Source: an optimization exercise on an open RTL-to-GDS flow (aim: small area). Production flows keep margins and buffers that such runs may drop.
RTL that was checked went through simulation tests only; none was proved equivalent to the original.
Some runs may be left out. An edit can pass the tests and still lose a function that they never use.
No functional check of the RTL was part of runs 4 and 5.
Power is estimated from default activity; no workload was simulated.

==> design/flow/design.v <==
module SRRC_filter (clk, reset, symb_in, symb_out);
	input clk, reset;
	input signed [7:0] symb_in;
	output signed [7:0] symb_out;
	reg [7:0] r1;
	reg [7:0] r2;
	reg [7:0] r3;
	reg [7:0] r4;
	reg [7:0] r5;
	reg [7:0] r6;
	reg [7:0] r7;
	reg [7:0] r8;
	reg [7:0] r9;
	reg [7:0] r10;
	reg [7:0] r11;
	reg [7:0] r12;
	reg [7:0] r13;
	reg [7:0] r14;
	reg [7:0] r15;
	reg [7:0] r16;
	reg [7:0] r17;
	reg [7:0] r18;
	reg [7:0] r19;
	reg [7:0] r20;
	reg [7:0] r21;
	wire [7:0] acc;
	reg rc;
	reg ra16;
	reg ra17;
	reg ra18;
	reg rb18;
	reg ra19;
	reg ra20;
	reg rb20;
	reg ra21;
	reg ra22;
	reg rb22;
	reg ra23;
	wire q16;
	wire qc16;
	wire q17;
	wire qc17;
	wire q18;
	wire qc18;
	wire q19;
	wire qc19;
	wire q20;
	wire qc20;
	wire q21;
	wire qc21;
	wire q22;
	wire qc22;
	wire nrst;
	wire [7:0] d1;
	wire [7:0] d2;
	wire [7:0] d3;
	wire [7:0] d4;
	wire [7:0] d5;
	wire [7:0] d6;
	wire [7:0] d7;
	wire [7:0] d8;
	wire [7:0] d9;
	wire [7:0] d10;
	wire [7:0] d11;
	wire [7:0] d12;
	wire [7:0] d13;
	wire [7:0] d14;
	wire [7:0] d15;
	wire [7:0] d16;
	wire [7:0] d17;
	wire [7:0] d18;
	wire [7:0] d19;
	wire [7:0] d20;
	wire [7:0] d21;
	wire s1;
	wire c2;
	wire s3;
	wire c4;
	wire s5;
	wire c6;
	wire s7;
	wire c8;
	wire s9;
	wire c10;
	wire s11;
	wire c12;
	wire s13;
	wire c14;
	wire s15;
	wire c16;
	wire s17;
	wire c18;
	wire s19;
	wire c20;
	wire s21;
	wire c22;
	wire s23;
	wire c24;
	wire s25;
	wire c26;
	wire s27;
	wire c28;
	wire s29;
	wire c30;
	wire s31;
	wire c32;
	wire s33;
	wire c34;
	wire s35;
	wire c36;
	wire s37;
	wire c38;
	wire s39;
	wire c40;
	wire s41;
	wire c42;
	wire s43;
	wire c44;
	wire s45;
	wire c46;
	wire s47;
	wire c48;
	wire s49;
	wire c50;
	wire s51;
	wire c52;
	wire s53;
	wire c54;
	wire s55;
	wire c56;
	wire s57;
	wire c58;
	wire s59;
	wire c60;
	wire s61;
	wire c62;
	wire s63;
	wire c64;
	wire s65;
	wire c66;
	wire s67;
	wire c68;
	wire s69;
	wire c70;
	wire s71;
	wire c72;
	wire s73;
	wire c74;
	wire s75;
	wire c76;
	wire s77;
	wire c78;
	wire s79;
	wire c80;
	wire s81;
	wire c82;
	wire s83;
	wire c84;
	wire s85;
	wire c86;
	wire s87;
	wire c88;
	wire s89;
	wire c90;
	wire s91;
	wire c92;
	wire s93;
	wire c94;
	wire s95;
	wire c96;
	wire s97;
	wire c98;
	wire s99;
	wire c100;
	wire s101;
	wire c102;
	wire s103;
	wire c104;
	wire s105;
	wire c106;
	wire s107;
	wire c108;
	wire s109;
	wire c110;
	wire s111;
	wire c112;
	wire s113;
	wire c114;
	wire s115;
	wire c116;
	wire s117;
	wire c118;
	wire s119;
	wire c120;
	wire s121;
	wire c122;
	wire s123;
	wire c124;
	wire s125;
	wire c126;
	wire s127;
	wire c128;
	wire s129;
	wire c130;
	wire s131;
	wire c132;
	wire s133;
	wire c134;
	wire s135;
	wire c136;
	wire s137;
	wire c138;
	wire s139;
	wire c140;
	wire s141;
	wire c142;
	wire s143;
	wire c144;
	wire n145;
	wire n146;
	wire n147;
	wire n148;
	wire n149;
	wire n150;
	wire n151;
	wire n152;
	wire n153;
	wire s154;
	wire c155;
	wire s156;
	wire c157;
	wire s158;
	wire c159;
	wire s160;
	wire c161;
	wire s162;
	wire c163;
	wire s164;
	wire c165;
	wire s166;
	wire c167;
	wire s168;
	wire c169;
	wire s170;
	wire c171;
	wire s172;
	wire c173;
	wire s174;
	wire c175;
	wire s176;
	wire c177;
	wire s178;
	wire c179;
	wire s180;
	wire c181;
	wire s182;
	wire c183;
	wire s184;
	wire c185;
	wire s186;
	wire c187;
	wire s188;
	wire c189;
	wire s190;
	wire c191;
	wire s192;
	wire c193;
	wire s194;
	wire c195;
	wire s196;
	wire c197;
	wire s198;
	wire c199;
	wire s200;
	wire c201;
	wire s202;
	wire c203;
	wire s204;
	wire c205;
	wire s206;
	wire c207;
	wire s208;
	wire c209;
	wire s210;
	wire c211;
	wire s212;
	wire c213;
	wire s214;
	wire c215;
	wire s216;
	wire c217;
	wire s218;
	wire c219;
	wire s220;
	wire c221;
	wire s222;
	wire c223;
	wire s224;
	wire c225;
	wire s226;
	wire c227;
	wire s228;
	wire c229;
	wire s230;
	wire c231;
	wire s232;
	wire c233;
	wire s234;
	wire c235;
	wire s236;
	wire c237;
	wire s238;
	wire c239;
	wire s240;
	wire c241;
	wire s242;
	wire c243;
	wire s244;
	wire c245;
	wire s246;
	wire c247;
	wire s248;
	wire c249;
	wire s250;
	wire c251;
	wire s252;
	wire c253;
	wire s254;
	wire c255;
	wire s256;
	wire c257;
	wire s258;
	wire c259;
	wire s260;
	wire c261;
	wire s262;
	wire c263;
	wire s264;
	wire c265;
	wire s266;
	wire c267;
	wire s268;
	wire c269;
	wire s270;
	wire c271;
	wire s272;
	wire c273;
	wire s274;
	wire c275;
	wire s276;
	wire c277;
	wire s278;
	wire c279;
	wire s280;
	wire c281;
	wire s282;
	wire c283;
	wire s284;
	wire c285;
	wire s286;
	wire c287;
	wire n288;
	wire n289;
	wire n290;
	wire n291;
	wire n292;
	wire n293;
	wire n294;
	wire n295;
	wire n296;
	wire s297;
	wire c298;
	wire s299;
	wire c300;
	wire s301;
	wire c302;
	wire s303;
	wire c304;
	wire s305;
	wire c306;
	wire s307;
	wire c308;
	wire s309;
	wire c310;
	wire s311;
	wire c312;
	wire s313;
	wire c314;
	wire s315;
	wire c316;
	wire s317;
	wire c318;
	wire s319;
	wire c320;
	wire s321;
	wire c322;
	wire s323;
	wire c324;
	wire s325;
	wire c326;
	wire s327;
	wire c328;
	wire s329;
	wire c330;
	wire s331;
	wire c332;
	wire s333;
	wire c334;
	wire n335;
	wire s336;
	wire c337;
	wire s338;
	wire c339;
	wire s340;
	wire c341;
	wire n342;
	wire s343;
	wire c344;
	wire n345;
	wire s346;
	wire c347;
	wire s348;
	wire c349;
	wire s350;
	wire c351;
	wire s352;
	wire c353;
	wire s354;
	wire c355;
	wire n356;
	wire s357;
	wire c358;
	wire s359;
	wire c360;
	wire s361;
	wire c362;
	wire s363;
	wire c364;
	wire s365;
	wire c366;
	wire s367;
	wire c368;
	wire s369;
	wire c370;
	wire s371;
	wire c372;
	wire n373;
	wire s374;
	wire c375;
	wire s376;
	wire c377;
	wire s378;
	wire c379;
	wire s380;
	wire c381;
	wire s382;
	wire c383;
	wire s384;
	wire c385;
	wire s386;
	wire c387;
	wire s388;
	wire c389;
	wire s390;
	wire c391;
	wire s392;
	wire c393;
	wire n394;
	wire s395;
	wire c396;
	wire s397;
	wire c398;
	wire s399;
	wire c400;
	wire s401;
	wire c402;
	wire s403;
	wire c404;
	wire s405;
	wire c406;
	wire s407;
	wire c408;
	wire s409;
	wire c410;
	wire s411;
	wire c412;
	wire s413;
	wire c414;
	wire s415;
	wire c416;
	wire n417;
	wire s418;
	wire c419;
	wire s420;
	wire c421;
	wire s422;
	wire c423;
	wire s424;
	wire c425;
	wire s426;
	wire c427;
	wire s428;
	wire c429;
	wire s430;
	wire c431;
	wire s432;
	wire c433;
	wire s434;
	wire c435;
	wire s436;
	wire c437;
	wire s438;
	wire c439;
	wire s440;
	wire c441;
	wire n442;
	wire s443;
	wire c444;
	wire n445;
	wire n446;
	wire s447;
	wire c448;
	wire s449;
	wire c450;
	wire s451;
	wire c452;
	wire s453;
	wire c454;
	wire s455;
	wire c456;
	wire s457;
	wire c458;
	wire s459;
	wire c460;
	wire s461;
	wire c462;
	wire s463;
	wire c464;
	wire s465;
	wire c466;
	wire s467;
	wire c468;
	wire s469;
	wire c470;
	wire n471;
	wire s472;
	wire c473;
	wire s474;
	wire c475;
	wire s476;
	wire c477;
	wire s478;
	wire c479;
	wire s480;
	wire c481;
	wire s482;
	wire c483;
	wire s484;
	wire c485;
	wire s486;
	wire c487;
	wire s488;
	wire c489;
	wire s490;
	wire c491;
	wire s492;
	wire c493;
	wire s494;
	wire c495;
	wire s496;
	wire c497;
	wire s498;
	wire c499;
	wire n500;
	wire s501;
	wire c502;
	wire n503;
	wire s504;
	wire c505;
	wire n506;
	wire s507;
	wire c508;
	wire s509;
	wire c510;
	wire s511;
	wire c512;
	wire s513;
	wire c514;
	wire s515;
	wire c516;
	wire s517;
	wire c518;
	wire s519;
	wire c520;
	wire s521;
	wire c522;
	wire s523;
	wire c524;
	wire s525;
	wire c526;
	wire s527;
	wire c528;
	wire s529;
	wire c530;
	wire n531;
	wire s532;
	wire c533;
	wire s534;
	wire c535;
	wire s536;
	wire c537;
	wire s538;
	wire c539;
	wire s540;
	wire c541;
	wire s542;
	wire c543;
	wire s544;
	wire c545;
	wire s546;
	wire c547;
	wire s548;
	wire c549;
	wire s550;
	wire c551;
	wire s552;
	wire c553;
	wire s554;
	wire c555;
	wire n556;
	wire s557;
	wire c558;
	wire n559;
	wire s560;
	wire c561;
	wire s562;
	wire c563;
	wire s564;
	wire c565;
	wire s566;
	wire c567;
	wire s568;
	wire c569;
	wire s570;
	wire c571;
	wire s572;
	wire c573;
	wire s574;
	wire c575;
	wire s576;
	wire c577;
	wire s578;
	wire c579;
	wire s580;
	wire c581;
	wire n582;
	wire s583;
	wire c584;
	wire n585;
	wire s586;
	wire c587;
	wire n588;
	wire s589;
	wire c590;
	wire s591;
	wire c592;
	wire s593;
	wire c594;
	wire s595;
	wire c596;
	wire s597;
	wire c598;
	wire s599;
	wire c600;
	wire s601;
	wire c602;
	wire s603;
	wire c604;
	wire s605;
	wire c606;
	wire s607;
	wire c608;
	wire s609;
	wire c610;
	wire n611;
	wire s612;
	wire c613;
	wire n614;
	wire n615;
	wire s616;
	wire c617;
	wire s618;
	wire c619;
	wire s620;
	wire c621;
	wire s622;
	wire c623;
	wire s624;
	wire c625;
	wire s626;
	wire c627;
	wire s628;
	wire c629;
	wire s630;
	wire c631;
	wire s632;
	wire c633;
	wire s634;
	wire c635;
	wire n636;
	wire s637;
	wire c638;
	wire n639;
	wire s640;
	wire c641;
	wire s642;
	wire c643;
	wire s644;
	wire c645;
	wire s646;
	wire c647;
	wire s648;
	wire c649;
	wire s650;
	wire c651;
	wire s652;
	wire c653;
	wire s654;
	wire c655;
	wire s656;
	wire c657;
	wire s658;
	wire c659;
	wire n660;
	wire s661;
	wire c662;
	wire n663;
	wire s664;
	wire c665;
	wire s666;
	wire c667;
	wire s668;
	wire c669;
	wire s670;
	wire c671;
	wire s672;
	wire c673;
	wire s674;
	wire c675;
	wire s676;
	wire c677;
	wire s678;
	wire c679;
	wire s680;
	wire c681;
	wire s682;
	wire c683;
	wire s684;
	wire c685;
	wire n686;
	wire s687;
	wire c688;
	wire s689;
	wire c690;
	wire s691;
	wire c692;
	wire s693;
	wire c694;
	wire s695;
	wire c696;
	wire s697;
	wire c698;
	wire n699;
	wire s700;
	wire c701;
	wire s702;
	wire c703;
	wire s704;
	wire c705;
	wire n706;
	wire s707;
	wire c708;
	wire n709;
	wire s710;
	wire c711;
	wire s712;
	wire c713;
	wire s714;
	wire c715;
	wire s716;
	wire c717;
	wire s718;
	wire c719;
	wire s720;
	wire c721;
	wire n722;
	wire s723;
	wire c724;
	wire n725;
	wire s726;
	wire c727;
	wire s728;
	wire c729;
	wire n730;
	wire s731;
	wire c732;
	wire s733;
	wire c734;
	wire s735;
	wire c736;
	wire s737;
	wire c738;
	wire s739;
	wire c740;
	wire s741;
	wire c742;
	wire n743;
	wire s744;
	wire c745;
	wire n746;
	wire s747;
	wire c748;
	wire n749;
	wire n750;
	wire s751;
	wire c752;
	wire s753;
	wire c754;
	wire s755;
	wire c756;
	wire s757;
	wire c758;
	wire s759;
	wire c760;
	wire s761;
	wire c762;
	wire n763;
	wire s764;
	wire c765;
	wire n766;
	wire s767;
	wire c768;
	wire s769;
	wire c770;
	wire n771;
	wire s772;
	wire c773;
	wire n774;
	wire s775;
	wire c776;
	wire n777;
	wire s778;
	wire c779;
	wire n780;
	wire s781;
	wire c782;
	wire s783;
	wire c784;
	wire n785;
	wire s786;
	wire c787;
	wire s788;
	wire c789;
	wire n790;
	wire s791;
	wire c792;
	wire n793;
	wire s794;
	wire c795;
	wire s796;
	wire c797;
	wire s798;
	wire c799;
	wire k800;
	wire k801;
	wire k802;
	wire k803;
	wire k804;
	wire k805;
	wire k806;
	wire k807;
	wire k808;
	wire k809;
	wire k810;
	wire k811;
	wire k812;
	wire k813;
	wire k814;
	wire k815;
	assign nrst = ~reset;
	srrc_nand2 g1_0 (.a(nrst), .b(symb_in[0]), .y(d1[0]));
	srrc_nand2 g1_1 (.a(nrst), .b(symb_in[1]), .y(d1[1]));
	srrc_nand2 g1_2 (.a(nrst), .b(symb_in[2]), .y(d1[2]));
	srrc_nand2 g1_3 (.a(nrst), .b(symb_in[3]), .y(d1[3]));
	srrc_nand2 g1_4 (.a(nrst), .b(symb_in[4]), .y(d1[4]));
	srrc_nand2 g1_5 (.a(nrst), .b(symb_in[5]), .y(d1[5]));
	srrc_nand2 g1_6 (.a(nrst), .b(symb_in[6]), .y(d1[6]));
	assign d1[7] = nrst & symb_in[7];
	srrc_nor2 g2_0 (.a(reset), .b(r1[0]), .y(d2[0]));
	srrc_nor2 g2_1 (.a(reset), .b(r1[1]), .y(d2[1]));
	srrc_nor2 g2_2 (.a(reset), .b(r1[2]), .y(d2[2]));
	srrc_nor2 g2_3 (.a(reset), .b(r1[3]), .y(d2[3]));
	srrc_nor2 g2_4 (.a(reset), .b(r1[4]), .y(d2[4]));
	srrc_nor2 g2_5 (.a(reset), .b(r1[5]), .y(d2[5]));
	srrc_nor2 g2_6 (.a(reset), .b(r1[6]), .y(d2[6]));
	srrc_nand2 g2_7 (.a(nrst), .b(r1[7]), .y(d2[7]));
	srrc_nand2 g3_0 (.a(nrst), .b(r2[0]), .y(d3[0]));
	srrc_nand2 g3_1 (.a(nrst), .b(r2[1]), .y(d3[1]));
	srrc_nand2 g3_2 (.a(nrst), .b(r2[2]), .y(d3[2]));
	srrc_nand2 g3_3 (.a(nrst), .b(r2[3]), .y(d3[3]));
	srrc_nand2 g3_4 (.a(nrst), .b(r2[4]), .y(d3[4]));
	srrc_nand2 g3_5 (.a(nrst), .b(r2[5]), .y(d3[5]));
	srrc_nand2 g3_6 (.a(nrst), .b(r2[6]), .y(d3[6]));
	srrc_nor2 g3_7 (.a(reset), .b(r2[7]), .y(d3[7]));
	srrc_nor2 g4_0 (.a(reset), .b(r3[0]), .y(d4[0]));
	srrc_nor2 g4_1 (.a(reset), .b(r3[1]), .y(d4[1]));
	srrc_nor2 g4_2 (.a(reset), .b(r3[2]), .y(d4[2]));
	srrc_nor2 g4_3 (.a(reset), .b(r3[3]), .y(d4[3]));
	srrc_nor2 g4_4 (.a(reset), .b(r3[4]), .y(d4[4]));
	srrc_nor2 g4_5 (.a(reset), .b(r3[5]), .y(d4[5]));
	srrc_nor2 g4_6 (.a(reset), .b(r3[6]), .y(d4[6]));
	srrc_nand2 g4_7 (.a(nrst), .b(r3[7]), .y(d4[7]));
	srrc_nand2 g5_0 (.a(nrst), .b(r4[0]), .y(d5[0]));
	srrc_nand2 g5_1 (.a(nrst), .b(r4[1]), .y(d5[1]));
	srrc_nand2 g5_2 (.a(nrst), .b(r4[2]), .y(d5[2]));
	srrc_nand2 g5_3 (.a(nrst), .b(r4[3]), .y(d5[3]));
	srrc_nand2 g5_4 (.a(nrst), .b(r4[4]), .y(d5[4]));
	srrc_nand2 g5_5 (.a(nrst), .b(r4[5]), .y(d5[5]));
	srrc_nand2 g5_6 (.a(nrst), .b(r4[6]), .y(d5[6]));
	srrc_nor2 g5_7 (.a(reset), .b(r4[7]), .y(d5[7]));
	srrc_nor2 g6_0 (.a(reset), .b(r5[0]), .y(d6[0]));
	srrc_nor2 g6_1 (.a(reset), .b(r5[1]), .y(d6[1]));
	srrc_nor2 g6_2 (.a(reset), .b(r5[2]), .y(d6[2]));
	srrc_nor2 g6_3 (.a(reset), .b(r5[3]), .y(d6[3]));
	srrc_nor2 g6_4 (.a(reset), .b(r5[4]), .y(d6[4]));
	srrc_nor2 g6_5 (.a(reset), .b(r5[5]), .y(d6[5]));
	srrc_nor2 g6_6 (.a(reset), .b(r5[6]), .y(d6[6]));
	srrc_nand2 g6_7 (.a(nrst), .b(r5[7]), .y(d6[7]));
	srrc_nand2 g7_0 (.a(nrst), .b(r6[0]), .y(d7[0]));
	srrc_nand2 g7_1 (.a(nrst), .b(r6[1]), .y(d7[1]));
	srrc_nand2 g7_2 (.a(nrst), .b(r6[2]), .y(d7[2]));
	srrc_nand2 g7_3 (.a(nrst), .b(r6[3]), .y(d7[3]));
	srrc_nand2 g7_4 (.a(nrst), .b(r6[4]), .y(d7[4]));
	srrc_nand2 g7_5 (.a(nrst), .b(r6[5]), .y(d7[5]));
	srrc_nand2 g7_6 (.a(nrst), .b(r6[6]), .y(d7[6]));
	srrc_nor2 g7_7 (.a(reset), .b(r6[7]), .y(d7[7]));
	srrc_nor2 g8_0 (.a(reset), .b(r7[0]), .y(d8[0]));
	srrc_nor2 g8_1 (.a(reset), .b(r7[1]), .y(d8[1]));
	srrc_nor2 g8_2 (.a(reset), .b(r7[2]), .y(d8[2]));
	srrc_nor2 g8_3 (.a(reset), .b(r7[3]), .y(d8[3]));
	srrc_nor2 g8_4 (.a(reset), .b(r7[4]), .y(d8[4]));
	srrc_nor2 g8_5 (.a(reset), .b(r7[5]), .y(d8[5]));
	srrc_nor2 g8_6 (.a(reset), .b(r7[6]), .y(d8[6]));
	srrc_nand2 g8_7 (.a(nrst), .b(r7[7]), .y(d8[7]));
	srrc_nand2 g9_0 (.a(nrst), .b(r8[0]), .y(d9[0]));
	srrc_nand2 g9_1 (.a(nrst), .b(r8[1]), .y(d9[1]));
	srrc_nand2 g9_2 (.a(nrst), .b(r8[2]), .y(d9[2]));
	srrc_nand2 g9_3 (.a(nrst), .b(r8[3]), .y(d9[3]));
	srrc_nand2 g9_4 (.a(nrst), .b(r8[4]), .y(d9[4]));
	srrc_nand2 g9_5 (.a(nrst), .b(r8[5]), .y(d9[5]));
	srrc_nand2 g9_6 (.a(nrst), .b(r8[6]), .y(d9[6]));
	srrc_nor2 g9_7 (.a(reset), .b(r8[7]), .y(d9[7]));
	srrc_nor2 g10_0 (.a(reset), .b(r9[0]), .y(d10[0]));
	srrc_nor2 g10_1 (.a(reset), .b(r9[1]), .y(d10[1]));
	srrc_nor2 g10_2 (.a(reset), .b(r9[2]), .y(d10[2]));
	srrc_nor2 g10_3 (.a(reset), .b(r9[3]), .y(d10[3]));
	srrc_nor2 g10_4 (.a(reset), .b(r9[4]), .y(d10[4]));
	srrc_nor2 g10_5 (.a(reset), .b(r9[5]), .y(d10[5]));
	srrc_nor2 g10_6 (.a(reset), .b(r9[6]), .y(d10[6]));
	srrc_nand2 g10_7 (.a(nrst), .b(r9[7]), .y(d10[7]));
	srrc_nand2 g11_0 (.a(nrst), .b(r10[0]), .y(d11[0]));
	srrc_nand2 g11_1 (.a(nrst), .b(r10[1]), .y(d11[1]));
	srrc_nand2 g11_2 (.a(nrst), .b(r10[2]), .y(d11[2]));
	srrc_nand2 g11_3 (.a(nrst), .b(r10[3]), .y(d11[3]));
	srrc_nand2 g11_4 (.a(nrst), .b(r10[4]), .y(d11[4]));
	srrc_nand2 g11_5 (.a(nrst), .b(r10[5]), .y(d11[5]));
	srrc_nand2 g11_6 (.a(nrst), .b(r10[6]), .y(d11[6]));
	srrc_nor2 g11_7 (.a(reset), .b(r10[7]), .y(d11[7]));
	srrc_nor2 g12_0 (.a(reset), .b(r11[0]), .y(d12[0]));
	srrc_nor2 g12_1 (.a(reset), .b(r11[1]), .y(d12[1]));
	srrc_nor2 g12_2 (.a(reset), .b(r11[2]), .y(d12[2]));
	srrc_nor2 g12_3 (.a(reset), .b(r11[3]), .y(d12[3]));
	srrc_nor2 g12_4 (.a(reset), .b(r11[4]), .y(d12[4]));
	srrc_nor2 g12_5 (.a(reset), .b(r11[5]), .y(d12[5]));
	srrc_nor2 g12_6 (.a(reset), .b(r11[6]), .y(d12[6]));
	srrc_nand2 g12_7 (.a(nrst), .b(r11[7]), .y(d12[7]));
	srrc_nand2 g13_0 (.a(nrst), .b(r12[0]), .y(d13[0]));
	srrc_nand2 g13_1 (.a(nrst), .b(r12[1]), .y(d13[1]));
	srrc_nand2 g13_2 (.a(nrst), .b(r12[2]), .y(d13[2]));
	srrc_nand2 g13_3 (.a(nrst), .b(r12[3]), .y(d13[3]));
	srrc_nand2 g13_4 (.a(nrst), .b(r12[4]), .y(d13[4]));
	srrc_nand2 g13_5 (.a(nrst), .b(r12[5]), .y(d13[5]));
	srrc_nand2 g13_6 (.a(nrst), .b(r12[6]), .y(d13[6]));
	srrc_nor2 g13_7 (.a(reset), .b(r12[7]), .y(d13[7]));
	srrc_nor2 g14_0 (.a(reset), .b(r13[0]), .y(d14[0]));
	srrc_nor2 g14_1 (.a(reset), .b(r13[1]), .y(d14[1]));
	srrc_nor2 g14_2 (.a(reset), .b(r13[2]), .y(d14[2]));
	srrc_nor2 g14_3 (.a(reset), .b(r13[3]), .y(d14[3]));
	srrc_nor2 g14_4 (.a(reset), .b(r13[4]), .y(d14[4]));
	srrc_nor2 g14_5 (.a(reset), .b(r13[5]), .y(d14[5]));
	srrc_nor2 g14_6 (.a(reset), .b(r13[6]), .y(d14[6]));
	srrc_nand2 g14_7 (.a(nrst), .b(r13[7]), .y(d14[7]));
	srrc_nand2 g15_0 (.a(nrst), .b(r14[0]), .y(d15[0]));
	srrc_nand2 g15_1 (.a(nrst), .b(r14[1]), .y(d15[1]));
	srrc_nand2 g15_2 (.a(nrst), .b(r14[2]), .y(d15[2]));
	srrc_nand2 g15_3 (.a(nrst), .b(r14[3]), .y(d15[3]));
	srrc_nand2 g15_4 (.a(nrst), .b(r14[4]), .y(d15[4]));
	srrc_nand2 g15_5 (.a(nrst), .b(r14[5]), .y(d15[5]));
	srrc_nand2 g15_6 (.a(nrst), .b(r14[6]), .y(d15[6]));
	srrc_nor2 g15_7 (.a(reset), .b(r14[7]), .y(d15[7]));
	srrc_nor2 g16_0 (.a(reset), .b(r15[0]), .y(d16[0]));
	srrc_nor2 g16_1 (.a(reset), .b(r15[1]), .y(d16[1]));
	srrc_nor2 g16_2 (.a(reset), .b(r15[2]), .y(d16[2]));
	srrc_nor2 g16_3 (.a(reset), .b(r15[3]), .y(d16[3]));
	srrc_nor2 g16_4 (.a(reset), .b(r15[4]), .y(d16[4]));
	srrc_nor2 g16_5 (.a(reset), .b(r15[5]), .y(d16[5]));
	srrc_nor2 g16_6 (.a(reset), .b(r15[6]), .y(d16[6]));
	srrc_nand2 g16_7 (.a(nrst), .b(r15[7]), .y(d16[7]));
	srrc_nand2 g17_0 (.a(nrst), .b(r16[0]), .y(d17[0]));
	srrc_nand2 g17_1 (.a(nrst), .b(r16[1]), .y(d17[1]));
	srrc_nand2 g17_2 (.a(nrst), .b(r16[2]), .y(d17[2]));
	srrc_nand2 g17_3 (.a(nrst), .b(r16[3]), .y(d17[3]));
	srrc_nand2 g17_4 (.a(nrst), .b(r16[4]), .y(d17[4]));
	srrc_nand2 g17_5 (.a(nrst), .b(r16[5]), .y(d17[5]));
	srrc_nand2 g17_6 (.a(nrst), .b(r16[6]), .y(d17[6]));
	srrc_nor2 g17_7 (.a(reset), .b(r16[7]), .y(d17[7]));
	srrc_nor2 g18_0 (.a(reset), .b(r17[0]), .y(d18[0]));
	srrc_nor2 g18_1 (.a(reset), .b(r17[1]), .y(d18[1]));
	srrc_nor2 g18_2 (.a(reset), .b(r17[2]), .y(d18[2]));
	srrc_nor2 g18_3 (.a(reset), .b(r17[3]), .y(d18[3]));
	srrc_nor2 g18_4 (.a(reset), .b(r17[4]), .y(d18[4]));
	srrc_nor2 g18_5 (.a(reset), .b(r17[5]), .y(d18[5]));
	srrc_nor2 g18_6 (.a(reset), .b(r17[6]), .y(d18[6]));
	srrc_nand2 g18_7 (.a(nrst), .b(r17[7]), .y(d18[7]));
	srrc_nand2 g19_0 (.a(nrst), .b(r18[0]), .y(d19[0]));
	srrc_nand2 g19_1 (.a(nrst), .b(r18[1]), .y(d19[1]));
	srrc_nand2 g19_2 (.a(nrst), .b(r18[2]), .y(d19[2]));
	srrc_nand2 g19_3 (.a(nrst), .b(r18[3]), .y(d19[3]));
	srrc_nand2 g19_4 (.a(nrst), .b(r18[4]), .y(d19[4]));
	srrc_nand2 g19_5 (.a(nrst), .b(r18[5]), .y(d19[5]));
	srrc_nand2 g19_6 (.a(nrst), .b(r18[6]), .y(d19[6]));
	srrc_nor2 g19_7 (.a(reset), .b(r18[7]), .y(d19[7]));
	srrc_nor2 g20_0 (.a(reset), .b(r19[0]), .y(d20[0]));
	srrc_nor2 g20_1 (.a(reset), .b(r19[1]), .y(d20[1]));
	srrc_nor2 g20_2 (.a(reset), .b(r19[2]), .y(d20[2]));
	srrc_nor2 g20_3 (.a(reset), .b(r19[3]), .y(d20[3]));
	srrc_nor2 g20_4 (.a(reset), .b(r19[4]), .y(d20[4]));
	srrc_nor2 g20_5 (.a(reset), .b(r19[5]), .y(d20[5]));
	srrc_nor2 g20_6 (.a(reset), .b(r19[6]), .y(d20[6]));
	srrc_nand2 g20_7 (.a(nrst), .b(r19[7]), .y(d20[7]));
	srrc_nand2 g21_0 (.a(nrst), .b(r20[0]), .y(d21[0]));
	srrc_nand2 g21_1 (.a(nrst), .b(r20[1]), .y(d21[1]));
	srrc_nand2 g21_2 (.a(nrst), .b(r20[2]), .y(d21[2]));
	srrc_nand2 g21_3 (.a(nrst), .b(r20[3]), .y(d21[3]));
	srrc_nand2 g21_4 (.a(nrst), .b(r20[4]), .y(d21[4]));
	srrc_nand2 g21_5 (.a(nrst), .b(r20[5]), .y(d21[5]));
	srrc_nand2 g21_6 (.a(nrst), .b(r20[6]), .y(d21[6]));
	srrc_nor2 g21_7 (.a(reset), .b(r20[7]), .y(d21[7]));
	always @(posedge clk) begin
		r1 <= d1;
		r2 <= d2;
		r3 <= d3;
		r4 <= d4;
		r5 <= d5;
		r6 <= d6;
		r7 <= d7;
		r8 <= d8;
		r9 <= d9;
		r10 <= d10;
		r11 <= d11;
		r12 <= d12;
		r13 <= d13;
		r14 <= d14;
		r15 <= d15;
		r16 <= d16;
		r17 <= d17;
		r18 <= d18;
		r19 <= d19;
		r20 <= d20;
		r21 <= d21;
		if (reset) begin
			rc <= 1'b0;
			ra16 <= 1'b0;
			ra17 <= 1'b0;
			ra18 <= 1'b0;
			rb18 <= 1'b0;
			ra19 <= 1'b0;
			ra20 <= 1'b0;
			rb20 <= 1'b0;
			ra21 <= 1'b0;
			ra22 <= 1'b0;
			rb22 <= 1'b0;
			ra23 <= 1'b0;
		end else begin
			rc <= k815;
			ra16 <= n709;
			ra17 <= n730;
			ra18 <= n749;
			rb18 <= n750;
			ra19 <= n766;
			ra20 <= s778;
			rb20 <= n780;
			ra21 <= s794;
			ra22 <= s796;
			rb22 <= c795;
			ra23 <= s798;
		end
	end
	srrc_ha us1 (.a(r1[0]), .b(r21[0]), .s(s1), .co(c2));
	srrc_fa us3 (.a(r1[1]), .b(r21[1]), .ci(c2), .s(s3), .co(c4));
	srrc_fa us5 (.a(r1[2]), .b(r21[2]), .ci(c4), .s(s5), .co(c6));
	srrc_fa us7 (.a(r1[3]), .b(r21[3]), .ci(c6), .s(s7), .co(c8));
	srrc_fa us9 (.a(r1[4]), .b(r21[4]), .ci(c8), .s(s9), .co(c10));
	srrc_fa us11 (.a(r1[5]), .b(r21[5]), .ci(c10), .s(s11), .co(c12));
	srrc_fa us13 (.a(r1[6]), .b(r21[6]), .ci(c12), .s(s13), .co(c14));
	srrc_fa us15 (.a(r1[7]), .b(r21[7]), .ci(c14), .s(s15), .co(c16));
	srrc_ha us17 (.a(r2[0]), .b(r20[0]), .s(s17), .co(c18));
	srrc_fa us19 (.a(r2[1]), .b(r20[1]), .ci(c18), .s(s19), .co(c20));
	srrc_fa us21 (.a(r2[2]), .b(r20[2]), .ci(c20), .s(s21), .co(c22));
	srrc_fa us23 (.a(r2[3]), .b(r20[3]), .ci(c22), .s(s23), .co(c24));
	srrc_fa us25 (.a(r2[4]), .b(r20[4]), .ci(c24), .s(s25), .co(c26));
	srrc_fa us27 (.a(r2[5]), .b(r20[5]), .ci(c26), .s(s27), .co(c28));
	srrc_fa us29 (.a(r2[6]), .b(r20[6]), .ci(c28), .s(s29), .co(c30));
	srrc_fa us31 (.a(r2[7]), .b(r20[7]), .ci(c30), .s(s31), .co(c32));
	srrc_ha us33 (.a(r3[0]), .b(r19[0]), .s(s33), .co(c34));
	srrc_fa us35 (.a(r3[1]), .b(r19[1]), .ci(c34), .s(s35), .co(c36));
	srrc_fa us37 (.a(r3[2]), .b(r19[2]), .ci(c36), .s(s37), .co(c38));
	srrc_fa us39 (.a(r3[3]), .b(r19[3]), .ci(c38), .s(s39), .co(c40));
	srrc_fa us41 (.a(r3[4]), .b(r19[4]), .ci(c40), .s(s41), .co(c42));
	srrc_fa us43 (.a(r3[5]), .b(r19[5]), .ci(c42), .s(s43), .co(c44));
	srrc_fa us45 (.a(r3[6]), .b(r19[6]), .ci(c44), .s(s45), .co(c46));
	srrc_fa us47 (.a(r3[7]), .b(r19[7]), .ci(c46), .s(s47), .co(c48));
	srrc_ha us49 (.a(r4[0]), .b(r18[0]), .s(s49), .co(c50));
	srrc_fa us51 (.a(r4[1]), .b(r18[1]), .ci(c50), .s(s51), .co(c52));
	srrc_fa us53 (.a(r4[2]), .b(r18[2]), .ci(c52), .s(s53), .co(c54));
	srrc_fa us55 (.a(r4[3]), .b(r18[3]), .ci(c54), .s(s55), .co(c56));
	srrc_fa us57 (.a(r4[4]), .b(r18[4]), .ci(c56), .s(s57), .co(c58));
	srrc_fa us59 (.a(r4[5]), .b(r18[5]), .ci(c58), .s(s59), .co(c60));
	srrc_fa us61 (.a(r4[6]), .b(r18[6]), .ci(c60), .s(s61), .co(c62));
	srrc_fa us63 (.a(r4[7]), .b(r18[7]), .ci(c62), .s(s63), .co(c64));
	srrc_ha us65 (.a(r5[0]), .b(r17[0]), .s(s65), .co(c66));
	srrc_fa us67 (.a(r5[1]), .b(r17[1]), .ci(c66), .s(s67), .co(c68));
	srrc_fa us69 (.a(r5[2]), .b(r17[2]), .ci(c68), .s(s69), .co(c70));
	srrc_fa us71 (.a(r5[3]), .b(r17[3]), .ci(c70), .s(s71), .co(c72));
	srrc_fa us73 (.a(r5[4]), .b(r17[4]), .ci(c72), .s(s73), .co(c74));
	srrc_fa us75 (.a(r5[5]), .b(r17[5]), .ci(c74), .s(s75), .co(c76));
	srrc_fa us77 (.a(r5[6]), .b(r17[6]), .ci(c76), .s(s77), .co(c78));
	srrc_fa us79 (.a(r5[7]), .b(r17[7]), .ci(c78), .s(s79), .co(c80));
	srrc_ha us81 (.a(r6[0]), .b(r16[0]), .s(s81), .co(c82));
	srrc_fa us83 (.a(r6[1]), .b(r16[1]), .ci(c82), .s(s83), .co(c84));
	srrc_fa us85 (.a(r6[2]), .b(r16[2]), .ci(c84), .s(s85), .co(c86));
	srrc_fa us87 (.a(r6[3]), .b(r16[3]), .ci(c86), .s(s87), .co(c88));
	srrc_fa us89 (.a(r6[4]), .b(r16[4]), .ci(c88), .s(s89), .co(c90));
	srrc_fa us91 (.a(r6[5]), .b(r16[5]), .ci(c90), .s(s91), .co(c92));
	srrc_fa us93 (.a(r6[6]), .b(r16[6]), .ci(c92), .s(s93), .co(c94));
	srrc_fa us95 (.a(r6[7]), .b(r16[7]), .ci(c94), .s(s95), .co(c96));
	srrc_ha us97 (.a(r8[0]), .b(r14[0]), .s(s97), .co(c98));
	srrc_fa us99 (.a(r8[1]), .b(r14[1]), .ci(c98), .s(s99), .co(c100));
	srrc_fa us101 (.a(r8[2]), .b(r14[2]), .ci(c100), .s(s101), .co(c102));
	srrc_fa us103 (.a(r8[3]), .b(r14[3]), .ci(c102), .s(s103), .co(c104));
	srrc_fa us105 (.a(r8[4]), .b(r14[4]), .ci(c104), .s(s105), .co(c106));
	srrc_fa us107 (.a(r8[5]), .b(r14[5]), .ci(c106), .s(s107), .co(c108));
	srrc_fa us109 (.a(r8[6]), .b(r14[6]), .ci(c108), .s(s109), .co(c110));
	srrc_fa us111 (.a(r8[7]), .b(r14[7]), .ci(c110), .s(s111), .co(c112));
	srrc_ha us113 (.a(r9[0]), .b(r13[0]), .s(s113), .co(c114));
	srrc_fa us115 (.a(r9[1]), .b(r13[1]), .ci(c114), .s(s115), .co(c116));
	srrc_fa us117 (.a(r9[2]), .b(r13[2]), .ci(c116), .s(s117), .co(c118));
	srrc_fa us119 (.a(r9[3]), .b(r13[3]), .ci(c118), .s(s119), .co(c120));
	srrc_fa us121 (.a(r9[4]), .b(r13[4]), .ci(c120), .s(s121), .co(c122));
	srrc_fa us123 (.a(r9[5]), .b(r13[5]), .ci(c122), .s(s123), .co(c124));
	srrc_fa us125 (.a(r9[6]), .b(r13[6]), .ci(c124), .s(s125), .co(c126));
	srrc_fa us127 (.a(r9[7]), .b(r13[7]), .ci(c126), .s(s127), .co(c128));
	srrc_ha us129 (.a(r10[0]), .b(r12[0]), .s(s129), .co(c130));
	srrc_fa us131 (.a(r10[1]), .b(r12[1]), .ci(c130), .s(s131), .co(c132));
	srrc_fa us133 (.a(r10[2]), .b(r12[2]), .ci(c132), .s(s133), .co(c134));
	srrc_fa us135 (.a(r10[3]), .b(r12[3]), .ci(c134), .s(s135), .co(c136));
	srrc_fa us137 (.a(r10[4]), .b(r12[4]), .ci(c136), .s(s137), .co(c138));
	srrc_fa us139 (.a(r10[5]), .b(r12[5]), .ci(c138), .s(s139), .co(c140));
	srrc_fa us141 (.a(r10[6]), .b(r12[6]), .ci(c140), .s(s141), .co(c142));
	srrc_fa us143 (.a(r10[7]), .b(r12[7]), .ci(c142), .s(s143), .co(c144));
	assign n145 = ~s1;
	assign n146 = ~s3;
	assign n147 = ~s5;
	assign n148 = ~s7;
	assign n149 = ~s9;
	assign n150 = ~s11;
	assign n151 = ~s13;
	assign n152 = ~s15;
	assign n153 = ~c16;
	srrc_ha us154 (.a(s51), .b(n145), .s(s154), .co(c155));
	srrc_fa us156 (.a(s53), .b(n146), .ci(c155), .s(s156), .co(c157));
	srrc_fa us158 (.a(s55), .b(n147), .ci(c157), .s(s158), .co(c159));
	srrc_fa us160 (.a(s57), .b(n148), .ci(c159), .s(s160), .co(c161));
	srrc_fa us162 (.a(s59), .b(n149), .ci(c161), .s(s162), .co(c163));
	srrc_fa us164 (.a(s61), .b(n150), .ci(c163), .s(s164), .co(c165));
	srrc_fa us166 (.a(s63), .b(n151), .ci(c165), .s(s166), .co(c167));
	srrc_fa us168 (.a(c64), .b(n152), .ci(c167), .s(s168), .co(c169));
	srrc_ha us170 (.a(n153), .b(c169), .s(s170), .co(c171));
	srrc_ha us172 (.a(s99), .b(s81), .s(s172), .co(c173));
	srrc_fa us174 (.a(s101), .b(s83), .ci(c173), .s(s174), .co(c175));
	srrc_fa us176 (.a(s103), .b(s85), .ci(c175), .s(s176), .co(c177));
	srrc_fa us178 (.a(s105), .b(s87), .ci(c177), .s(s178), .co(c179));
	srrc_fa us180 (.a(s107), .b(s89), .ci(c179), .s(s180), .co(c181));
	srrc_fa us182 (.a(s109), .b(s91), .ci(c181), .s(s182), .co(c183));
	srrc_fa us184 (.a(s111), .b(s93), .ci(c183), .s(s184), .co(c185));
	srrc_fa us186 (.a(c112), .b(s95), .ci(c185), .s(s186), .co(c187));
	srrc_ha us188 (.a(c96), .b(c187), .s(s188), .co(c189));
	srrc_ha us190 (.a(s174), .b(s65), .s(s190), .co(c191));
	srrc_fa us192 (.a(s176), .b(s67), .ci(c191), .s(s192), .co(c193));
	srrc_fa us194 (.a(s178), .b(s69), .ci(c193), .s(s194), .co(c195));
	srrc_fa us196 (.a(s180), .b(s71), .ci(c195), .s(s196), .co(c197));
	srrc_fa us198 (.a(s182), .b(s73), .ci(c197), .s(s198), .co(c199));
	srrc_fa us200 (.a(s184), .b(s75), .ci(c199), .s(s200), .co(c201));
	srrc_fa us202 (.a(s186), .b(s77), .ci(c201), .s(s202), .co(c203));
	srrc_fa us204 (.a(s188), .b(s79), .ci(c203), .s(s204), .co(c205));
	srrc_fa us206 (.a(c189), .b(c80), .ci(c205), .s(s206), .co(c207));
	srrc_ha us208 (.a(s158), .b(s129), .s(s208), .co(c209));
	srrc_fa us210 (.a(s160), .b(s131), .ci(c209), .s(s210), .co(c211));
	srrc_fa us212 (.a(s162), .b(s133), .ci(c211), .s(s212), .co(c213));
	srrc_fa us214 (.a(s164), .b(s135), .ci(c213), .s(s214), .co(c215));
	srrc_fa us216 (.a(s166), .b(s137), .ci(c215), .s(s216), .co(c217));
	srrc_fa us218 (.a(s168), .b(s139), .ci(c217), .s(s218), .co(c219));
	srrc_fa us220 (.a(s170), .b(s141), .ci(c219), .s(s220), .co(c221));
	srrc_fa us222 (.a(c171), .b(s143), .ci(c221), .s(s222), .co(c223));
	srrc_ha us224 (.a(c144), .b(c223), .s(s224), .co(c225));
	srrc_ha us226 (.a(s172), .b(s49), .s(s226), .co(c227));
	srrc_fa us228 (.a(s190), .b(s154), .ci(c227), .s(s228), .co(c229));
	srrc_fa us230 (.a(s192), .b(s156), .ci(c229), .s(s230), .co(c231));
	srrc_fa us232 (.a(s194), .b(s208), .ci(c231), .s(s232), .co(c233));
	srrc_fa us234 (.a(s196), .b(s210), .ci(c233), .s(s234), .co(c235));
	srrc_fa us236 (.a(s198), .b(s212), .ci(c235), .s(s236), .co(c237));
	srrc_fa us238 (.a(s200), .b(s214), .ci(c237), .s(s238), .co(c239));
	srrc_fa us240 (.a(s202), .b(s216), .ci(c239), .s(s240), .co(c241));
	srrc_fa us242 (.a(s204), .b(s218), .ci(c241), .s(s242), .co(c243));
	srrc_fa us244 (.a(s206), .b(s220), .ci(c243), .s(s244), .co(c245));
	srrc_fa us246 (.a(c207), .b(s222), .ci(c245), .s(s246), .co(c247));
	srrc_ha us248 (.a(s224), .b(c247), .s(s248), .co(c249));
	srrc_ha us250 (.a(c225), .b(c249), .s(s250), .co(c251));
	srrc_ha us252 (.a(s17), .b(s65), .s(s252), .co(c253));
	srrc_fa us254 (.a(s19), .b(s67), .ci(c253), .s(s254), .co(c255));
	srrc_fa us256 (.a(s21), .b(s69), .ci(c255), .s(s256), .co(c257));
	srrc_fa us258 (.a(s23), .b(s71), .ci(c257), .s(s258), .co(c259));
	srrc_fa us260 (.a(s25), .b(s73), .ci(c259), .s(s260), .co(c261));
	srrc_fa us262 (.a(s27), .b(s75), .ci(c261), .s(s262), .co(c263));
	srrc_fa us264 (.a(s29), .b(s77), .ci(c263), .s(s264), .co(c265));
	srrc_fa us266 (.a(s31), .b(s79), .ci(c265), .s(s266), .co(c267));
	srrc_fa us268 (.a(c32), .b(c80), .ci(c267), .s(s268), .co(c269));
	srrc_ha us270 (.a(r11[0]), .b(s33), .s(s270), .co(c271));
	srrc_fa us272 (.a(r11[1]), .b(s35), .ci(c271), .s(s272), .co(c273));
	srrc_fa us274 (.a(r11[2]), .b(s37), .ci(c273), .s(s274), .co(c275));
	srrc_fa us276 (.a(r11[3]), .b(s39), .ci(c275), .s(s276), .co(c277));
	srrc_fa us278 (.a(r11[4]), .b(s41), .ci(c277), .s(s278), .co(c279));
	srrc_fa us280 (.a(r11[5]), .b(s43), .ci(c279), .s(s280), .co(c281));
	srrc_fa us282 (.a(r11[6]), .b(s45), .ci(c281), .s(s282), .co(c283));
	srrc_fa us284 (.a(r11[7]), .b(s47), .ci(c283), .s(s284), .co(c285));
	srrc_ha us286 (.a(c48), .b(c285), .s(s286), .co(c287));
	assign n288 = ~s129;
	assign n289 = ~s131;
	assign n290 = ~s133;
	assign n291 = ~s135;
	assign n292 = ~s137;
	assign n293 = ~s139;
	assign n294 = ~s141;
	assign n295 = ~s143;
	assign n296 = ~c144;
	srrc_ha us297 (.a(r11[0]), .b(n288), .s(s297), .co(c298));
	srrc_fa us299 (.a(r11[1]), .b(n289), .ci(c298), .s(s299), .co(c300));
	srrc_fa us301 (.a(r11[2]), .b(n290), .ci(c300), .s(s301), .co(c302));
	srrc_fa us303 (.a(r11[3]), .b(n291), .ci(c302), .s(s303), .co(c304));
	srrc_fa us305 (.a(r11[4]), .b(n292), .ci(c304), .s(s305), .co(c306));
	srrc_fa us307 (.a(r11[5]), .b(n293), .ci(c306), .s(s307), .co(c308));
	srrc_fa us309 (.a(r11[6]), .b(n294), .ci(c308), .s(s309), .co(c310));
	srrc_fa us311 (.a(r11[7]), .b(n295), .ci(c310), .s(s311), .co(c312));
	srrc_ha us313 (.a(n296), .b(c312), .s(s313), .co(c314));
	srrc_ha us315 (.a(r11[1]), .b(s113), .s(s315), .co(c316));
	srrc_fa us317 (.a(r11[2]), .b(s115), .ci(c316), .s(s317), .co(c318));
	srrc_fa us319 (.a(r11[3]), .b(s117), .ci(c318), .s(s319), .co(c320));
	srrc_fa us321 (.a(r11[4]), .b(s119), .ci(c320), .s(s321), .co(c322));
	srrc_fa us323 (.a(r11[5]), .b(s121), .ci(c322), .s(s323), .co(c324));
	srrc_fa us325 (.a(r11[6]), .b(s123), .ci(c324), .s(s325), .co(c326));
	srrc_fa us327 (.a(r11[7]), .b(s125), .ci(c326), .s(s327), .co(c328));
	srrc_ha us329 (.a(s127), .b(c328), .s(s329), .co(c330));
	srrc_ha us331 (.a(c128), .b(c330), .s(s331), .co(c332));
	srrc_fa us333 (.a(s33), .b(s49), .ci(n145), .s(s333), .co(c334));
	assign n335 = ~s333;
	assign s336 = ~(r11[0] ^ r7[0]);
	assign c337 = r11[0] | r7[0];
	srrc_fa us338 (.a(r15[0]), .b(s336), .ci(s3), .s(s338), .co(c339));
	srrc_fa us340 (.a(s97), .b(s35), .ci(c334), .s(s340), .co(c341));
	assign n342 = ~s154;
	srrc_fa us343 (.a(n342), .b(s254), .ci(s338), .s(s343), .co(c344));
	assign n345 = ~s340;
	srrc_fa us346 (.a(r7[1]), .b(r15[1]), .ci(c337), .s(s346), .co(c347));
	srrc_fa us348 (.a(s315), .b(s346), .ci(s5), .s(s348), .co(c349));
	srrc_fa us350 (.a(s33), .b(s37), .ci(c341), .s(s350), .co(c351));
	srrc_fa us352 (.a(c339), .b(s256), .ci(c344), .s(s352), .co(c353));
	srrc_fa us354 (.a(s226), .b(s156), .ci(s350), .s(s354), .co(c355));
	assign n356 = ~s354;
	srrc_fa us357 (.a(s348), .b(s352), .ci(n356), .s(s357), .co(c358));
	srrc_fa us359 (.a(r7[2]), .b(r15[2]), .ci(s17), .s(s359), .co(c360));
	srrc_fa us361 (.a(c347), .b(s359), .ci(s317), .s(s361), .co(c362));
	srrc_fa us363 (.a(s297), .b(s35), .ci(s39), .s(s363), .co(c364));
	srrc_fa us365 (.a(s7), .b(c349), .ci(s361), .s(s365), .co(c366));
	srrc_fa us367 (.a(c351), .b(s158), .ci(s363), .s(s367), .co(c368));
	srrc_fa us369 (.a(s258), .b(c353), .ci(s365), .s(s369), .co(c370));
	srrc_fa us371 (.a(c355), .b(s228), .ci(s367), .s(s371), .co(c372));
	assign n373 = ~s371;
	srrc_fa us374 (.a(c358), .b(s369), .ci(n373), .s(s374), .co(c375));
	assign s376 = ~(r7[3] ^ r15[3]);
	assign c377 = r7[3] | r15[3];
	srrc_fa us378 (.a(s376), .b(c360), .ci(s19), .s(s378), .co(c379));
	srrc_fa us380 (.a(s49), .b(s37), .ci(s299), .s(s380), .co(c381));
	srrc_fa us382 (.a(s378), .b(s319), .ci(c362), .s(s382), .co(c383));
	srrc_fa us384 (.a(s380), .b(s41), .ci(c364), .s(s384), .co(c385));
	srrc_fa us386 (.a(s9), .b(c366), .ci(s382), .s(s386), .co(c387));
	srrc_fa us388 (.a(s160), .b(c368), .ci(s384), .s(s388), .co(c389));
	srrc_fa us390 (.a(s260), .b(c370), .ci(s386), .s(s390), .co(c391));
	srrc_fa us392 (.a(c372), .b(s388), .ci(s230), .s(s392), .co(c393));
	assign n394 = ~s392;
	srrc_fa us395 (.a(s390), .b(c375), .ci(n394), .s(s395), .co(c396));
	srrc_fa us397 (.a(r7[4]), .b(r15[4]), .ci(c377), .s(s397), .co(c398));
	srrc_fa us399 (.a(s397), .b(s21), .ci(c379), .s(s399), .co(c400));
	srrc_fa us401 (.a(s97), .b(s154), .ci(s39), .s(s401), .co(c402));
	srrc_fa us403 (.a(s399), .b(s321), .ci(c383), .s(s403), .co(c404));
	srrc_fa us405 (.a(s301), .b(c381), .ci(s401), .s(s405), .co(c406));
	srrc_fa us407 (.a(s11), .b(c387), .ci(s403), .s(s407), .co(c408));
	srrc_fa us409 (.a(s43), .b(c385), .ci(s405), .s(s409), .co(c410));
	srrc_fa us411 (.a(s262), .b(c391), .ci(s407), .s(s411), .co(c412));
	srrc_fa us413 (.a(s162), .b(c389), .ci(s409), .s(s413), .co(c414));
	srrc_fa us415 (.a(s232), .b(c393), .ci(s413), .s(s415), .co(c416));
	assign n417 = ~s415;
	srrc_fa us418 (.a(s411), .b(c396), .ci(n417), .s(s418), .co(c419));
	srrc_fa us420 (.a(r7[5]), .b(r15[5]), .ci(c398), .s(s420), .co(c421));
	srrc_fa us422 (.a(s270), .b(s420), .ci(s23), .s(s422), .co(c423));
	srrc_fa us424 (.a(s226), .b(s156), .ci(s41), .s(s424), .co(c425));
	srrc_fa us426 (.a(c400), .b(s422), .ci(s323), .s(s426), .co(c427));
	srrc_fa us428 (.a(c402), .b(s303), .ci(c406), .s(s428), .co(c429));
	srrc_fa us430 (.a(c404), .b(s13), .ci(c408), .s(s430), .co(c431));
	srrc_fa us432 (.a(s424), .b(s45), .ci(c410), .s(s432), .co(c433));
	srrc_fa us434 (.a(s426), .b(s264), .ci(c412), .s(s434), .co(c435));
	srrc_fa us436 (.a(s428), .b(s164), .ci(c414), .s(s436), .co(c437));
	srrc_fa us438 (.a(s432), .b(s234), .ci(c416), .s(s438), .co(c439));
	srrc_fa us440 (.a(s430), .b(s434), .ci(c419), .s(s440), .co(c441));
	assign n442 = ~s440;
	srrc_fa us443 (.a(s436), .b(s438), .ci(n442), .s(s443), .co(c444));
	assign n445 = ~s443;
	assign n446 = ~s113;
	srrc_fa us447 (.a(r7[6]), .b(r15[6]), .ci(n446), .s(s447), .co(c448));
	srrc_fa us449 (.a(s447), .b(c421), .ci(s272), .s(s449), .co(c450));
	srrc_fa us451 (.a(s449), .b(s25), .ci(c423), .s(s451), .co(c452));
	srrc_fa us453 (.a(s43), .b(c425), .ci(s208), .s(s453), .co(c454));
	srrc_fa us455 (.a(s451), .b(s325), .ci(c427), .s(s455), .co(c456));
	srrc_fa us457 (.a(s228), .b(s305), .ci(c429), .s(s457), .co(c458));
	srrc_fa us459 (.a(s15), .b(c431), .ci(s455), .s(s459), .co(c460));
	srrc_fa us461 (.a(s453), .b(s47), .ci(c433), .s(s461), .co(c462));
	srrc_fa us463 (.a(s266), .b(c435), .ci(s459), .s(s463), .co(c464));
	srrc_fa us465 (.a(s457), .b(s166), .ci(c437), .s(s465), .co(c466));
	srrc_fa us467 (.a(s461), .b(s236), .ci(s465), .s(s467), .co(c468));
	srrc_fa us469 (.a(c439), .b(s467), .ci(c444), .s(s469), .co(c470));
	assign n471 = ~s469;
	srrc_ha us472 (.a(s463), .b(c441), .s(s472), .co(c473));
	srrc_fa us474 (.a(r7[7]), .b(r15[7]), .ci(s97), .s(s474), .co(c475));
	srrc_fa us476 (.a(s252), .b(c448), .ci(s474), .s(s476), .co(c477));
	srrc_fa us478 (.a(s476), .b(s274), .ci(c450), .s(s478), .co(c479));
	srrc_fa us480 (.a(s478), .b(s27), .ci(c452), .s(s480), .co(c481));
	srrc_fa us482 (.a(s115), .b(s45), .ci(c454), .s(s482), .co(c483));
	srrc_fa us484 (.a(s307), .b(s210), .ci(c48), .s(s484), .co(c485));
	srrc_fa us486 (.a(s480), .b(c16), .ci(s327), .s(s486), .co(c487));
	srrc_fa us488 (.a(s230), .b(c458), .ci(s482), .s(s488), .co(c489));
	srrc_fa us490 (.a(c456), .b(c460), .ci(s486), .s(s490), .co(c491));
	srrc_fa us492 (.a(s484), .b(c462), .ci(s488), .s(s492), .co(c493));
	srrc_fa us494 (.a(s268), .b(c464), .ci(s490), .s(s494), .co(c495));
	srrc_fa us496 (.a(s168), .b(c466), .ci(s492), .s(s496), .co(c497));
	srrc_fa us498 (.a(s238), .b(c468), .ci(s496), .s(s498), .co(c499));
	assign n500 = ~s498;
	srrc_fa us501 (.a(s494), .b(c473), .ci(n500), .s(s501), .co(c502));
	assign n503 = ~c470;
	srrc_fa us504 (.a(c475), .b(s172), .ci(c477), .s(s504), .co(c505));
	assign n506 = ~s254;
	srrc_fa us507 (.a(s270), .b(s117), .ci(n506), .s(s507), .co(c508));
	srrc_fa us509 (.a(s504), .b(s276), .ci(c479), .s(s509), .co(c510));
	srrc_fa us511 (.a(s509), .b(s29), .ci(c481), .s(s511), .co(c512));
	srrc_fa us513 (.a(s507), .b(s47), .ci(c483), .s(s513), .co(c514));
	srrc_fa us515 (.a(s309), .b(s212), .ci(c485), .s(s515), .co(c516));
	srrc_fa us517 (.a(s511), .b(s329), .ci(c487), .s(s517), .co(c518));
	srrc_fa us519 (.a(s232), .b(c489), .ci(s513), .s(s519), .co(c520));
	srrc_fa us521 (.a(c269), .b(c491), .ci(s517), .s(s521), .co(c522));
	srrc_fa us523 (.a(s515), .b(c493), .ci(s519), .s(s523), .co(c524));
	srrc_fa us525 (.a(s170), .b(c497), .ci(s523), .s(s525), .co(c526));
	srrc_fa us527 (.a(s240), .b(c499), .ci(s525), .s(s527), .co(c528));
	srrc_fa us529 (.a(c495), .b(s521), .ci(c502), .s(s529), .co(c530));
	assign n531 = ~s527;
	srrc_fa us532 (.a(r11[0]), .b(s272), .ci(s119), .s(s532), .co(c533));
	srrc_fa us534 (.a(c505), .b(s256), .ci(s190), .s(s534), .co(c535));
	srrc_fa us536 (.a(s278), .b(c510), .ci(s534), .s(s536), .co(c537));
	srrc_fa us538 (.a(c508), .b(s532), .ci(c48), .s(s538), .co(c539));
	srrc_fa us540 (.a(s536), .b(s31), .ci(c512), .s(s540), .co(c541));
	srrc_fa us542 (.a(s538), .b(c514), .ci(s311), .s(s542), .co(c543));
	srrc_fa us544 (.a(s214), .b(c516), .ci(s234), .s(s544), .co(c545));
	srrc_fa us546 (.a(s540), .b(s331), .ci(c518), .s(s546), .co(c547));
	srrc_fa us548 (.a(c520), .b(c171), .ci(s542), .s(s548), .co(c549));
	srrc_fa us550 (.a(s544), .b(c524), .ci(s548), .s(s550), .co(c551));
	srrc_fa us552 (.a(c526), .b(s550), .ci(s242), .s(s552), .co(c553));
	srrc_fa us554 (.a(s546), .b(c522), .ci(c530), .s(s554), .co(c555));
	assign n556 = ~s554;
	srrc_fa us557 (.a(c528), .b(s552), .ci(n556), .s(s557), .co(c558));
	assign n559 = ~s557;
	assign s560 = ~(s81 ^ s315);
	assign c561 = s81 | s315;
	srrc_fa us562 (.a(s560), .b(s274), .ci(s121), .s(s562), .co(c563));
	srrc_fa us564 (.a(s258), .b(c535), .ci(s192), .s(s564), .co(c565));
	srrc_fa us566 (.a(s280), .b(c537), .ci(c32), .s(s566), .co(c567));
	srrc_fa us568 (.a(c533), .b(s562), .ci(c539), .s(s568), .co(c569));
	srrc_fa us570 (.a(s564), .b(c541), .ci(s566), .s(s570), .co(c571));
	srrc_fa us572 (.a(s313), .b(s568), .ci(c543), .s(s572), .co(c573));
	srrc_fa us574 (.a(s216), .b(s236), .ci(c545), .s(s574), .co(c575));
	srrc_fa us576 (.a(c332), .b(s570), .ci(c547), .s(s576), .co(c577));
	srrc_fa us578 (.a(c549), .b(s572), .ci(s574), .s(s578), .co(c579));
	srrc_fa us580 (.a(c551), .b(s578), .ci(s244), .s(s580), .co(c581));
	assign n582 = ~s576;
	srrc_fa us583 (.a(n582), .b(c553), .ci(s580), .s(s583), .co(c584));
	assign n585 = ~c555;
	srrc_fa us586 (.a(n585), .b(s583), .ci(c558), .s(s586), .co(c587));
	assign n588 = ~s586;
	srrc_fa us589 (.a(s83), .b(c561), .ci(s317), .s(s589), .co(c590));
	srrc_fa us591 (.a(s589), .b(s276), .ci(s123), .s(s591), .co(c592));
	assign s593 = ~(s97 ^ s260);
	assign c594 = s97 | s260;
	srrc_fa us595 (.a(s593), .b(s194), .ci(c565), .s(s595), .co(c596));
	srrc_fa us597 (.a(s282), .b(c567), .ci(s595), .s(s597), .co(c598));
	srrc_fa us599 (.a(c563), .b(s591), .ci(c314), .s(s599), .co(c600));
	srrc_fa us601 (.a(c569), .b(s599), .ci(c573), .s(s601), .co(c602));
	srrc_fa us603 (.a(s218), .b(c575), .ci(s238), .s(s603), .co(c604));
	srrc_fa us605 (.a(c571), .b(s597), .ci(c577), .s(s605), .co(c606));
	srrc_fa us607 (.a(s601), .b(c579), .ci(s603), .s(s607), .co(c608));
	srrc_fa us609 (.a(s607), .b(c581), .ci(s246), .s(s609), .co(c610));
	assign n611 = ~s605;
	srrc_fa us612 (.a(n611), .b(c584), .ci(s609), .s(s612), .co(c613));
	assign n614 = ~s612;
	assign n615 = ~c587;
	srrc_fa us616 (.a(s113), .b(s85), .ci(s319), .s(s616), .co(c617));
	srrc_fa us618 (.a(c590), .b(s616), .ci(s278), .s(s618), .co(c619));
	srrc_fa us620 (.a(s99), .b(c594), .ci(s262), .s(s620), .co(c621));
	srrc_fa us622 (.a(s125), .b(c592), .ci(s618), .s(s622), .co(c623));
	srrc_fa us624 (.a(s196), .b(c596), .ci(s620), .s(s624), .co(c625));
	srrc_fa us626 (.a(s284), .b(c598), .ci(s624), .s(s626), .co(c627));
	srrc_fa us628 (.a(s622), .b(c600), .ci(c602), .s(s628), .co(c629));
	srrc_fa us630 (.a(s220), .b(s240), .ci(c604), .s(s630), .co(c631));
	srrc_fa us632 (.a(s628), .b(s630), .ci(c608), .s(s632), .co(c633));
	srrc_fa us634 (.a(s632), .b(s248), .ci(c610), .s(s634), .co(c635));
	assign n636 = ~s634;
	srrc_fa us637 (.a(s626), .b(c606), .ci(n636), .s(s637), .co(c638));
	assign n639 = ~c613;
	srrc_fa us640 (.a(s297), .b(s115), .ci(s87), .s(s640), .co(c641));
	srrc_fa us642 (.a(s321), .b(c617), .ci(s640), .s(s642), .co(c643));
	srrc_fa us644 (.a(s642), .b(s280), .ci(c619), .s(s644), .co(c645));
	srrc_fa us646 (.a(s101), .b(s264), .ci(c621), .s(s646), .co(c647));
	srrc_fa us648 (.a(s127), .b(c623), .ci(s644), .s(s648), .co(c649));
	srrc_fa us650 (.a(s198), .b(c625), .ci(s646), .s(s650), .co(c651));
	srrc_fa us652 (.a(s286), .b(c627), .ci(s650), .s(s652), .co(c653));
	srrc_fa us654 (.a(s648), .b(c629), .ci(s222), .s(s654), .co(c655));
	srrc_fa us656 (.a(s242), .b(c631), .ci(s654), .s(s656), .co(c657));
	srrc_fa us658 (.a(c633), .b(s656), .ci(s250), .s(s658), .co(c659));
	assign n660 = ~s652;
	srrc_fa us661 (.a(n660), .b(c635), .ci(s658), .s(s661), .co(c662));
	assign n663 = ~s661;
	srrc_fa us664 (.a(s117), .b(s299), .ci(s89), .s(s664), .co(c665));
	srrc_fa us666 (.a(c641), .b(s323), .ci(c643), .s(s666), .co(c667));
	srrc_fa us668 (.a(s664), .b(s666), .ci(c128), .s(s668), .co(c669));
	srrc_fa us670 (.a(s282), .b(c645), .ci(s668), .s(s670), .co(c671));
	srrc_fa us672 (.a(s103), .b(s266), .ci(c647), .s(s672), .co(c673));
	srrc_fa us674 (.a(c287), .b(s200), .ci(c651), .s(s674), .co(c675));
	srrc_fa us676 (.a(s672), .b(c653), .ci(s674), .s(s676), .co(c677));
	srrc_fa us678 (.a(c649), .b(s670), .ci(s224), .s(s678), .co(c679));
	srrc_fa us680 (.a(c655), .b(s244), .ci(s678), .s(s680), .co(c681));
	srrc_fa us682 (.a(c657), .b(s680), .ci(c251), .s(s682), .co(c683));
	srrc_fa us684 (.a(c659), .b(s682), .ci(c662), .s(s684), .co(c685));
	assign n686 = ~s684;
	srrc_fa us687 (.a(s119), .b(s301), .ci(s91), .s(s687), .co(c688));
	srrc_fa us689 (.a(c665), .b(s325), .ci(c667), .s(s689), .co(c690));
	srrc_fa us691 (.a(s687), .b(s689), .ci(c669), .s(s691), .co(c692));
	srrc_fa us693 (.a(s284), .b(s691), .ci(c671), .s(s693), .co(c694));
	srrc_fa us695 (.a(s105), .b(s268), .ci(c673), .s(s695), .co(c696));
	srrc_fa us697 (.a(s202), .b(s695), .ci(c675), .s(s697), .co(c698));
	assign n699 = ~s693;
	srrc_fa us700 (.a(n699), .b(s697), .ci(c677), .s(s700), .co(c701));
	srrc_fa us702 (.a(c225), .b(c679), .ci(s246), .s(s702), .co(c703));
	srrc_fa us704 (.a(c681), .b(s702), .ci(c683), .s(s704), .co(c705));
	assign n706 = ~s700;
	srrc_fa us707 (.a(n706), .b(s704), .ci(c685), .s(s707), .co(c708));
	assign n709 = ~s707;
	srrc_fa us710 (.a(s121), .b(s303), .ci(s93), .s(s710), .co(c711));
	srrc_fa us712 (.a(c688), .b(s327), .ci(c690), .s(s712), .co(c713));
	srrc_fa us714 (.a(s710), .b(s712), .ci(c692), .s(s714), .co(c715));
	srrc_fa us716 (.a(s286), .b(c694), .ci(s714), .s(s716), .co(c717));
	srrc_fa us718 (.a(s107), .b(c269), .ci(c696), .s(s718), .co(c719));
	srrc_fa us720 (.a(s204), .b(c698), .ci(s718), .s(s720), .co(c721));
	assign n722 = ~s716;
	srrc_fa us723 (.a(n722), .b(c701), .ci(s720), .s(s723), .co(c724));
	assign n725 = ~s723;
	srrc_fa us726 (.a(n725), .b(s248), .ci(c703), .s(s726), .co(c727));
	srrc_fa us728 (.a(s726), .b(c705), .ci(c708), .s(s728), .co(c729));
	assign n730 = ~s728;
	srrc_fa us731 (.a(s123), .b(s305), .ci(s95), .s(s731), .co(c732));
	srrc_fa us733 (.a(c711), .b(s329), .ci(c713), .s(s733), .co(c734));
	srrc_fa us735 (.a(s731), .b(c287), .ci(s733), .s(s735), .co(c736));
	srrc_fa us737 (.a(c715), .b(s735), .ci(c717), .s(s737), .co(c738));
	assign s739 = ~(s109 ^ c719);
	assign c740 = s109 | c719;
	srrc_fa us741 (.a(s739), .b(s206), .ci(c721), .s(s741), .co(c742));
	assign n743 = ~s737;
	srrc_fa us744 (.a(n743), .b(s741), .ci(c724), .s(s744), .co(c745));
	assign n746 = ~s744;
	srrc_fa us747 (.a(n746), .b(s250), .ci(c727), .s(s747), .co(c748));
	assign n749 = ~s747;
	assign n750 = ~c729;
	srrc_fa us751 (.a(s125), .b(s307), .ci(c96), .s(s751), .co(c752));
	srrc_fa us753 (.a(c732), .b(s751), .ci(s331), .s(s753), .co(c754));
	srrc_fa us755 (.a(c734), .b(s753), .ci(c736), .s(s755), .co(c756));
	srrc_fa us757 (.a(s111), .b(c740), .ci(c207), .s(s757), .co(c758));
	srrc_fa us759 (.a(c742), .b(s757), .ci(c745), .s(s759), .co(c760));
	srrc_fa us761 (.a(s755), .b(c738), .ci(c251), .s(s761), .co(c762));
	assign n763 = ~s759;
	srrc_fa us764 (.a(n763), .b(s761), .ci(c748), .s(s764), .co(c765));
	assign n766 = ~s764;
	srrc_fa us767 (.a(s127), .b(s309), .ci(c752), .s(s767), .co(c768));
	srrc_fa us769 (.a(c332), .b(s767), .ci(c754), .s(s769), .co(c770));
	assign n771 = ~s769;
	assign s772 = ~(c112 ^ n771);
	assign c773 = c112 | n771;
	assign n774 = ~c756;
	srrc_fa us775 (.a(s772), .b(n774), .ci(c758), .s(s775), .co(c776));
	assign n777 = ~c762;
	srrc_fa us778 (.a(s775), .b(c760), .ci(n777), .s(s778), .co(c779));
	assign n780 = ~c765;
	srrc_fa us781 (.a(c128), .b(s311), .ci(c768), .s(s781), .co(c782));
	assign s783 = ~(s781 ^ c770);
	assign c784 = s781 | c770;
	assign n785 = ~s783;
	srrc_fa us786 (.a(n785), .b(c773), .ci(c776), .s(s786), .co(c787));
	srrc_fa us788 (.a(s313), .b(c782), .ci(c784), .s(s788), .co(c789));
	assign n790 = ~s788;
	srrc_fa us791 (.a(c314), .b(c789), .ci(s788), .s(s791), .co(c792));
	assign n793 = ~s791;
	assign s794 = ~(s786 ^ c779);
	assign c795 = s786 | c779;
	srrc_ha us796 (.a(s788), .b(c787), .s(s796), .co(c797));
	assign s798 = ~(n793 ^ c797);
	assign c799 = n793 | c797;
	assign k800 = s252 & n335;
	assign k801 = (n345 & s343) | (n345 & k800) | (s343 & k800);
	assign k802 = s357 & k801;
	assign k803 = s374 & k802;
	assign k804 = s395 & k803;
	assign k805 = s418 & k804;
	assign k806 = n445 & k805;
	assign k807 = (s472 & n471) | (s472 & k806) | (n471 & k806);
	assign k808 = (s501 & n503) | (s501 & k807) | (n503 & k807);
	assign k809 = (n531 & s529) | (n531 & k808) | (s529 & k808);
	assign k810 = n559 & k809;
	assign k811 = n588 | k810;
	assign k812 = (n614 & n615) | (n614 & k811) | (n615 & k811);
	assign k813 = (n639 & s637) | (n639 & k812) | (s637 & k812);
	assign k814 = (c638 & n663) | (c638 & k813) | (n663 & k813);
	assign k815 = (s676 & n686) | (s676 & k814) | (n686 & k814);
	srrc_ha uq16 (.a(ra16), .b(rc), .s(q16), .co(qc16));
	srrc_ha uq17 (.a(ra17), .b(qc16), .s(q17), .co(qc17));
	srrc_fa uq18 (.a(ra18), .b(rb18), .ci(qc17), .s(q18), .co(qc18));
	srrc_ha uq19 (.a(ra19), .b(qc18), .s(q19), .co(qc19));
	srrc_fa uq20 (.a(ra20), .b(rb20), .ci(qc19), .s(q20), .co(qc20));
	srrc_ha uq21 (.a(ra21), .b(qc20), .s(q21), .co(qc21));
	srrc_fa uq22 (.a(ra22), .b(rb22), .ci(qc21), .s(q22), .co(qc22));
	assign acc = {ra23 ^ qc22, q22, q21, q20, q19, q18, q17, q16};
	assign symb_out = acc;
endmodule
module srrc_fa (a, b, ci, s, co);
	input a, b, ci;
	output s, co;
	assign s = a ^ b ^ ci;
	assign co = (a & b) | (ci & (a ^ b));
endmodule
module srrc_ha (a, b, s, co);
	input a, b;
	output s, co;
	assign s = a ^ b;
	assign co = a & b;
endmodule
module srrc_nand2 (a, b, y);
	input a, b;
	output y;
	assign y = ~(a & b);
endmodule
module srrc_nor2 (a, b, y);
	input a, b;
	output y;
	assign y = ~(a | b);
endmodule
==> design/flow/flow/run.sh <==
#!/bin/bash
# The standard layout (standard.sh) with two changes:
#  * clock tree synthesis uses clkbuf_8 and adds no dummy balancing loads;
#  * the port buffers that buffer_ports inserts are buf_1 cells.
set -e
export CTS_ARGS="-sink_clustering_enable -repair_clock_nets -dont_use_dummy_load -buf_list sky130_fd_sc_hd__clkbuf_8 -sink_clustering_size 60 -sink_clustering_max_diameter 500"
export BUFFER_PORTS_ARGS="-buffer_cell sky130_fd_sc_hd__buf_1"
bash standard.sh > standard.log 2>&1
==> design/flow/standard.sh <==
#!/bin/bash
# synth_recipe.tcl (not shown) runs the flow's synth.tcl, then flattens the netlist and writes it again
# the make line also repeats each setting of config.mk as NAME=value (left out here)
make -C /OpenROAD-flow-scripts/flow DESIGN_CONFIG=/design/flow/config.mk WORK_HOME=/design/flow/orfs CLKGATE_MAP_FILE= SYNTH_SCRIPT=/design/flow/synth_recipe.tcl "${@:-finish}"
==> design/flow/config.mk <==
export PLATFORM = sky130hd
export DESIGN_NAME = SRRC_filter
export DESIGN_NICKNAME = SRRC_filter
export VERILOG_FILES = /design/flow/design.v
export SDC_FILE = /design/flow/constraint.sdc
export NUM_CORES = 4
export LEC_CHECK = 0
export CAP_MARGIN = 20
export CORE_MARGIN = 2
export CORE_UTILIZATION = 40
export SLEW_MARGIN = 20
export SYNTH_HIERARCHICAL = 1
export SYNTH_MINIMUM_KEEP_SIZE = 0
==> design/flow/constraint.sdc <==
create_clock -name core_clock -period 10.0 [get_ports {clk}]
set_input_delay 2.0000 -clock core_clock [delete_from_list [all_inputs] [get_ports {clk}]]
set_output_delay 2.0000 -clock core_clock [all_outputs]
set_load 0.01 [all_outputs]
run_1/clk_routes.png
(3 px per um)
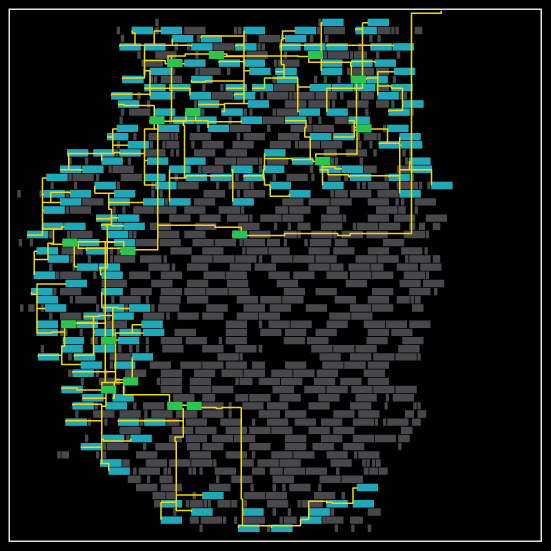
flip-flops: marked cyan, count 180. clock drivers: marked green, count 17. clock wires: marked yellow, length 2020 um.
There are 18 routed clock nets.
Fin Clk Skew: 29.19 ps
power share of the clock group: 14.5%
power in the clock group: 371 uW

run_1/chip.png
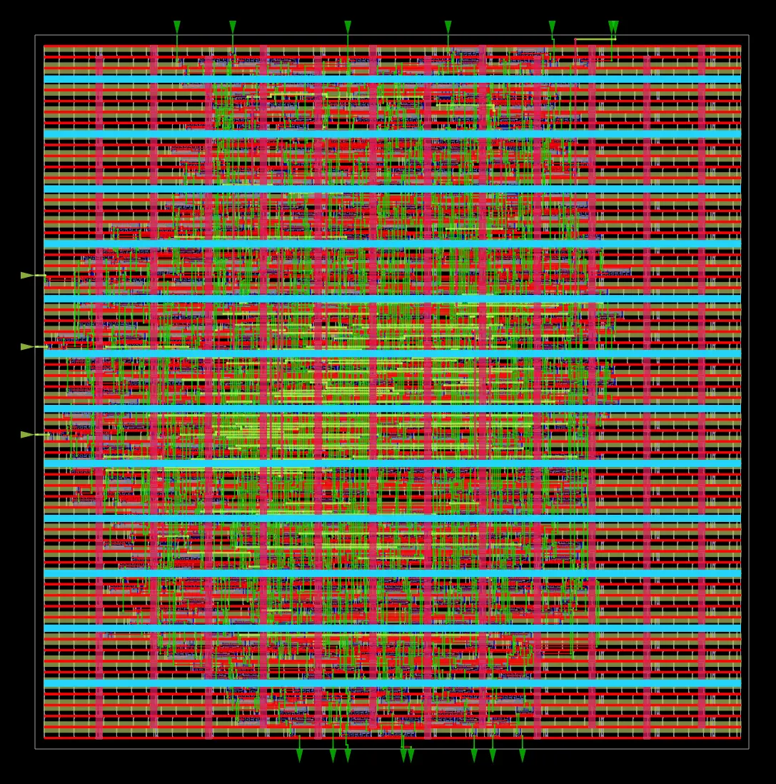
Horiz. Die Dim: 176.8 um
post-layout util: 42.95%
post-route cell area: 12700 um2
I/O pins: 18
Routed WL: 26550 um

run_1/placement_by_type.png
(3 px per um)
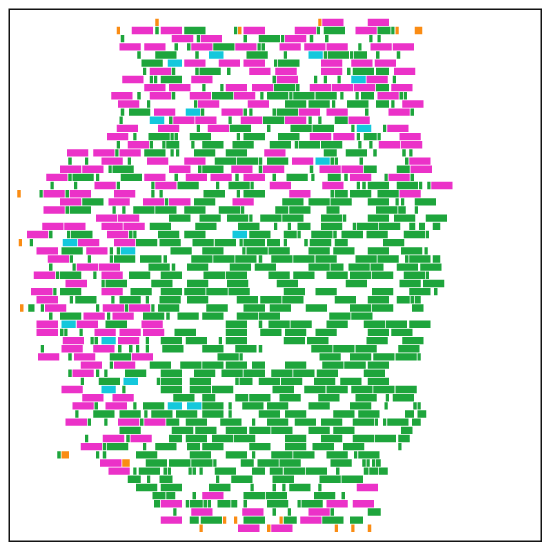
combinational and other logic: marked green, cells 651, share of their area 68%. clock drivers: marked cyan, cells 17, share of their area 1.9%. remaining buffers and delay cells: marked orange, cells 19, share of their area 0.68%. sequential cells: marked magenta, cells 180, share of their area 30%.

run_1/worst_path.png
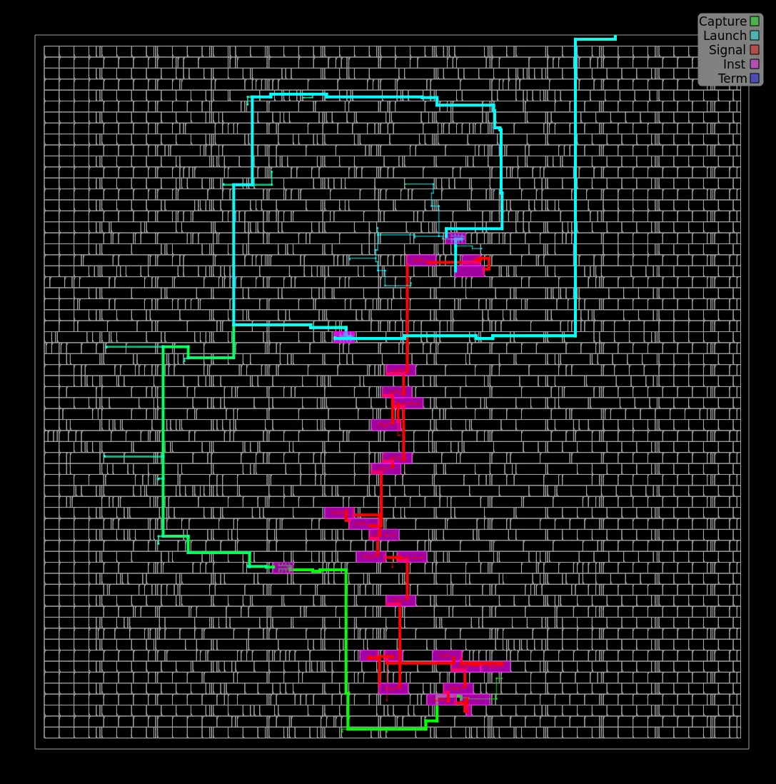
final non-filler cell total: 1257
slack of the critical path: 587.6 ps

==> run 1: routing by layer <==
layer | vias to the layer above | part of all wire [%] | routed length (um)
met5 | - | 0 | 0
met4 | 0 | 2.2 | 577
met3 | 33 | 8.2 | 2172
met2 | 173 | 48 | 12760
met1 | 3192 | 42 | 11040
li1 | 2563 | - | -
==> run 1: how the worst max path moves through the flow <==
stage / start / endpoint / slack, ps / depth (start not counted)
2_1_floorplan: r8[0] / ra17 / 930 / 22
3_3_place_gp: r8[0] / ra17 / 640 / 22
3_5_place_dp: r8[0] / ra17 / 570 / 22
4_1_cts: r14[0] / ra17 / 550 / 22
5_1_grt: r14[0] / rc / 200 / 22
6_report: r8[0] / ra17 / 590 / 23
==> run 1: worst register-to-register path, cell delays in order, from the launching register on <==
cell     delay (ps)
dfxtp_1         320
ha_1            210
fa_1            410
fa_1            400
fa_1            390
fa_1            520
fa_1            470
fa_1            390
fa_1            400
fa_1            390
fa_1            480
fa_1            450
fa_1            510
fa_1            460
fa_1            410
fa_1            390
ha_1            190
ha_1            340
fa_1            470
fa_1            390
fa_1            390
fa_1            380
fa_1            490
nor2_1           40
==> run 1: report_power, final <==
| part | internal [uW] | switching [uW] | leakage (uW) |
|---|---|---|---|
| Combinational | 694 | 744 | 0.00339 |
| Clock | 150 | 221 | 0.000122 |
| Sequential | 741 | 10.1 | 0.00146 |
| Total | 1590 | 975 | 0.00497 |
==> run 1: cells by family (layout without fill, tap and decap cells) <==
logic type      count (synthesis)  count (layout)
compound gates                  9               9
xor+xnor                        2               2
fa+ha+maj                     376             376
buf+inv                        87             115
flops                         180             180
simple gates                  185             185
==> run 1: final cells by class <==
class                   instances  area (um2)
inverters                      79       296.5
multi-input cells             572        7993
clock buffers                  17       234.0
fillers                      2712       16860
well taps                     390       488.0
repair buffers                 19       82.58
flip-flops and latches        180        3603
==> run 1: Yosys stat by module, one instance, submodules excluded <==
module,flip-flops and latches,copies in the design,cells
srrc_nor2,0,80,1
srrc_fa,0,332,1
srrc_ha,0,33,1
srrc_nand2,0,87,1
SRRC_filter,180,1,307
==> run 1: per-stage QoR <==
step	cell area, um2	util (%)	hold slack (ps)	power (uW)
3_5_place_dp	12460	42.16	373.2	2246
3_3_place_gp	12460	42.16	367.9	2230
6_report	12700	42.95	381.9	2561
2_1_floorplan	11950	-	361.7	1912
5_1_grt	12700	42.95	386.1	2844
4_1_cts	12700	42.95	375.2	2621
==> run 1: layout by cell type, fill, tap and decap left out <==
master / instances
nor2b_1: 4
nor2_1: 90
buf_1: 16
inv_2: 1
a22oi_1: 1
maj3_2: 3
xor2_1: 1
o21ai_2: 1
o311ai_0: 1
buf_4: 2
dfxtp_1: 180
clkbuf_4: 1
nor3_1: 1
a21oi_1: 1
xnor2_1: 1
fa_1: 332
clkbuf_8: 17
inv_1: 78
nand3b_1: 1
nand2_1: 88
nor4_1: 1
ha_1: 41
a21o_2: 1
a221oi_1: 2
o22ai_1: 1
o211ai_1: 1
==> results.txt, run 1 <==
RSZ-0062 raised after global routing=false; cts hold-fix bufs=0; Max Buffers Root-to-Sink=2; dpl hpwl=between 20000 and 25000 um; Distinct cells, synth=23; Setup WS pre-CTS=568.2 ps; TNS Setup=0 ps; register area share after synthesis=a little under a third; largest net degree at the start of global routing=88; ant diodes=0; highest clock rate=approximately 110 MHz; Worst path max stage delay=~520 ps; Pre-antenna DRT Iters=4; max-cap violations=0; Initial Util=roughly two fifths; initial antenna violation count=0; largest cells by area after synthesis=fa_1, dfxtp_1, ha_1; Post-synth top cells=fa_1, dfxtp_1, nor2_1, nand2_1, inv_1; Min-Delay Path Depth=1; top_reg_cell synth=dfxtp_1; Final Cycle Share=94.12%; post-DR vias/cell=4.742; Synth Area in Adders=about three fifths; Synthesized Nets=around 1200; Resized cells post-CTS=0; M1 GR Usage=25.38%; CP cell instances=ha_1 > fa_1 > fa_1 > fa_1 > fa_1 > fa_1 > fa_1 > fa_1 > fa_1 > fa_1 > fa_1 > fa_1 > fa_1 > fa_1 > fa_1 > ha_1 > ha_1 > fa_1 > fa_1 > fa_1 > fa_1 > fa_1 > nor2_1; Die Area=31270 um2; crit path time final=9412 ps; syn avg cell area=approximately 14 um2; slowest cell on the critical path=fa_1; Critical Path Sink Type=flop; asr flop ratio synth=0%; endpoints failing setup=0; PortBufs=17; top cell family by delay on the critical path=adder cells; CTS sink cnt=180; Hold Path Sink=r9[0]; routability cong.=0.9522; LEAKAGE=a little under 0.005 uW; clk root buf=clkbuf_8; max-slew violations=0; most frequent cell after synthesis=fa_1; yosys warns=7; crit path DAT=about 9700 ps; 1st-iter DRT viols=343; vias in the first global route=about 6900; worst hold start=r8[0]; cell taking the most area after synthesis=fa_1; worst r2r src=r8[0]; startpoint types=flop; CTS HTree Levels=4; r2r setup slk=roughly 600 ps; Max VDD drop=~180 uV; fin nets=about 1300; Core Footprint=29560 um2; grt ovf=0; Yosys top cell area share=55.62%; CTS tree=done; DR vias=5961; grt met3 use=between 5 and 6%; Clock Pin Slew Worst Setup and Hold Paths=~80 ps; status=no timing/DRC/antenna violations; EDFF count, synth=0; crit path kind=reg -> reg; Setup Fix Bufs, Post-CTS=0; worst reg-to-reg path cell count=23; Slew headroom=about 37%; total track usage=18.67%; synthesized netlist cell count=approximately 840; drc violations=0; Routed Antenna Nets=0; drt wl/cell=around 21 um; layer with the highest usage=met2; Worst-Skew Late Latency=approximately 470 ps; post-synthesis compound-gate area fraction=less than 1%; Least-Margin Pin Slew=~940 ps; crit path max fanout=2; row cnt=between 60 and 70; Crit path required time=between 10000 and 15000 ps; mux contribution to synthesized area=0%; CP dominant cell by count=fa_1; Worst Hold Class=reg -> reg; largest family of logic cells by synthesized area=adder cells; P per Cell Area=about 200 nW/um2; Placed Instances=1240; xor and xnor area share after synthesis=0.1466%; CP Buf/Inv Count=0; layout cell share with drive strength beyond 1=roughly 3.0%; Num CTS Buffers=17; Final Hold Fails=0; first-pass GRT wire length=40960 um; Seq cells post-synth=between 150 and 200; Simple-Gate Fraction of Synth Area=between 5 and 6%; Synth-to-Final Area Change=6.262%; reg2reg end=ra17; GRT met2 Usage=29.59%; Mapped Area=~12000 um2
run_1/layer_met1.png
(4 px per um) Supply wires on this layer in gray. Cells faint in the background.
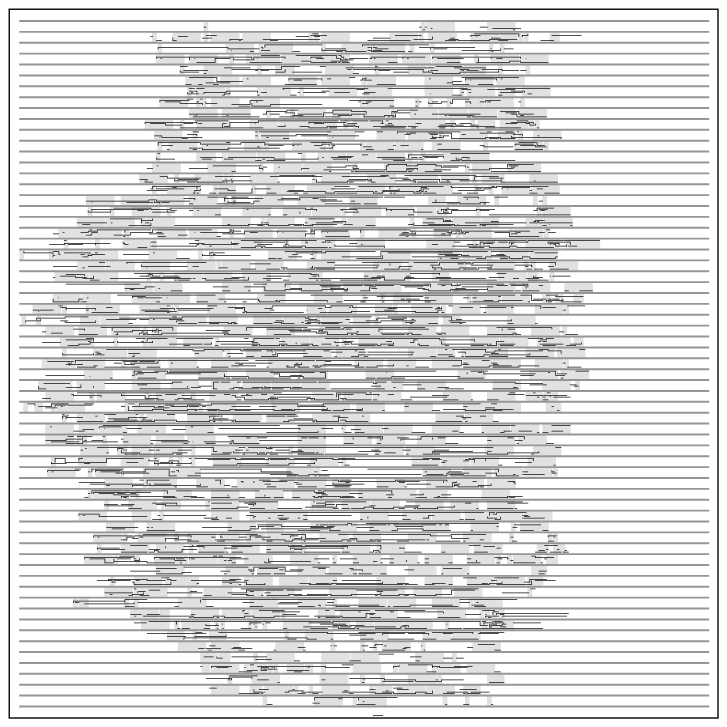

==> run 1 -> run 2 <==
==> design/flow/flow/run.sh (replaced) <==
#!/bin/bash
# The standard layout (standard.sh) with two changes:
#  * clock tree synthesis uses clkbuf_8 and adds no dummy balancing loads;
#  * the port buffers that buffer_ports inserts are buf_1 cells.
set -e
export CTS_ARGS="-sink_clustering_enable -repair_clock_nets -dont_use_dummy_load -buf_list sky130_fd_sc_hd__clkbuf_8"
export BUFFER_PORTS_ARGS="-buffer_cell sky130_fd_sc_hd__buf_1"
bash standard.sh > standard.log 2>&1
--- a/design/flow/config.mk
+++ b/design/flow/config.mk
@@ -5,6 +5,7 @@
 export SDC_FILE = /design/flow/constraint.sdc
 export NUM_CORES = 4
 export LEC_CHECK = 0
+export ABC_AREA = 1
 export CAP_MARGIN = 20
 export CORE_MARGIN = 2
 export CORE_UTILIZATION = 40
run_2/layer_met1.png
(4 px per um) Supply wires on this layer in gray. Cells faint in the background.
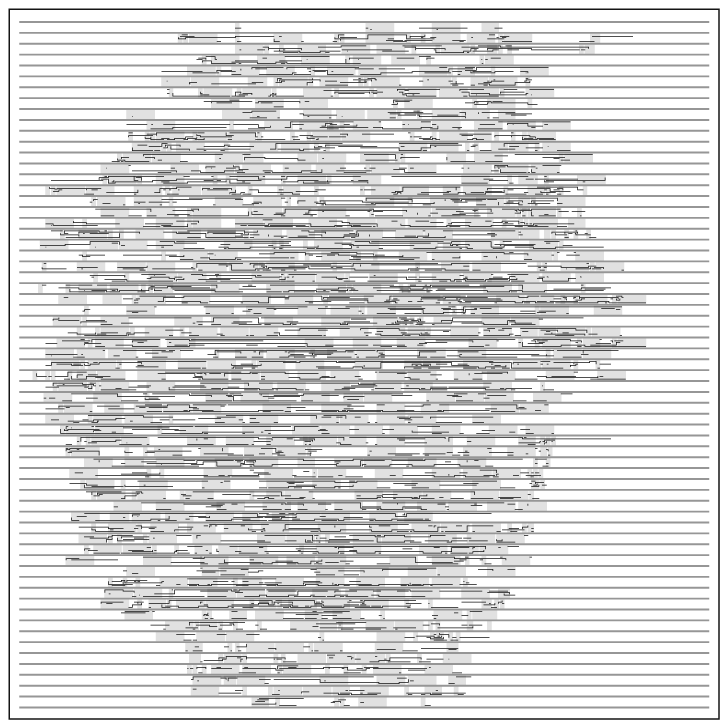
The layer carries 11200 um of wire. 1188 nets have wire on it. The wires run mostly horizontal. The layer holds 43% of the routed length. The longest straight run is 81.0 um.
M1 GR Usage: 24.29%
DR vias: 6045
Routed WL: 26410 um

run_2/sizes.png
(4 px per um)
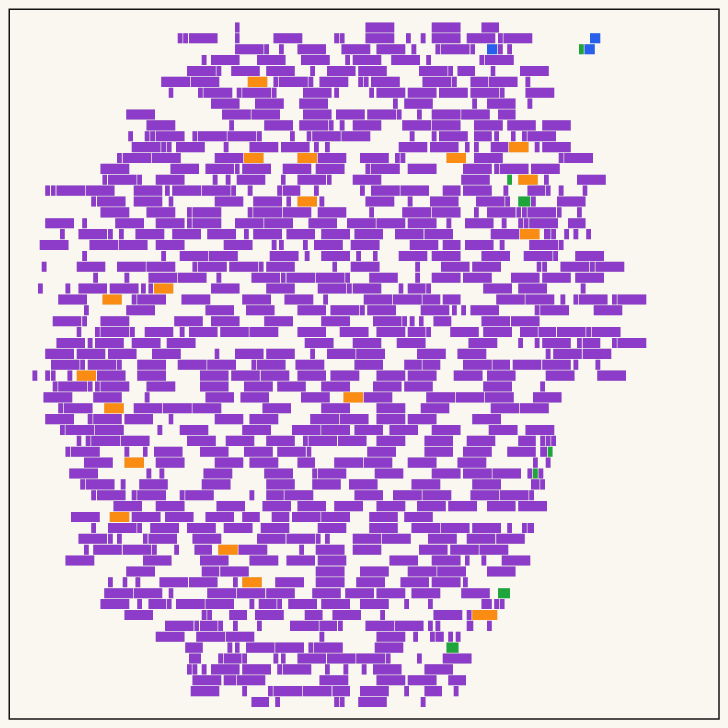
_0 and _1 cells: marked purple, cells 857, share 97%. _2 cells: marked green, cells 7, share 0.79%. _3 and _4 cells: marked blue, cells 3, share 0.34%. _6 and larger: marked orange, cells 18, share 2.0%.
nonclk buf count: 19
post-route cell area: 12730 um2

==> run 2 against run 1 <==
Compared with the run above:
- clock skew grew 6.9 ps
- design area increased by 0.27%
- non-clock buffer count unchanged
- global-route usage down 0.18 points
- critical path depth fell by 1
- clock power grew 2%
- clock-buffer cell count unchanged
- synthesized cell count grew 2.1%
- sequential power hardly changed
==> results.txt, run 2 <==
Mapped Area=11980 um2 (was 11950 um2); Critical Path Sink Type=flop (unchanged); max-cap violations=0 (unchanged); Synthesized Nets=1240 (was 1222); largest cells by area after synthesis=fa_1, dfxtp_1, ha_1 (unchanged); Least-Margin Pin Slew=969.5 ps (was 942.8 ps); Fin Clk Skew=36.11 ps (was 29.19 ps); max-slew violations=0 (unchanged); highest clock rate=104.8 MHz (was 106.2 MHz); PortBufs=17 (unchanged); ant diodes=0 (unchanged); yosys warns=7 (unchanged); post-layout util=43.07% (was 42.95%); Synth-to-Final Area Change=6.244% (was 6.262%); Clock Pin Slew Worst Setup and Hold Paths=100 ps (was 80 ps); asr flop ratio synth=0% (unchanged); Max VDD drop=189.5 uV (was 183.9 uV); post-DR vias/cell=4.741 (was 4.742); I/O pins=18 (unchanged); most frequent cell after synthesis=fa_1 (unchanged); CTS HTree Levels=4 (unchanged); Num CTS Buffers=17 (unchanged); endpoints failing setup=0 (unchanged); P per Cell Area=205.7 nW/um2 (was 201.7 nW/um2); crit path DAT=9840 ps (was 9740 ps); clk root buf=clkbuf_8 (unchanged); crit path time final=9541 ps (was 9412 ps); drt wl/cell=20.72 um (was 21.12 um); Slew headroom=35.37% (was 37.14%); CTS tree=done (unchanged); CTS sink cnt=180 (unchanged); LEAKAGE=0.005034 uW (was 0.004971 uW); cell taking the most area after synthesis=fa_1 (unchanged); vias in the first global route=6951 (was 6876); Horiz. Die Dim=177.1 um (was 176.8 um); first-pass GRT wire length=40810 um (was 40960 um); synthesized netlist cell count=857 (was 839); Worst-Skew Late Latency=480 ps (was 470 ps); crit path max fanout=2 (unchanged); register area share after synthesis=30.07% (was 30.16%); Sequential Area=3603 um2 (unchanged); Worst Hold Class=reg -> reg (unchanged); 1st-iter DRT viols=313 (was 343); Post-synth top cells=fa_1, dfxtp_1, nand2_1, nor2_1, inv_1 (was fa_1, dfxtp_1, nor2_1, nand2_1, inv_1); routability cong.=0.9275 (was 0.9522); Final Hold Fails=0 (unchanged); largest net degree at the start of global routing=88 (unchanged); DIE HEIGHT=177.1 um (was 176.8 um); TNS Setup=0 ps (unchanged); status=no timing/DRC/antenna violations (unchanged); Pre-antenna DRT Iters=4 (unchanged); Total Power=2619 uW (was 2561 uW); RSZ-0062 raised after global routing=false (unchanged); cts hold-fix bufs=0 (unchanged); Crit path required time=10300 ps (was 10330 ps); EDFF count, synth=0 (unchanged); layout cell share with drive strength beyond 1=3.164% (was 2.999%); fin nets=1270 (was 1252); Core Footprint=29560 um2 (unchanged); dpl hpwl=23510 um (was 23810 um); drc violations=0 (unchanged); syn avg cell area=13.98 um2 (was 14.24 um2); Routed Antenna Nets=0 (unchanged); Yosys top cell area share=55.47% (was 55.62%); fillers=2747 (was 2712); startpoint types=flop (unchanged); initial antenna violation count=0 (unchanged); total track usage=18.49% (was 18.67%); grt ovf=0 (unchanged); footprint of the multi-input gates=7983 um2 (was 7993 um2); most common cell after layout, fill and taps aside=fa_1 (unchanged); Resized cells post-CTS=0 (unchanged)
## run 2: cell count changes in the layout (fill, tap and decap cells not counted), sizes merged, moves of 2 or more
cell	delta
maj3	-3
nand2	+16
inv	+6
nor2b	-4
a221oi	-2
nor2	+3
a21oi	+2
## run 2: layout make-up
| class | count | area share, % |
|---|---|---|
| multi-input combinational | 582 | 62.70 |
| clock buffer | 17 | 1.838 |
| tap | 390 | 3.833 |
| sequential | 180 | 28.30 |
| inverter | 87 | 2.673 |
| timing repair buffer | 19 | 0.6486 |
## run 2: final timing paths
| kind | from | to | slack [ps] | cells past startpoint |
|---|---|---|---|---|
| worst max-delay path | r8[0] | ra17 | 460 | 22 |
| worst min-delay path | r12[0] | r13[0] | 380 | 1 |
| worst max register to register | r8[0] | ra17 | 460 | 22 |
| worst min register to register | r12[0] | r13[0] | 380 | 1 |
## run 2: layer usage
metal  up-vias  share of wire, %  global-route usage [%]
met2       152                49                   29.47
met4         0               2.6                   6.508
li1       2602                 -                       -
met1      3252                43                   24.29
met5         -                 0                       0
met3        39               6.1                   5.241
## run 2: per-stage QoR
| step | area (um2) | hold WS [ps] | setup slack [ps] | std cells |
|---|---|---|---|---|
| after floorplan | 11980 | 361.7 | 929.1 | 857 |
| after global placement | 12500 | 370.5 | 636.2 | 1258 |
| after detailed placement | 12500 | 372.7 | 509.0 | 1258 |
| after CTS | 12730 | 384.9 | 449.1 | 1275 |
| after global routing | 12730 | 407.5 | 201.7 | 1275 |
| final | 12730 | 381.8 | 459.1 | 1275 |
## run 2: report_power, final
group,internal [uW],leakage [uW],switching [uW],total (uW)
clock,150,0.000122,227,378
combinational,723,0.00345,768,1490
sequential,741,0.00146,10.1,751
total,1610,0.00503,1010,2620
## run 2: per-module statistics from Yosys (local to each module, per instance)
module,area (um2),copies in the design
srrc_ha,12.51,33
srrc_nand2,3.754,87
srrc_fa,20.02,332
srrc_nor2,3.754,80
SRRC_filter,4297,1
## run 2: worst max-delay path, cell delays in order (launching register included)
cell and delay, ps:
dfxtp_1 330, ha_1 210, fa_1 430, fa_1 420
fa_1 410, fa_1 520, fa_1 460, fa_1 390
fa_1 480, fa_1 460, fa_1 390, fa_1 520
fa_1 460, fa_1 400, fa_1 530, fa_1 420
fa_1 410, fa_1 400, fa_1 410, fa_1 390
fa_1 380, fa_1 480, nor2_1 40
## run 2: cell families after synthesis
kind of cell | count (synthesis) | share of synthesized area, %
adders and majority gates | 373 | 59.75
and+or+nand+nor | 198 | 6.213
DFF | 180 | 30.07
buffers and inverters | 95 | 3.310
AOI/OAI and AO/OA | 9 | 0.5117
xor gates and xnor gates | 2 | 0.1462
==> run 2 -> run 3 <==
--- a/design/flow/config.mk
+++ b/design/flow/config.mk
@@ -5,7 +5,6 @@
 export SDC_FILE = /design/flow/constraint.sdc
 export NUM_CORES = 4
 export LEC_CHECK = 0
-export ABC_AREA = 1
 export CAP_MARGIN = 20
 export CORE_MARGIN = 2
 export CORE_UTILIZATION = 40
run_3/sizes.png
(4 px per um)
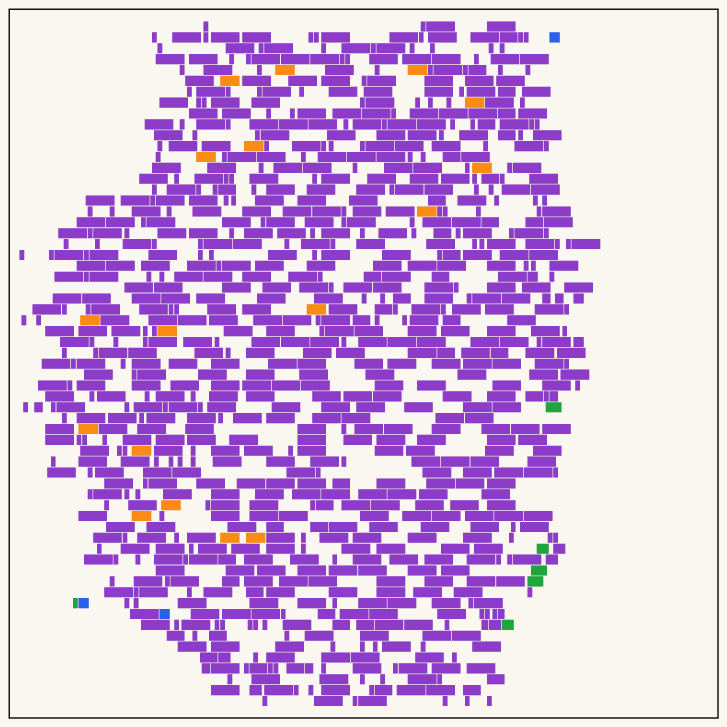
_2 cells: marked green, cells 6, share 0.69%. _3 and _4 cells: marked blue, cells 3, share 0.35%. _6 and larger: marked orange, cells 17, share 2.0%. _0 and _1 cells: marked purple, cells 841, share 97%.
Synth-to-Final Area Change: 6.262%
post-route cell area: 12700 um2

==> run 3 against run 2 <==
Compared with the run above:
- still clean
- clock skew is 6.9 ps lower
- non-clock buffer count did not move
- design area decreased by 0.27%
- wire length grew 0.52%
- largest power group unchanged
- highest routed layer unchanged
==> results.txt, run 3 <==
crit path time final=9412 ps (was 9541 ps); slowest cell on the critical path=fa_1 (unchanged); Distinct cells, synth=23 (was 20); layout cell share with drive strength beyond 1=2.999% (was 3.164%); register area share after synthesis=30.16% (was 30.07%); CP Buf/Inv Count=0 (unchanged); CP dominant cell by count=fa_1 (unchanged); Clock Pin Slew Worst Setup and Hold Paths=80 ps (was 100 ps); Final Cycle Share=94.12% (was 95.41%); largest cells by area after synthesis=fa_1, dfxtp_1, ha_1 (unchanged); crit path max fanout=2 (unchanged); crit path kind=reg -> reg (unchanged); Synthesized Nets=1222 (was 1240); Slew headroom=37.14% (was 35.37%); total track usage=18.67% (was 18.49%); Max Buffers Root-to-Sink=2 (unchanged); first-pass GRT wire length=40960 um (was 40810 um); Routed Antenna Nets=0 (unchanged); cell taking the most area after synthesis=fa_1 (unchanged); CP cell instances=ha_1 > fa_1 > fa_1 > fa_1 > fa_1 > fa_1 > fa_1 > fa_1 > fa_1 > fa_1 > fa_1 > fa_1 > fa_1 > fa_1 > fa_1 > ha_1 > ha_1 > fa_1 > fa_1 > fa_1 > fa_1 > fa_1 > nor2_1 (was ha_1 > fa_1 > fa_1 > fa_1 > fa_1 > fa_1 > fa_1 > fa_1 > fa_1 > fa_1 > fa_1 > fa_1 > fa_1 > fa_1 > fa_1 > fa_1 > fa_1 > fa_1 > fa_1 > fa_1 > fa_1 > nor2_1); synthesized netlist cell count=839 (was 857); Routed WL=26550 um (was 26410 um); Core Footprint=29560 um2 (unchanged); Seq cells post-synth=180 (unchanged); Mapped Area=11950 um2 (was 11980 um2); DR vias=5961 (was 6045); Num CTS Buffers=17 (unchanged); drt wl/cell=21.12 um (was 20.72 um); I/O pins=18 (unchanged); row cnt=63 (unchanged); Worst path max stage delay=520 ps (was 530 ps); Resized cells post-CTS=0 (unchanged); CTS sink cnt=180 (unchanged); status=no timing/DRC/antenna violations (unchanged); fin nets=1252 (was 1270); PortBufs=17 (unchanged); Pre-antenna DRT Iters=4 (unchanged); most frequent cells in the layout=fa_1, dfxtp_1, nor2_1 (was fa_1, dfxtp_1, nand2_1); Setup Fix Bufs, Post-CTS=0 (unchanged); crit path DAT=9740 ps (was 9840 ps); P per Cell Area=201.7 nW/um2 (was 205.7 nW/um2); syn avg cell area=14.24 um2 (was 13.98 um2); Worst Hold Class=reg -> reg (unchanged); dpl hpwl=23810 um (was 23510 um); startpoint types=flop (unchanged); Max VDD drop=183.9 uV (was 189.5 uV); post-DR vias/cell=4.742 (was 4.741); RSZ-0062 raised after global routing=false (unchanged); routability cong.=0.9522 (was 0.9275); vias in the first global route=6876 (was 6951); Post-synth top cells=fa_1, dfxtp_1, nor2_1, nand2_1, inv_1 (was fa_1, dfxtp_1, nand2_1, nor2_1, inv_1); most frequent cell after synthesis=fa_1 (unchanged); largest net degree at the start of global routing=88 (unchanged); ant diodes=0 (unchanged); top cell family by delay on the critical path=adder cells (unchanged); yosys warns=7 (unchanged); Worst-Skew Late Latency=470 ps (was 480 ps); Least-Margin Pin Slew=942.8 ps (was 969.5 ps); LEAKAGE=0.004971 uW (was 0.005034 uW); most common cell after layout, fill and taps aside=fa_1 (unchanged); drc violations=0 (unchanged); highest clock rate=106.2 MHz (was 104.8 MHz); CTS HTree Levels=4 (unchanged); Crit path required time=10330 ps (was 10300 ps); 1st-iter DRT viols=343 (was 313); Yosys top cell area share=55.62% (was 55.47%); Critical Path Sink Type=flop (unchanged); top_reg_cell synth=dfxtp_1 (unchanged); Fin Clk Skew=29.19 ps (was 36.11 ps); max-cap violations=0 (unchanged); cts hold-fix bufs=0 (unchanged); Initial Util=40.42% (was 40.54%); Horiz. Die Dim=176.8 um (was 177.1 um); grt ovf=0 (unchanged); TNS Setup=0 ps (unchanged); Final Hold Fails=0 (unchanged); Die Area=31270 um2 (was 31360 um2); asr flop ratio synth=0% (unchanged); initial antenna violation count=0 (unchanged); EDFF count, synth=0 (unchanged); clk root buf=clkbuf_8 (unchanged); DIE HEIGHT=176.8 um (was 177.1 um); endpoints failing setup=0 (unchanged); Hold WS=381.9 ps (was 381.8 ps); max-slew violations=0 (unchanged); CTS tree=done (unchanged)
[run 3: cell types whose count changed after synthesis, sizes merged, moves of 3 or more]
cell,before,now
maj3,0,3
nor2,93,90
nand2,104,88
inv,85,79
nor2b,0,4
[run 3: final cells by class]
cell class,count,area [um2]
well taps,390,488.0
clock buffers,17,234.0
inverters,79,296.5
fillers,2712,16860
flip-flops and latches,180,3603
multi-input cells,572,7993
repair buffers,19,82.58
[run 3: per-layer routing]
metal  up-vias  track usage, %  wire length [um]
met5         -               0                 0
met4         0           5.406               577
met3        33           5.090              2172
met2       173           29.59             12760
met1      3192           25.38             11040
li1       2563               -                 -
[run 3: path summary, 6_finish.rpt]
check / from / end / slack, ps / cells after the start
setup / recovery: r8[0] / ra17 / 590 / 23
hold / removal: r8[0] / r9[0] / 380 / 1
setup reg to reg: r8[0] / ra17 / 590 / 23
hold reg to reg: r8[0] / r9[0] / 380 / 1
[run 3: modules after synthesis, one instance, submodules excluded]
module	flip-flops and latches	cell area, um2	cells	copies in the design
srrc_nor2	0	3.754	1	80
SRRC_filter	180	4263	307	1
srrc_fa	0	20.02	1	332
srrc_nand2	0	3.754	1	87
srrc_ha	0	12.51	1	33
[run 3: metrics by stage]
| step | worst slack (ps) | instances | instance area [um2] | utilization [%] | total power, uW |
|---|---|---|---|---|---|
| final | 587.6 | 1257 | 12700 | 42.95 | 2561 |
| after global routing | 197.5 | 1257 | 12700 | 42.95 | 2844 |
| after CTS | 553.9 | 1257 | 12700 | 42.95 | 2621 |
| after detailed placement | 568.2 | 1240 | 12460 | 42.16 | 2246 |
| after global placement | 643.2 | 1240 | 12460 | 42.16 | 2230 |
| after floorplan | 930.3 | 839 | 11950 | - | 1912 |
[run 3: kinds of logic (layout without fill, tap and decap cells)]
group	count (synthesis)	in the layout	synth area share (%)
AND/OR/NAND/NOR	185	185	5.958
AO/OA/AOI/OAI	9	9	0.5865
XOR/XNOR	2	2	0.1466
flip-flops	180	180	30.16
buffers and inverters	87	115	2.953
adder cells (fa/ha/maj)	376	376	60.20
[run 3: report_power, final]
group / internal, uW / total [uW] / leakage (uW) / switching [uW]
combinational: 694 / 1440 / 0.00339 / 744
clock: 150 / 371 / 0.000122 / 221
sequential: 741 / 751 / 0.00146 / 10.1
total: 1590 / 2560 / 0.00497 / 975
==> run 4: too many edits to list; what changed since run 3 <==
design/flow/design.v: 1597 -> 1601 lines; modules unchanged: 4
  SRRC_filter: edited, 1575 -> 1579 lines
run_4/sizes.png
(4 px per um)
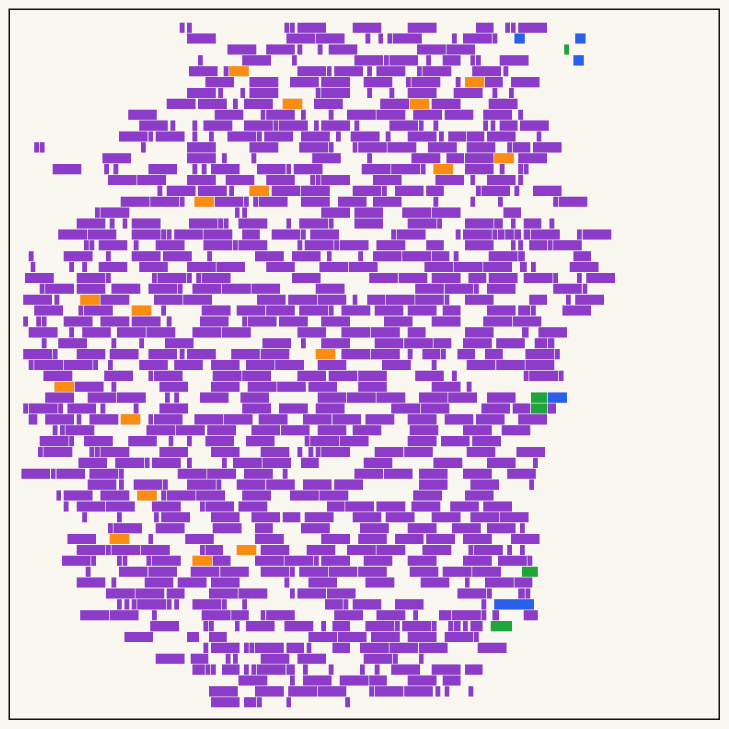
_0 and _1 cells: marked purple, cells 851, share 97%. _2 cells: marked green, cells 5, share 0.57%. _6 and larger: marked orange, cells 17, share 1.9%. _3 and _4 cells: marked blue, cells 5, share 0.57%.

run_4/layer_met1.png
(4 px per um) Supply wires on this layer in gray. Cells faint in the background.
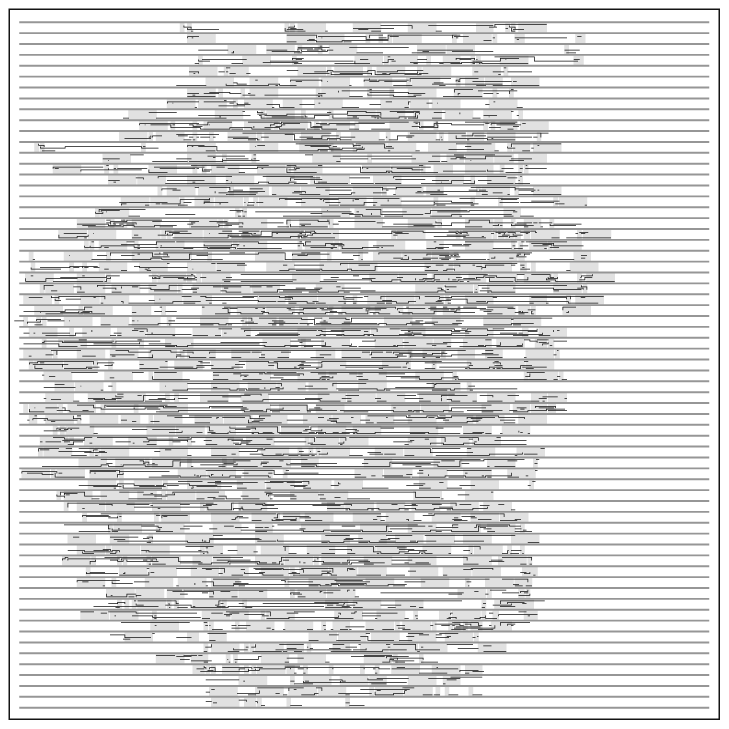
The layer carries 11600 um of wire. 1187 nets have wire on it.
DR vias: 6046
Routed WL: 27000 um

==> run 4 against run 3 <==
Compared with the run above:
- still clean
- die area grew 0.35%
- first-iteration DRC count shrank 9.0%
- design area grew 0.33%
- flip-flop and latch count is the same
- sequential power is essentially flat
- core utilization grew 0.14 points
- maximum frequency grew 1.7%
- clock power is essentially flat
- non-clock buffer count is the same
- largest power group unchanged
==> results.txt, run 4 <==
drc violations=0 (unchanged); Final Cycle Share=92.51% (was 94.12%); RSZ-0062 raised after global routing=false (unchanged); Min-Delay Path Depth=1 (unchanged); CTS tree=done (unchanged); TNS Setup=0 ps (unchanged); most common cell after layout, fill and taps aside=fa_1 (unchanged); startpoint types=flop (unchanged); Yosys top cell area share=54.59% (was 55.62%); top_reg_cell synth=dfxtp_1 (unchanged); cell taking the most area after synthesis=fa_1 (unchanged); worst r2r src=r8[0] (unchanged); r2r setup slk=750 ps (was 590 ps); max-cap violations=0 (unchanged); synthesized netlist cell count=850 (was 839); PortBufs=17 (unchanged); highest clock rate=108.1 MHz (was 106.2 MHz); drt wl/cell=21.29 um (was 21.12 um); ant diodes=0 (unchanged); Crit path required time=10350 ps (was 10330 ps); fin nets=1262 (was 1252); grt ovf=0 (unchanged); Horiz. Die Dim=177.1 um (was 176.8 um); Critical Path Sink Type=flop (unchanged); total track usage=18.82% (was 18.67%); crit path max fanout=2 (unchanged); P per Cell Area=207.9 nW/um2 (was 201.7 nW/um2); Logic pwr share=57.7% (was 56.2%); Post-synth top cells=fa_1, dfxtp_1, nand2_1, nor2_1, inv_1 (was fa_1, dfxtp_1, nor2_1, nand2_1, inv_1); initial antenna violation count=0 (unchanged); largest net degree at the start of global routing=94 (was 88); worst hold start=r16[0] (was r8[0]); CTS sink cnt=180 (unchanged); Slew headroom=27.11% (was 37.14%); routability cong.=0.9470 (was 0.9522); yosys warns=7 (unchanged); Pre-antenna DRT Iters=4 (unchanged); cts hold-fix bufs=0 (unchanged); Num CTS Buffers=17 (unchanged); Initial Util=40.57% (was 40.42%); Max VDD drop=155.4 uV (was 183.9 uV); row cnt=63 (unchanged); Net Sw Power=1051 uW (was 975.3 uW); Routed Antenna Nets=0 (unchanged); DIE HEIGHT=177.1 um (was 176.8 um); crit path DAT=9600 ps (was 9740 ps); Placed Instances=1251 (was 1240); clk root buf=clkbuf_8 (unchanged); I/O pins=18 (unchanged); Least-Margin Pin Slew=1093 ps (was 942.8 ps); Synthesized Nets=1232 (was 1222); Resized cells post-CTS=0 (unchanged); register area share after synthesis=30.05% (was 30.16%); largest cells by area after synthesis=fa_1, dfxtp_1, ha_1 (unchanged); endpoints failing setup=0 (unchanged); Fin Clk Skew=33.20 ps (was 29.19 ps); Core Footprint=29560 um2 (unchanged); status=no timing/DRC/antenna violations (unchanged); internal power=1597 uW (was 1586 uW); dpl hpwl=24230 um (was 23810 um); EDFF count, synth=0 (unchanged); Setup Fix Bufs, Post-CTS=0 (unchanged); Max Buffers Root-to-Sink=2 (unchanged); first-pass GRT wire length=41360 um (was 40960 um); worst reg-to-reg path cell count=24 (was 23); Worst Hold Class=reg -> reg (unchanged); vias in the first global route=6981 (was 6876); layout cell share with drive strength beyond 1=3.075% (was 2.999%); LEAKAGE=0.004981 uW (was 0.004971 uW); Hold Path Sink=r17[0] (was r9[0]); post-DR vias/cell=4.768 (was 4.742); Synth-to-Final Area Change=6.239% (was 6.262%); power share of the clock group=13.9% (was 14.5%); reg2reg end=rc (was ra17); Final Hold Fails=0 (unchanged); crit path time final=9251 ps (was 9412 ps); most frequent cell after synthesis=fa_1 (unchanged); Die Area=31380 um2 (was 31270 um2); Mapped Area=11990 um2 (was 11950 um2); CTS HTree Levels=4 (unchanged); 1st-iter DRT viols=312 (was 343); syn avg cell area=14.11 um2 (was 14.24 um2); Flop pwr share=28.4% (was 29.3%); asr flop ratio synth=0% (unchanged); Distinct cells, synth=24 (was 23); most frequent cells in the layout=fa_1, dfxtp_1, nand2_1 (was fa_1, dfxtp_1, nor2_1); Clock Pin Slew Worst Setup and Hold Paths=90 ps (was 80 ps); max-slew violations=0 (unchanged); Worst-Skew Late Latency=470 ps (about the same); crit path kind=reg -> reg (unchanged); Sw Ratio=39.69% (was 38.08%); final non-filler cell total=1268 (was 1257); Seq cells post-synth=180 (unchanged)
run 4: changes by cell type after synthesis, moves of 2 or more:
| cell | delta |
|---|---|
| o21ai_0 | +3 |
| nand2_1 | +3 |
| fa_1 | -5 |
| a221oi_1 | -2 |
| a21oi_1 | +3 |
| o221ai_1 | +2 |
| ha_1 | +4 |
run 4: cell families (layout without fill, tap and decap cells):
kind of cell,Yosys count,count (layout),share of synthesized area [%]
buf+inv,88,116,2.974
simple gates,188,188,6.062
flops,180,180,30.05
fa+ha+maj,376,376,59.65
compound gates,15,15,1.043
xor+xnor,3,3,0.2192
run 4: through the flow:
stage	hold WS, ps	instance area, um2	util [%]	setup WS (ps)	power (uW)
after floorplan	361.7	11990	-	1137	1993
after global placement	366.3	12510	42.31	837.0	2296
after detailed placement	374.9	12510	42.31	702.6	2323
after CTS	377.6	12740	43.10	685.5	2697
after global routing	382.3	12740	43.10	402.7	2916
final	377.9	12740	43.10	749.5	2648
run 4: how the worst max path moves through the flow:
| stage | end | start | cells past startpoint |
|---|---|---|---|
| 2_1_floorplan | rc | r8[0] | 24 |
| 3_3_place_gp | rc | r8[0] | 24 |
| 3_5_place_dp | rc | r8[0] | 24 |
| 4_1_cts | rc | r8[0] | 24 |
| 5_1_grt | rc | r8[0] | 24 |
| 6_report | rc | r8[0] | 24 |
run 4: cell type report:
cell class | count | area (um2)
Clock buffer | 17 | 234.0
Fill cell | 2685 | 16820
Inverter | 80 | 300.3
Multi-Input combinational cell | 582 | 8031
Sequential cell | 180 | 3603
Tap cell | 390 | 488.0
Timing Repair Buffer | 19 | 82.58
run 4: worst max-delay path, cell delays in order (launching register included):
cell and delay, ps:
dfxtp_1 320, ha_1 210, fa_1 400, fa_1 520
fa_1 470, fa_1 480, fa_1 450, fa_1 390
fa_1 390, fa_1 520, fa_1 460, fa_1 410
fa_1 390, fa_1 390, fa_1 390, fa_1 390
ha_1 350, fa_1 390, fa_1 490, inv_1 50
fa_1 470, inv_1 50, o221ai_1 320, a2111oi_4 100
a2111oi_2 360
run 4: layer usage:
metal | track usage, % | vias up | share of wire (%)
met5 | 0 | - | 0
met4 | 5.062 | 0 | 1.6
met3 | 5.391 | 28 | 6.7
met2 | 30.32 | 146 | 49
met1 | 25.04 | 3251 | 43
li1 | - | 2621 | -
run 4: power groups by stage:
stage          clock network (uW)  registers [uW]  logic (uW)
6_report                      369             751        1530
3_5_place_dp                    0             768        1560
5_1_grt                       412             754        1750
4_1_cts                       385             752        1560
3_3_place_gp                    0             768        1530
2_1_floorplan                   0             766        1230
run 4: modules after synthesis, one instance, submodules excluded:
module       cell area, um2  flops+latches  times used  cells inside
srrc_nand2            3.754              0          87             1
SRRC_filter            4368            180           1           320
srrc_ha               12.51              0          36             1
srrc_nor2             3.754              0          80             1
srrc_fa               20.02              0         327             1
run_4/clk_routes.png
(3 px per um)
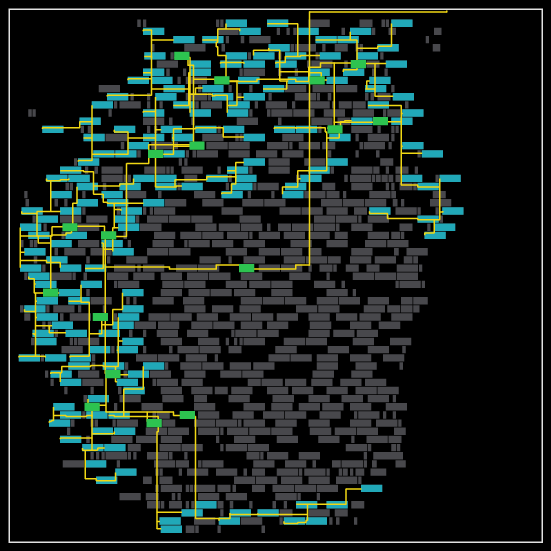

==> run 5: too many edits to list; what changed since run 4 <==
design/flow/design.v: 1601 -> 1583 lines; modules unchanged: 4
  SRRC_filter: edited, 1579 -> 1561 lines
run_5/clk_routes.png
(3 px per um)
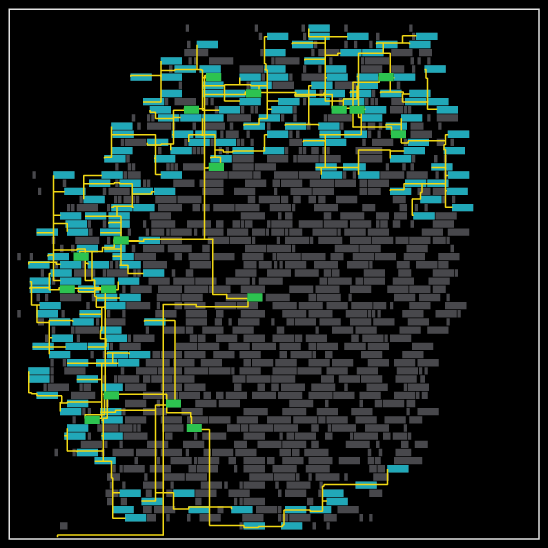
clock wires: marked yellow, length 2010 um. clock drivers: marked green, count 17. flip-flops: marked cyan, count 183.
Position of the flops: spread over the die.
Fin Clk Skew: 31.32 ps
Worst-Skew Late Latency: 470 ps

==> run 5 against run 4 <==
Compared with the run above:
- now fails the layout checks on negative setup slack
- sequential power rose by 2%
- setup slack got worse by 800 ps
- synthesized cell count fell by 0.82%
- clock power barely moved
- global-route usage fell by 0.42 points
- flip-flop and latch count rose by 3
- maximum frequency fell by 8.0%
- cell count rose by 4.3%
- first-iteration DRC count rose by 5.8%
- clock-buffer cell count did not move
- critical path type unchanged
- critical endpoint unchanged
==> results.txt, run 5 <==
status=complete, but fails checks (was no timing/DRC/antenna violations); SO Faults=negative setup slack; Initial Util=40.92% (was 40.57%); dpl cell area=12830 um2 (was 12510 um2); largest cells by area after synthesis=fa_1, dfxtp_1, ha_1 (unchanged); Synthesized Nets=1213 (was 1232); Post-synth top cells=fa_1, dfxtp_1, inv_1, nand2_1, nor2_1 (was fa_1, dfxtp_1, nand2_1, nor2_1, inv_1); syn avg cell area=14.05 um2 (was 14.11 um2); register area share after synthesis=30.94% (was 30.05%); Yosys top cell area share=54.44% (was 54.59%); synthesized netlist cell count=843 (was 850); vias in the first global route=7102 (was 6981); slack of the critical path=-53.55 ps (was 749.5 ps); endpoints failing setup=1 (was 0); fin nets=1311 (was 1262); max-cap violations=0 (unchanged); crit path time final=10050 ps (was 9251 ps); Crit path required time=10350 ps (about the same); total track usage=18.39% (was 18.82%); row cnt=62 (was 63); Core Footprint=28940 um2 (was 29560 um2); DR vias=6160 (was 6046); startpoint types=flop (unchanged); worst hold start=r12[4] (was r16[0]); Clock Pin Slew Worst Setup and Hold Paths=100 ps (was 90 ps); Least-Margin Pin Slew=784.6 ps (was 1093 ps); Distinct cells, synth=24 (unchanged); layout cell share with drive strength beyond 1=20.55% (was 3.075%); Pre-antenna DRT Iters=4 (unchanged); first-pass GRT wire length=40720 um (was 41360 um); most frequent cell after synthesis=fa_1 (unchanged); met1 WL=11510 um (was 11570 um); yosys warns=7 (unchanged); Routed WL=26130 um (was 27000 um); max-slew violations=0 (unchanged); Worst Hold Class=reg -> reg (unchanged); ant diodes=0 (unchanged); Die Area=31000 um2 (was 31380 um2); Synth-to-Final Area Change=13.00% (was 6.239%); Top Metal Used=met4 (unchanged); post-layout util=46.24% (was 43.10%); routability cong.=0.8674 (was 0.9470); LEAKAGE=0.005340 uW (was 0.004981 uW); Final Hold Fails=0 (unchanged); I/O pins=18 (unchanged); clk root buf=clkbuf_8 (unchanged); Horiz. Die Dim=176.1 um (was 177.1 um); Num CTS Buffers=17 (unchanged); grt ovf=0 (unchanged); cts hold-fix bufs=0 (unchanged); metal3 WL=1013 um (was 1800 um); 1st-iter DRT viols=330 (was 312); Met2 Routed Length=13210 um (was 13190 um); P per Cell Area=240.8 nW/um2 (was 207.9 nW/um2); Max Buffers Root-to-Sink=2 (unchanged); Final Cycle Share=100.5% (was 92.51%); Total Power=3222 uW (was 2648 uW); drc violations=0 (unchanged); top_reg_cell synth=dfxtp_1 (unchanged); initial antenna violation count=0 (unchanged); Max VDD drop=255.3 uV (was 155.4 uV); largest net degree at the start of global routing=73 (was 94); Mapped Area=11840 um2 (was 11990 um2); crit path max fanout=2 (unchanged); DIE HEIGHT=176.1 um (was 177.1 um); Seq cells post-synth=183 (was 180); RSZ-0062 raised after global routing=true (was false); highest clock rate=99.47 MHz (was 108.1 MHz); CTS sink cnt=183 (was 180); cell taking the most area after synthesis=fa_1 (unchanged); EDFF count, synth=0 (unchanged); PortBufs=17 (unchanged)
run_5/placement_by_type.png
(3 px per um)
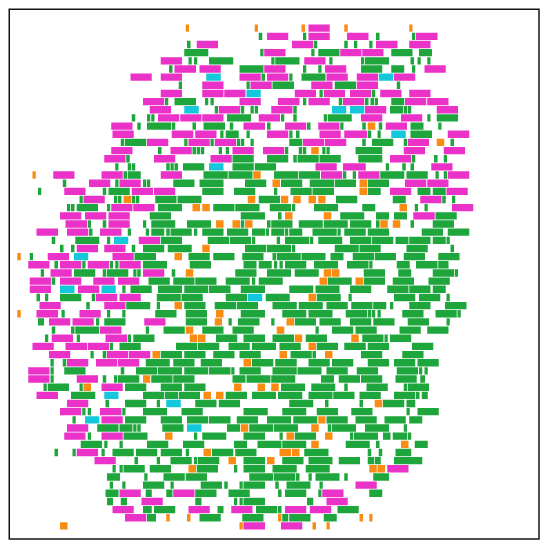
remaining buffers and delay cells: marked orange, cells 87, share of their area 4.6%. clock drivers: marked cyan, cells 17, share of their area 1.8%. combinational and other logic: marked green, cells 652, share of their area 65%. sequential cells: marked magenta, cells 183, share of their area 28%.

==> run 5: cell count changes after synthesis, sizes merged, moves of 3 or more <==
cell   previous run  this run
a21oi             4         1
dfxtp           180       183
fa              327       322
ha               45        38
inv              80        92
maj3              4         1
nor2             90        86
nor2b             4         9
o21ai             3         0
==> run 5: cell families after synthesis <==
group,synth area share [%]
compound gates,0.6128
xor+xnor,0.1480
simple gates,6.372
flops,30.94
buf+inv,3.392
fa+ha+maj,58.54
==> run 5: path summary, 6_finish.rpt <==
path / endpoint / slack, ps / cells past startpoint
worst max-delay path: rc / -50 / 25
worst min-delay path: r13[4] / 390 / 1
worst max register to register: rc / -50 / 25
worst min register to register: r13[4] / 390 / 1
==> run 5: metrics by stage <==
step           setup slack, ps  TNS (ps)  cells
3_3_place_gp            -475.1     -1128   1302
2_1_floorplan           -219.1    -234.8    843
4_1_cts                 -438.6    -845.3   1319
5_1_grt                 -359.6    -409.9   1323
3_5_place_dp            -580.4     -1486   1302
6_report                -53.55    -53.55   1323
==> run 5: final cells by class <==
cell class / count / area (um2)
flip-flops and latches: 183 / 3666
clock buffers: 17 / 234.0
multi-input cells: 560 / 8058
well taps: 384 / 480.5
fillers: 2575 / 15550
repair buffers: 87 / 596.8
inverters: 92 / 345.3
==> run 5: per-module statistics from Yosys (local to each module, per instance) <==
module       flip-flops and latches  cell area [um2]
SRRC_filter                     183             4418
srrc_fa                           0            20.02
srrc_ha                           0            12.51
srrc_nand2                        0            3.754
srrc_nor2                         0            3.754
==> run 5: per-layer routing <==
| metal | vias to the layer above | GRT usage (%) |
|---|---|---|
| li1 | 2702 | - |
| met1 | 3333 | 24.69 |
| met2 | 102 | 30.54 |
| met3 | 23 | 4.134 |
| met4 | 0 | 4.580 |
| met5 | - | 0 |
==> run 5: critical path: stages (launching register included) <==
cell and delay [ps]:
dfxtp_2 340, ha_4 160, fa_2 370, fa_2 350, fa_2 350, fa_2 360
fa_2 350, fa_2 350, fa_1 520, fa_2 400, fa_1 480, fa_2 510
fa_2 400, fa_2 540, fa_2 450, fa_2 410, fa_2 390, fa_2 450
fa_2 390, fa_2 370, fa_1 550, fa_1 410, or3_1 320, a221oi_2 240
o22ai_2 140, a2111oi_2 330
==> run 5: report_power, final <==
group | internal, uW | switching (uW)
combinational | 1060 | 1020
clock | 150 | 219
sequential | 757 | 12.1
==> run 5: timing repair <==
| item | in CTS | in global routing |
|---|---|---|
| setup buffers | 0 | 4 |
| gates resized for setup | 48 | 55 |
| endpoints found under the setup margin | 6 | 8 |
| gates cloned | 0 | 0 |
| pin swaps | 38 | 38 |

-- static timing again, ports no longer ideal --
In the flow no input, the clock included, has a driving cell. The finished layouts below were timed again as built, in two steps. Step 1 assumes that a clkbuf_16 drives the clock port and a buf_2 every other input. Step 2 also shifts input and output timing later by t, the mid clock arrival at the registers, as if the neighbouring blocks saw the same clock. a / b / c = ideal / step 1 / step 2; a / b = the first two.
| run | shift t [ns] | slack for setup (ns) | hold WS [ns] | cell pins on the clock port's net |
|---|---|---|---|---|
| run 1 | 0.496 | 0.588 / 0.587 / 0.587 | 0.382 / 0.382 / 0.382 | 1 |
| run 2 | 0.505 | 0.459 / 0.459 / 0.459 | 0.382 / 0.382 / 0.382 | 1 |
| run 3 | 0.496 | 0.588 / 0.587 / 0.587 | 0.382 / 0.382 / 0.382 | 1 |
| run 4 | 0.502 | 0.749 / 0.749 / 0.749 | 0.378 / 0.378 / 0.378 | 1 |
| run 5 | 0.494 | -0.054 / -0.054 / -0.054 | 0.386 / 0.386 / 0.386 | 1 |
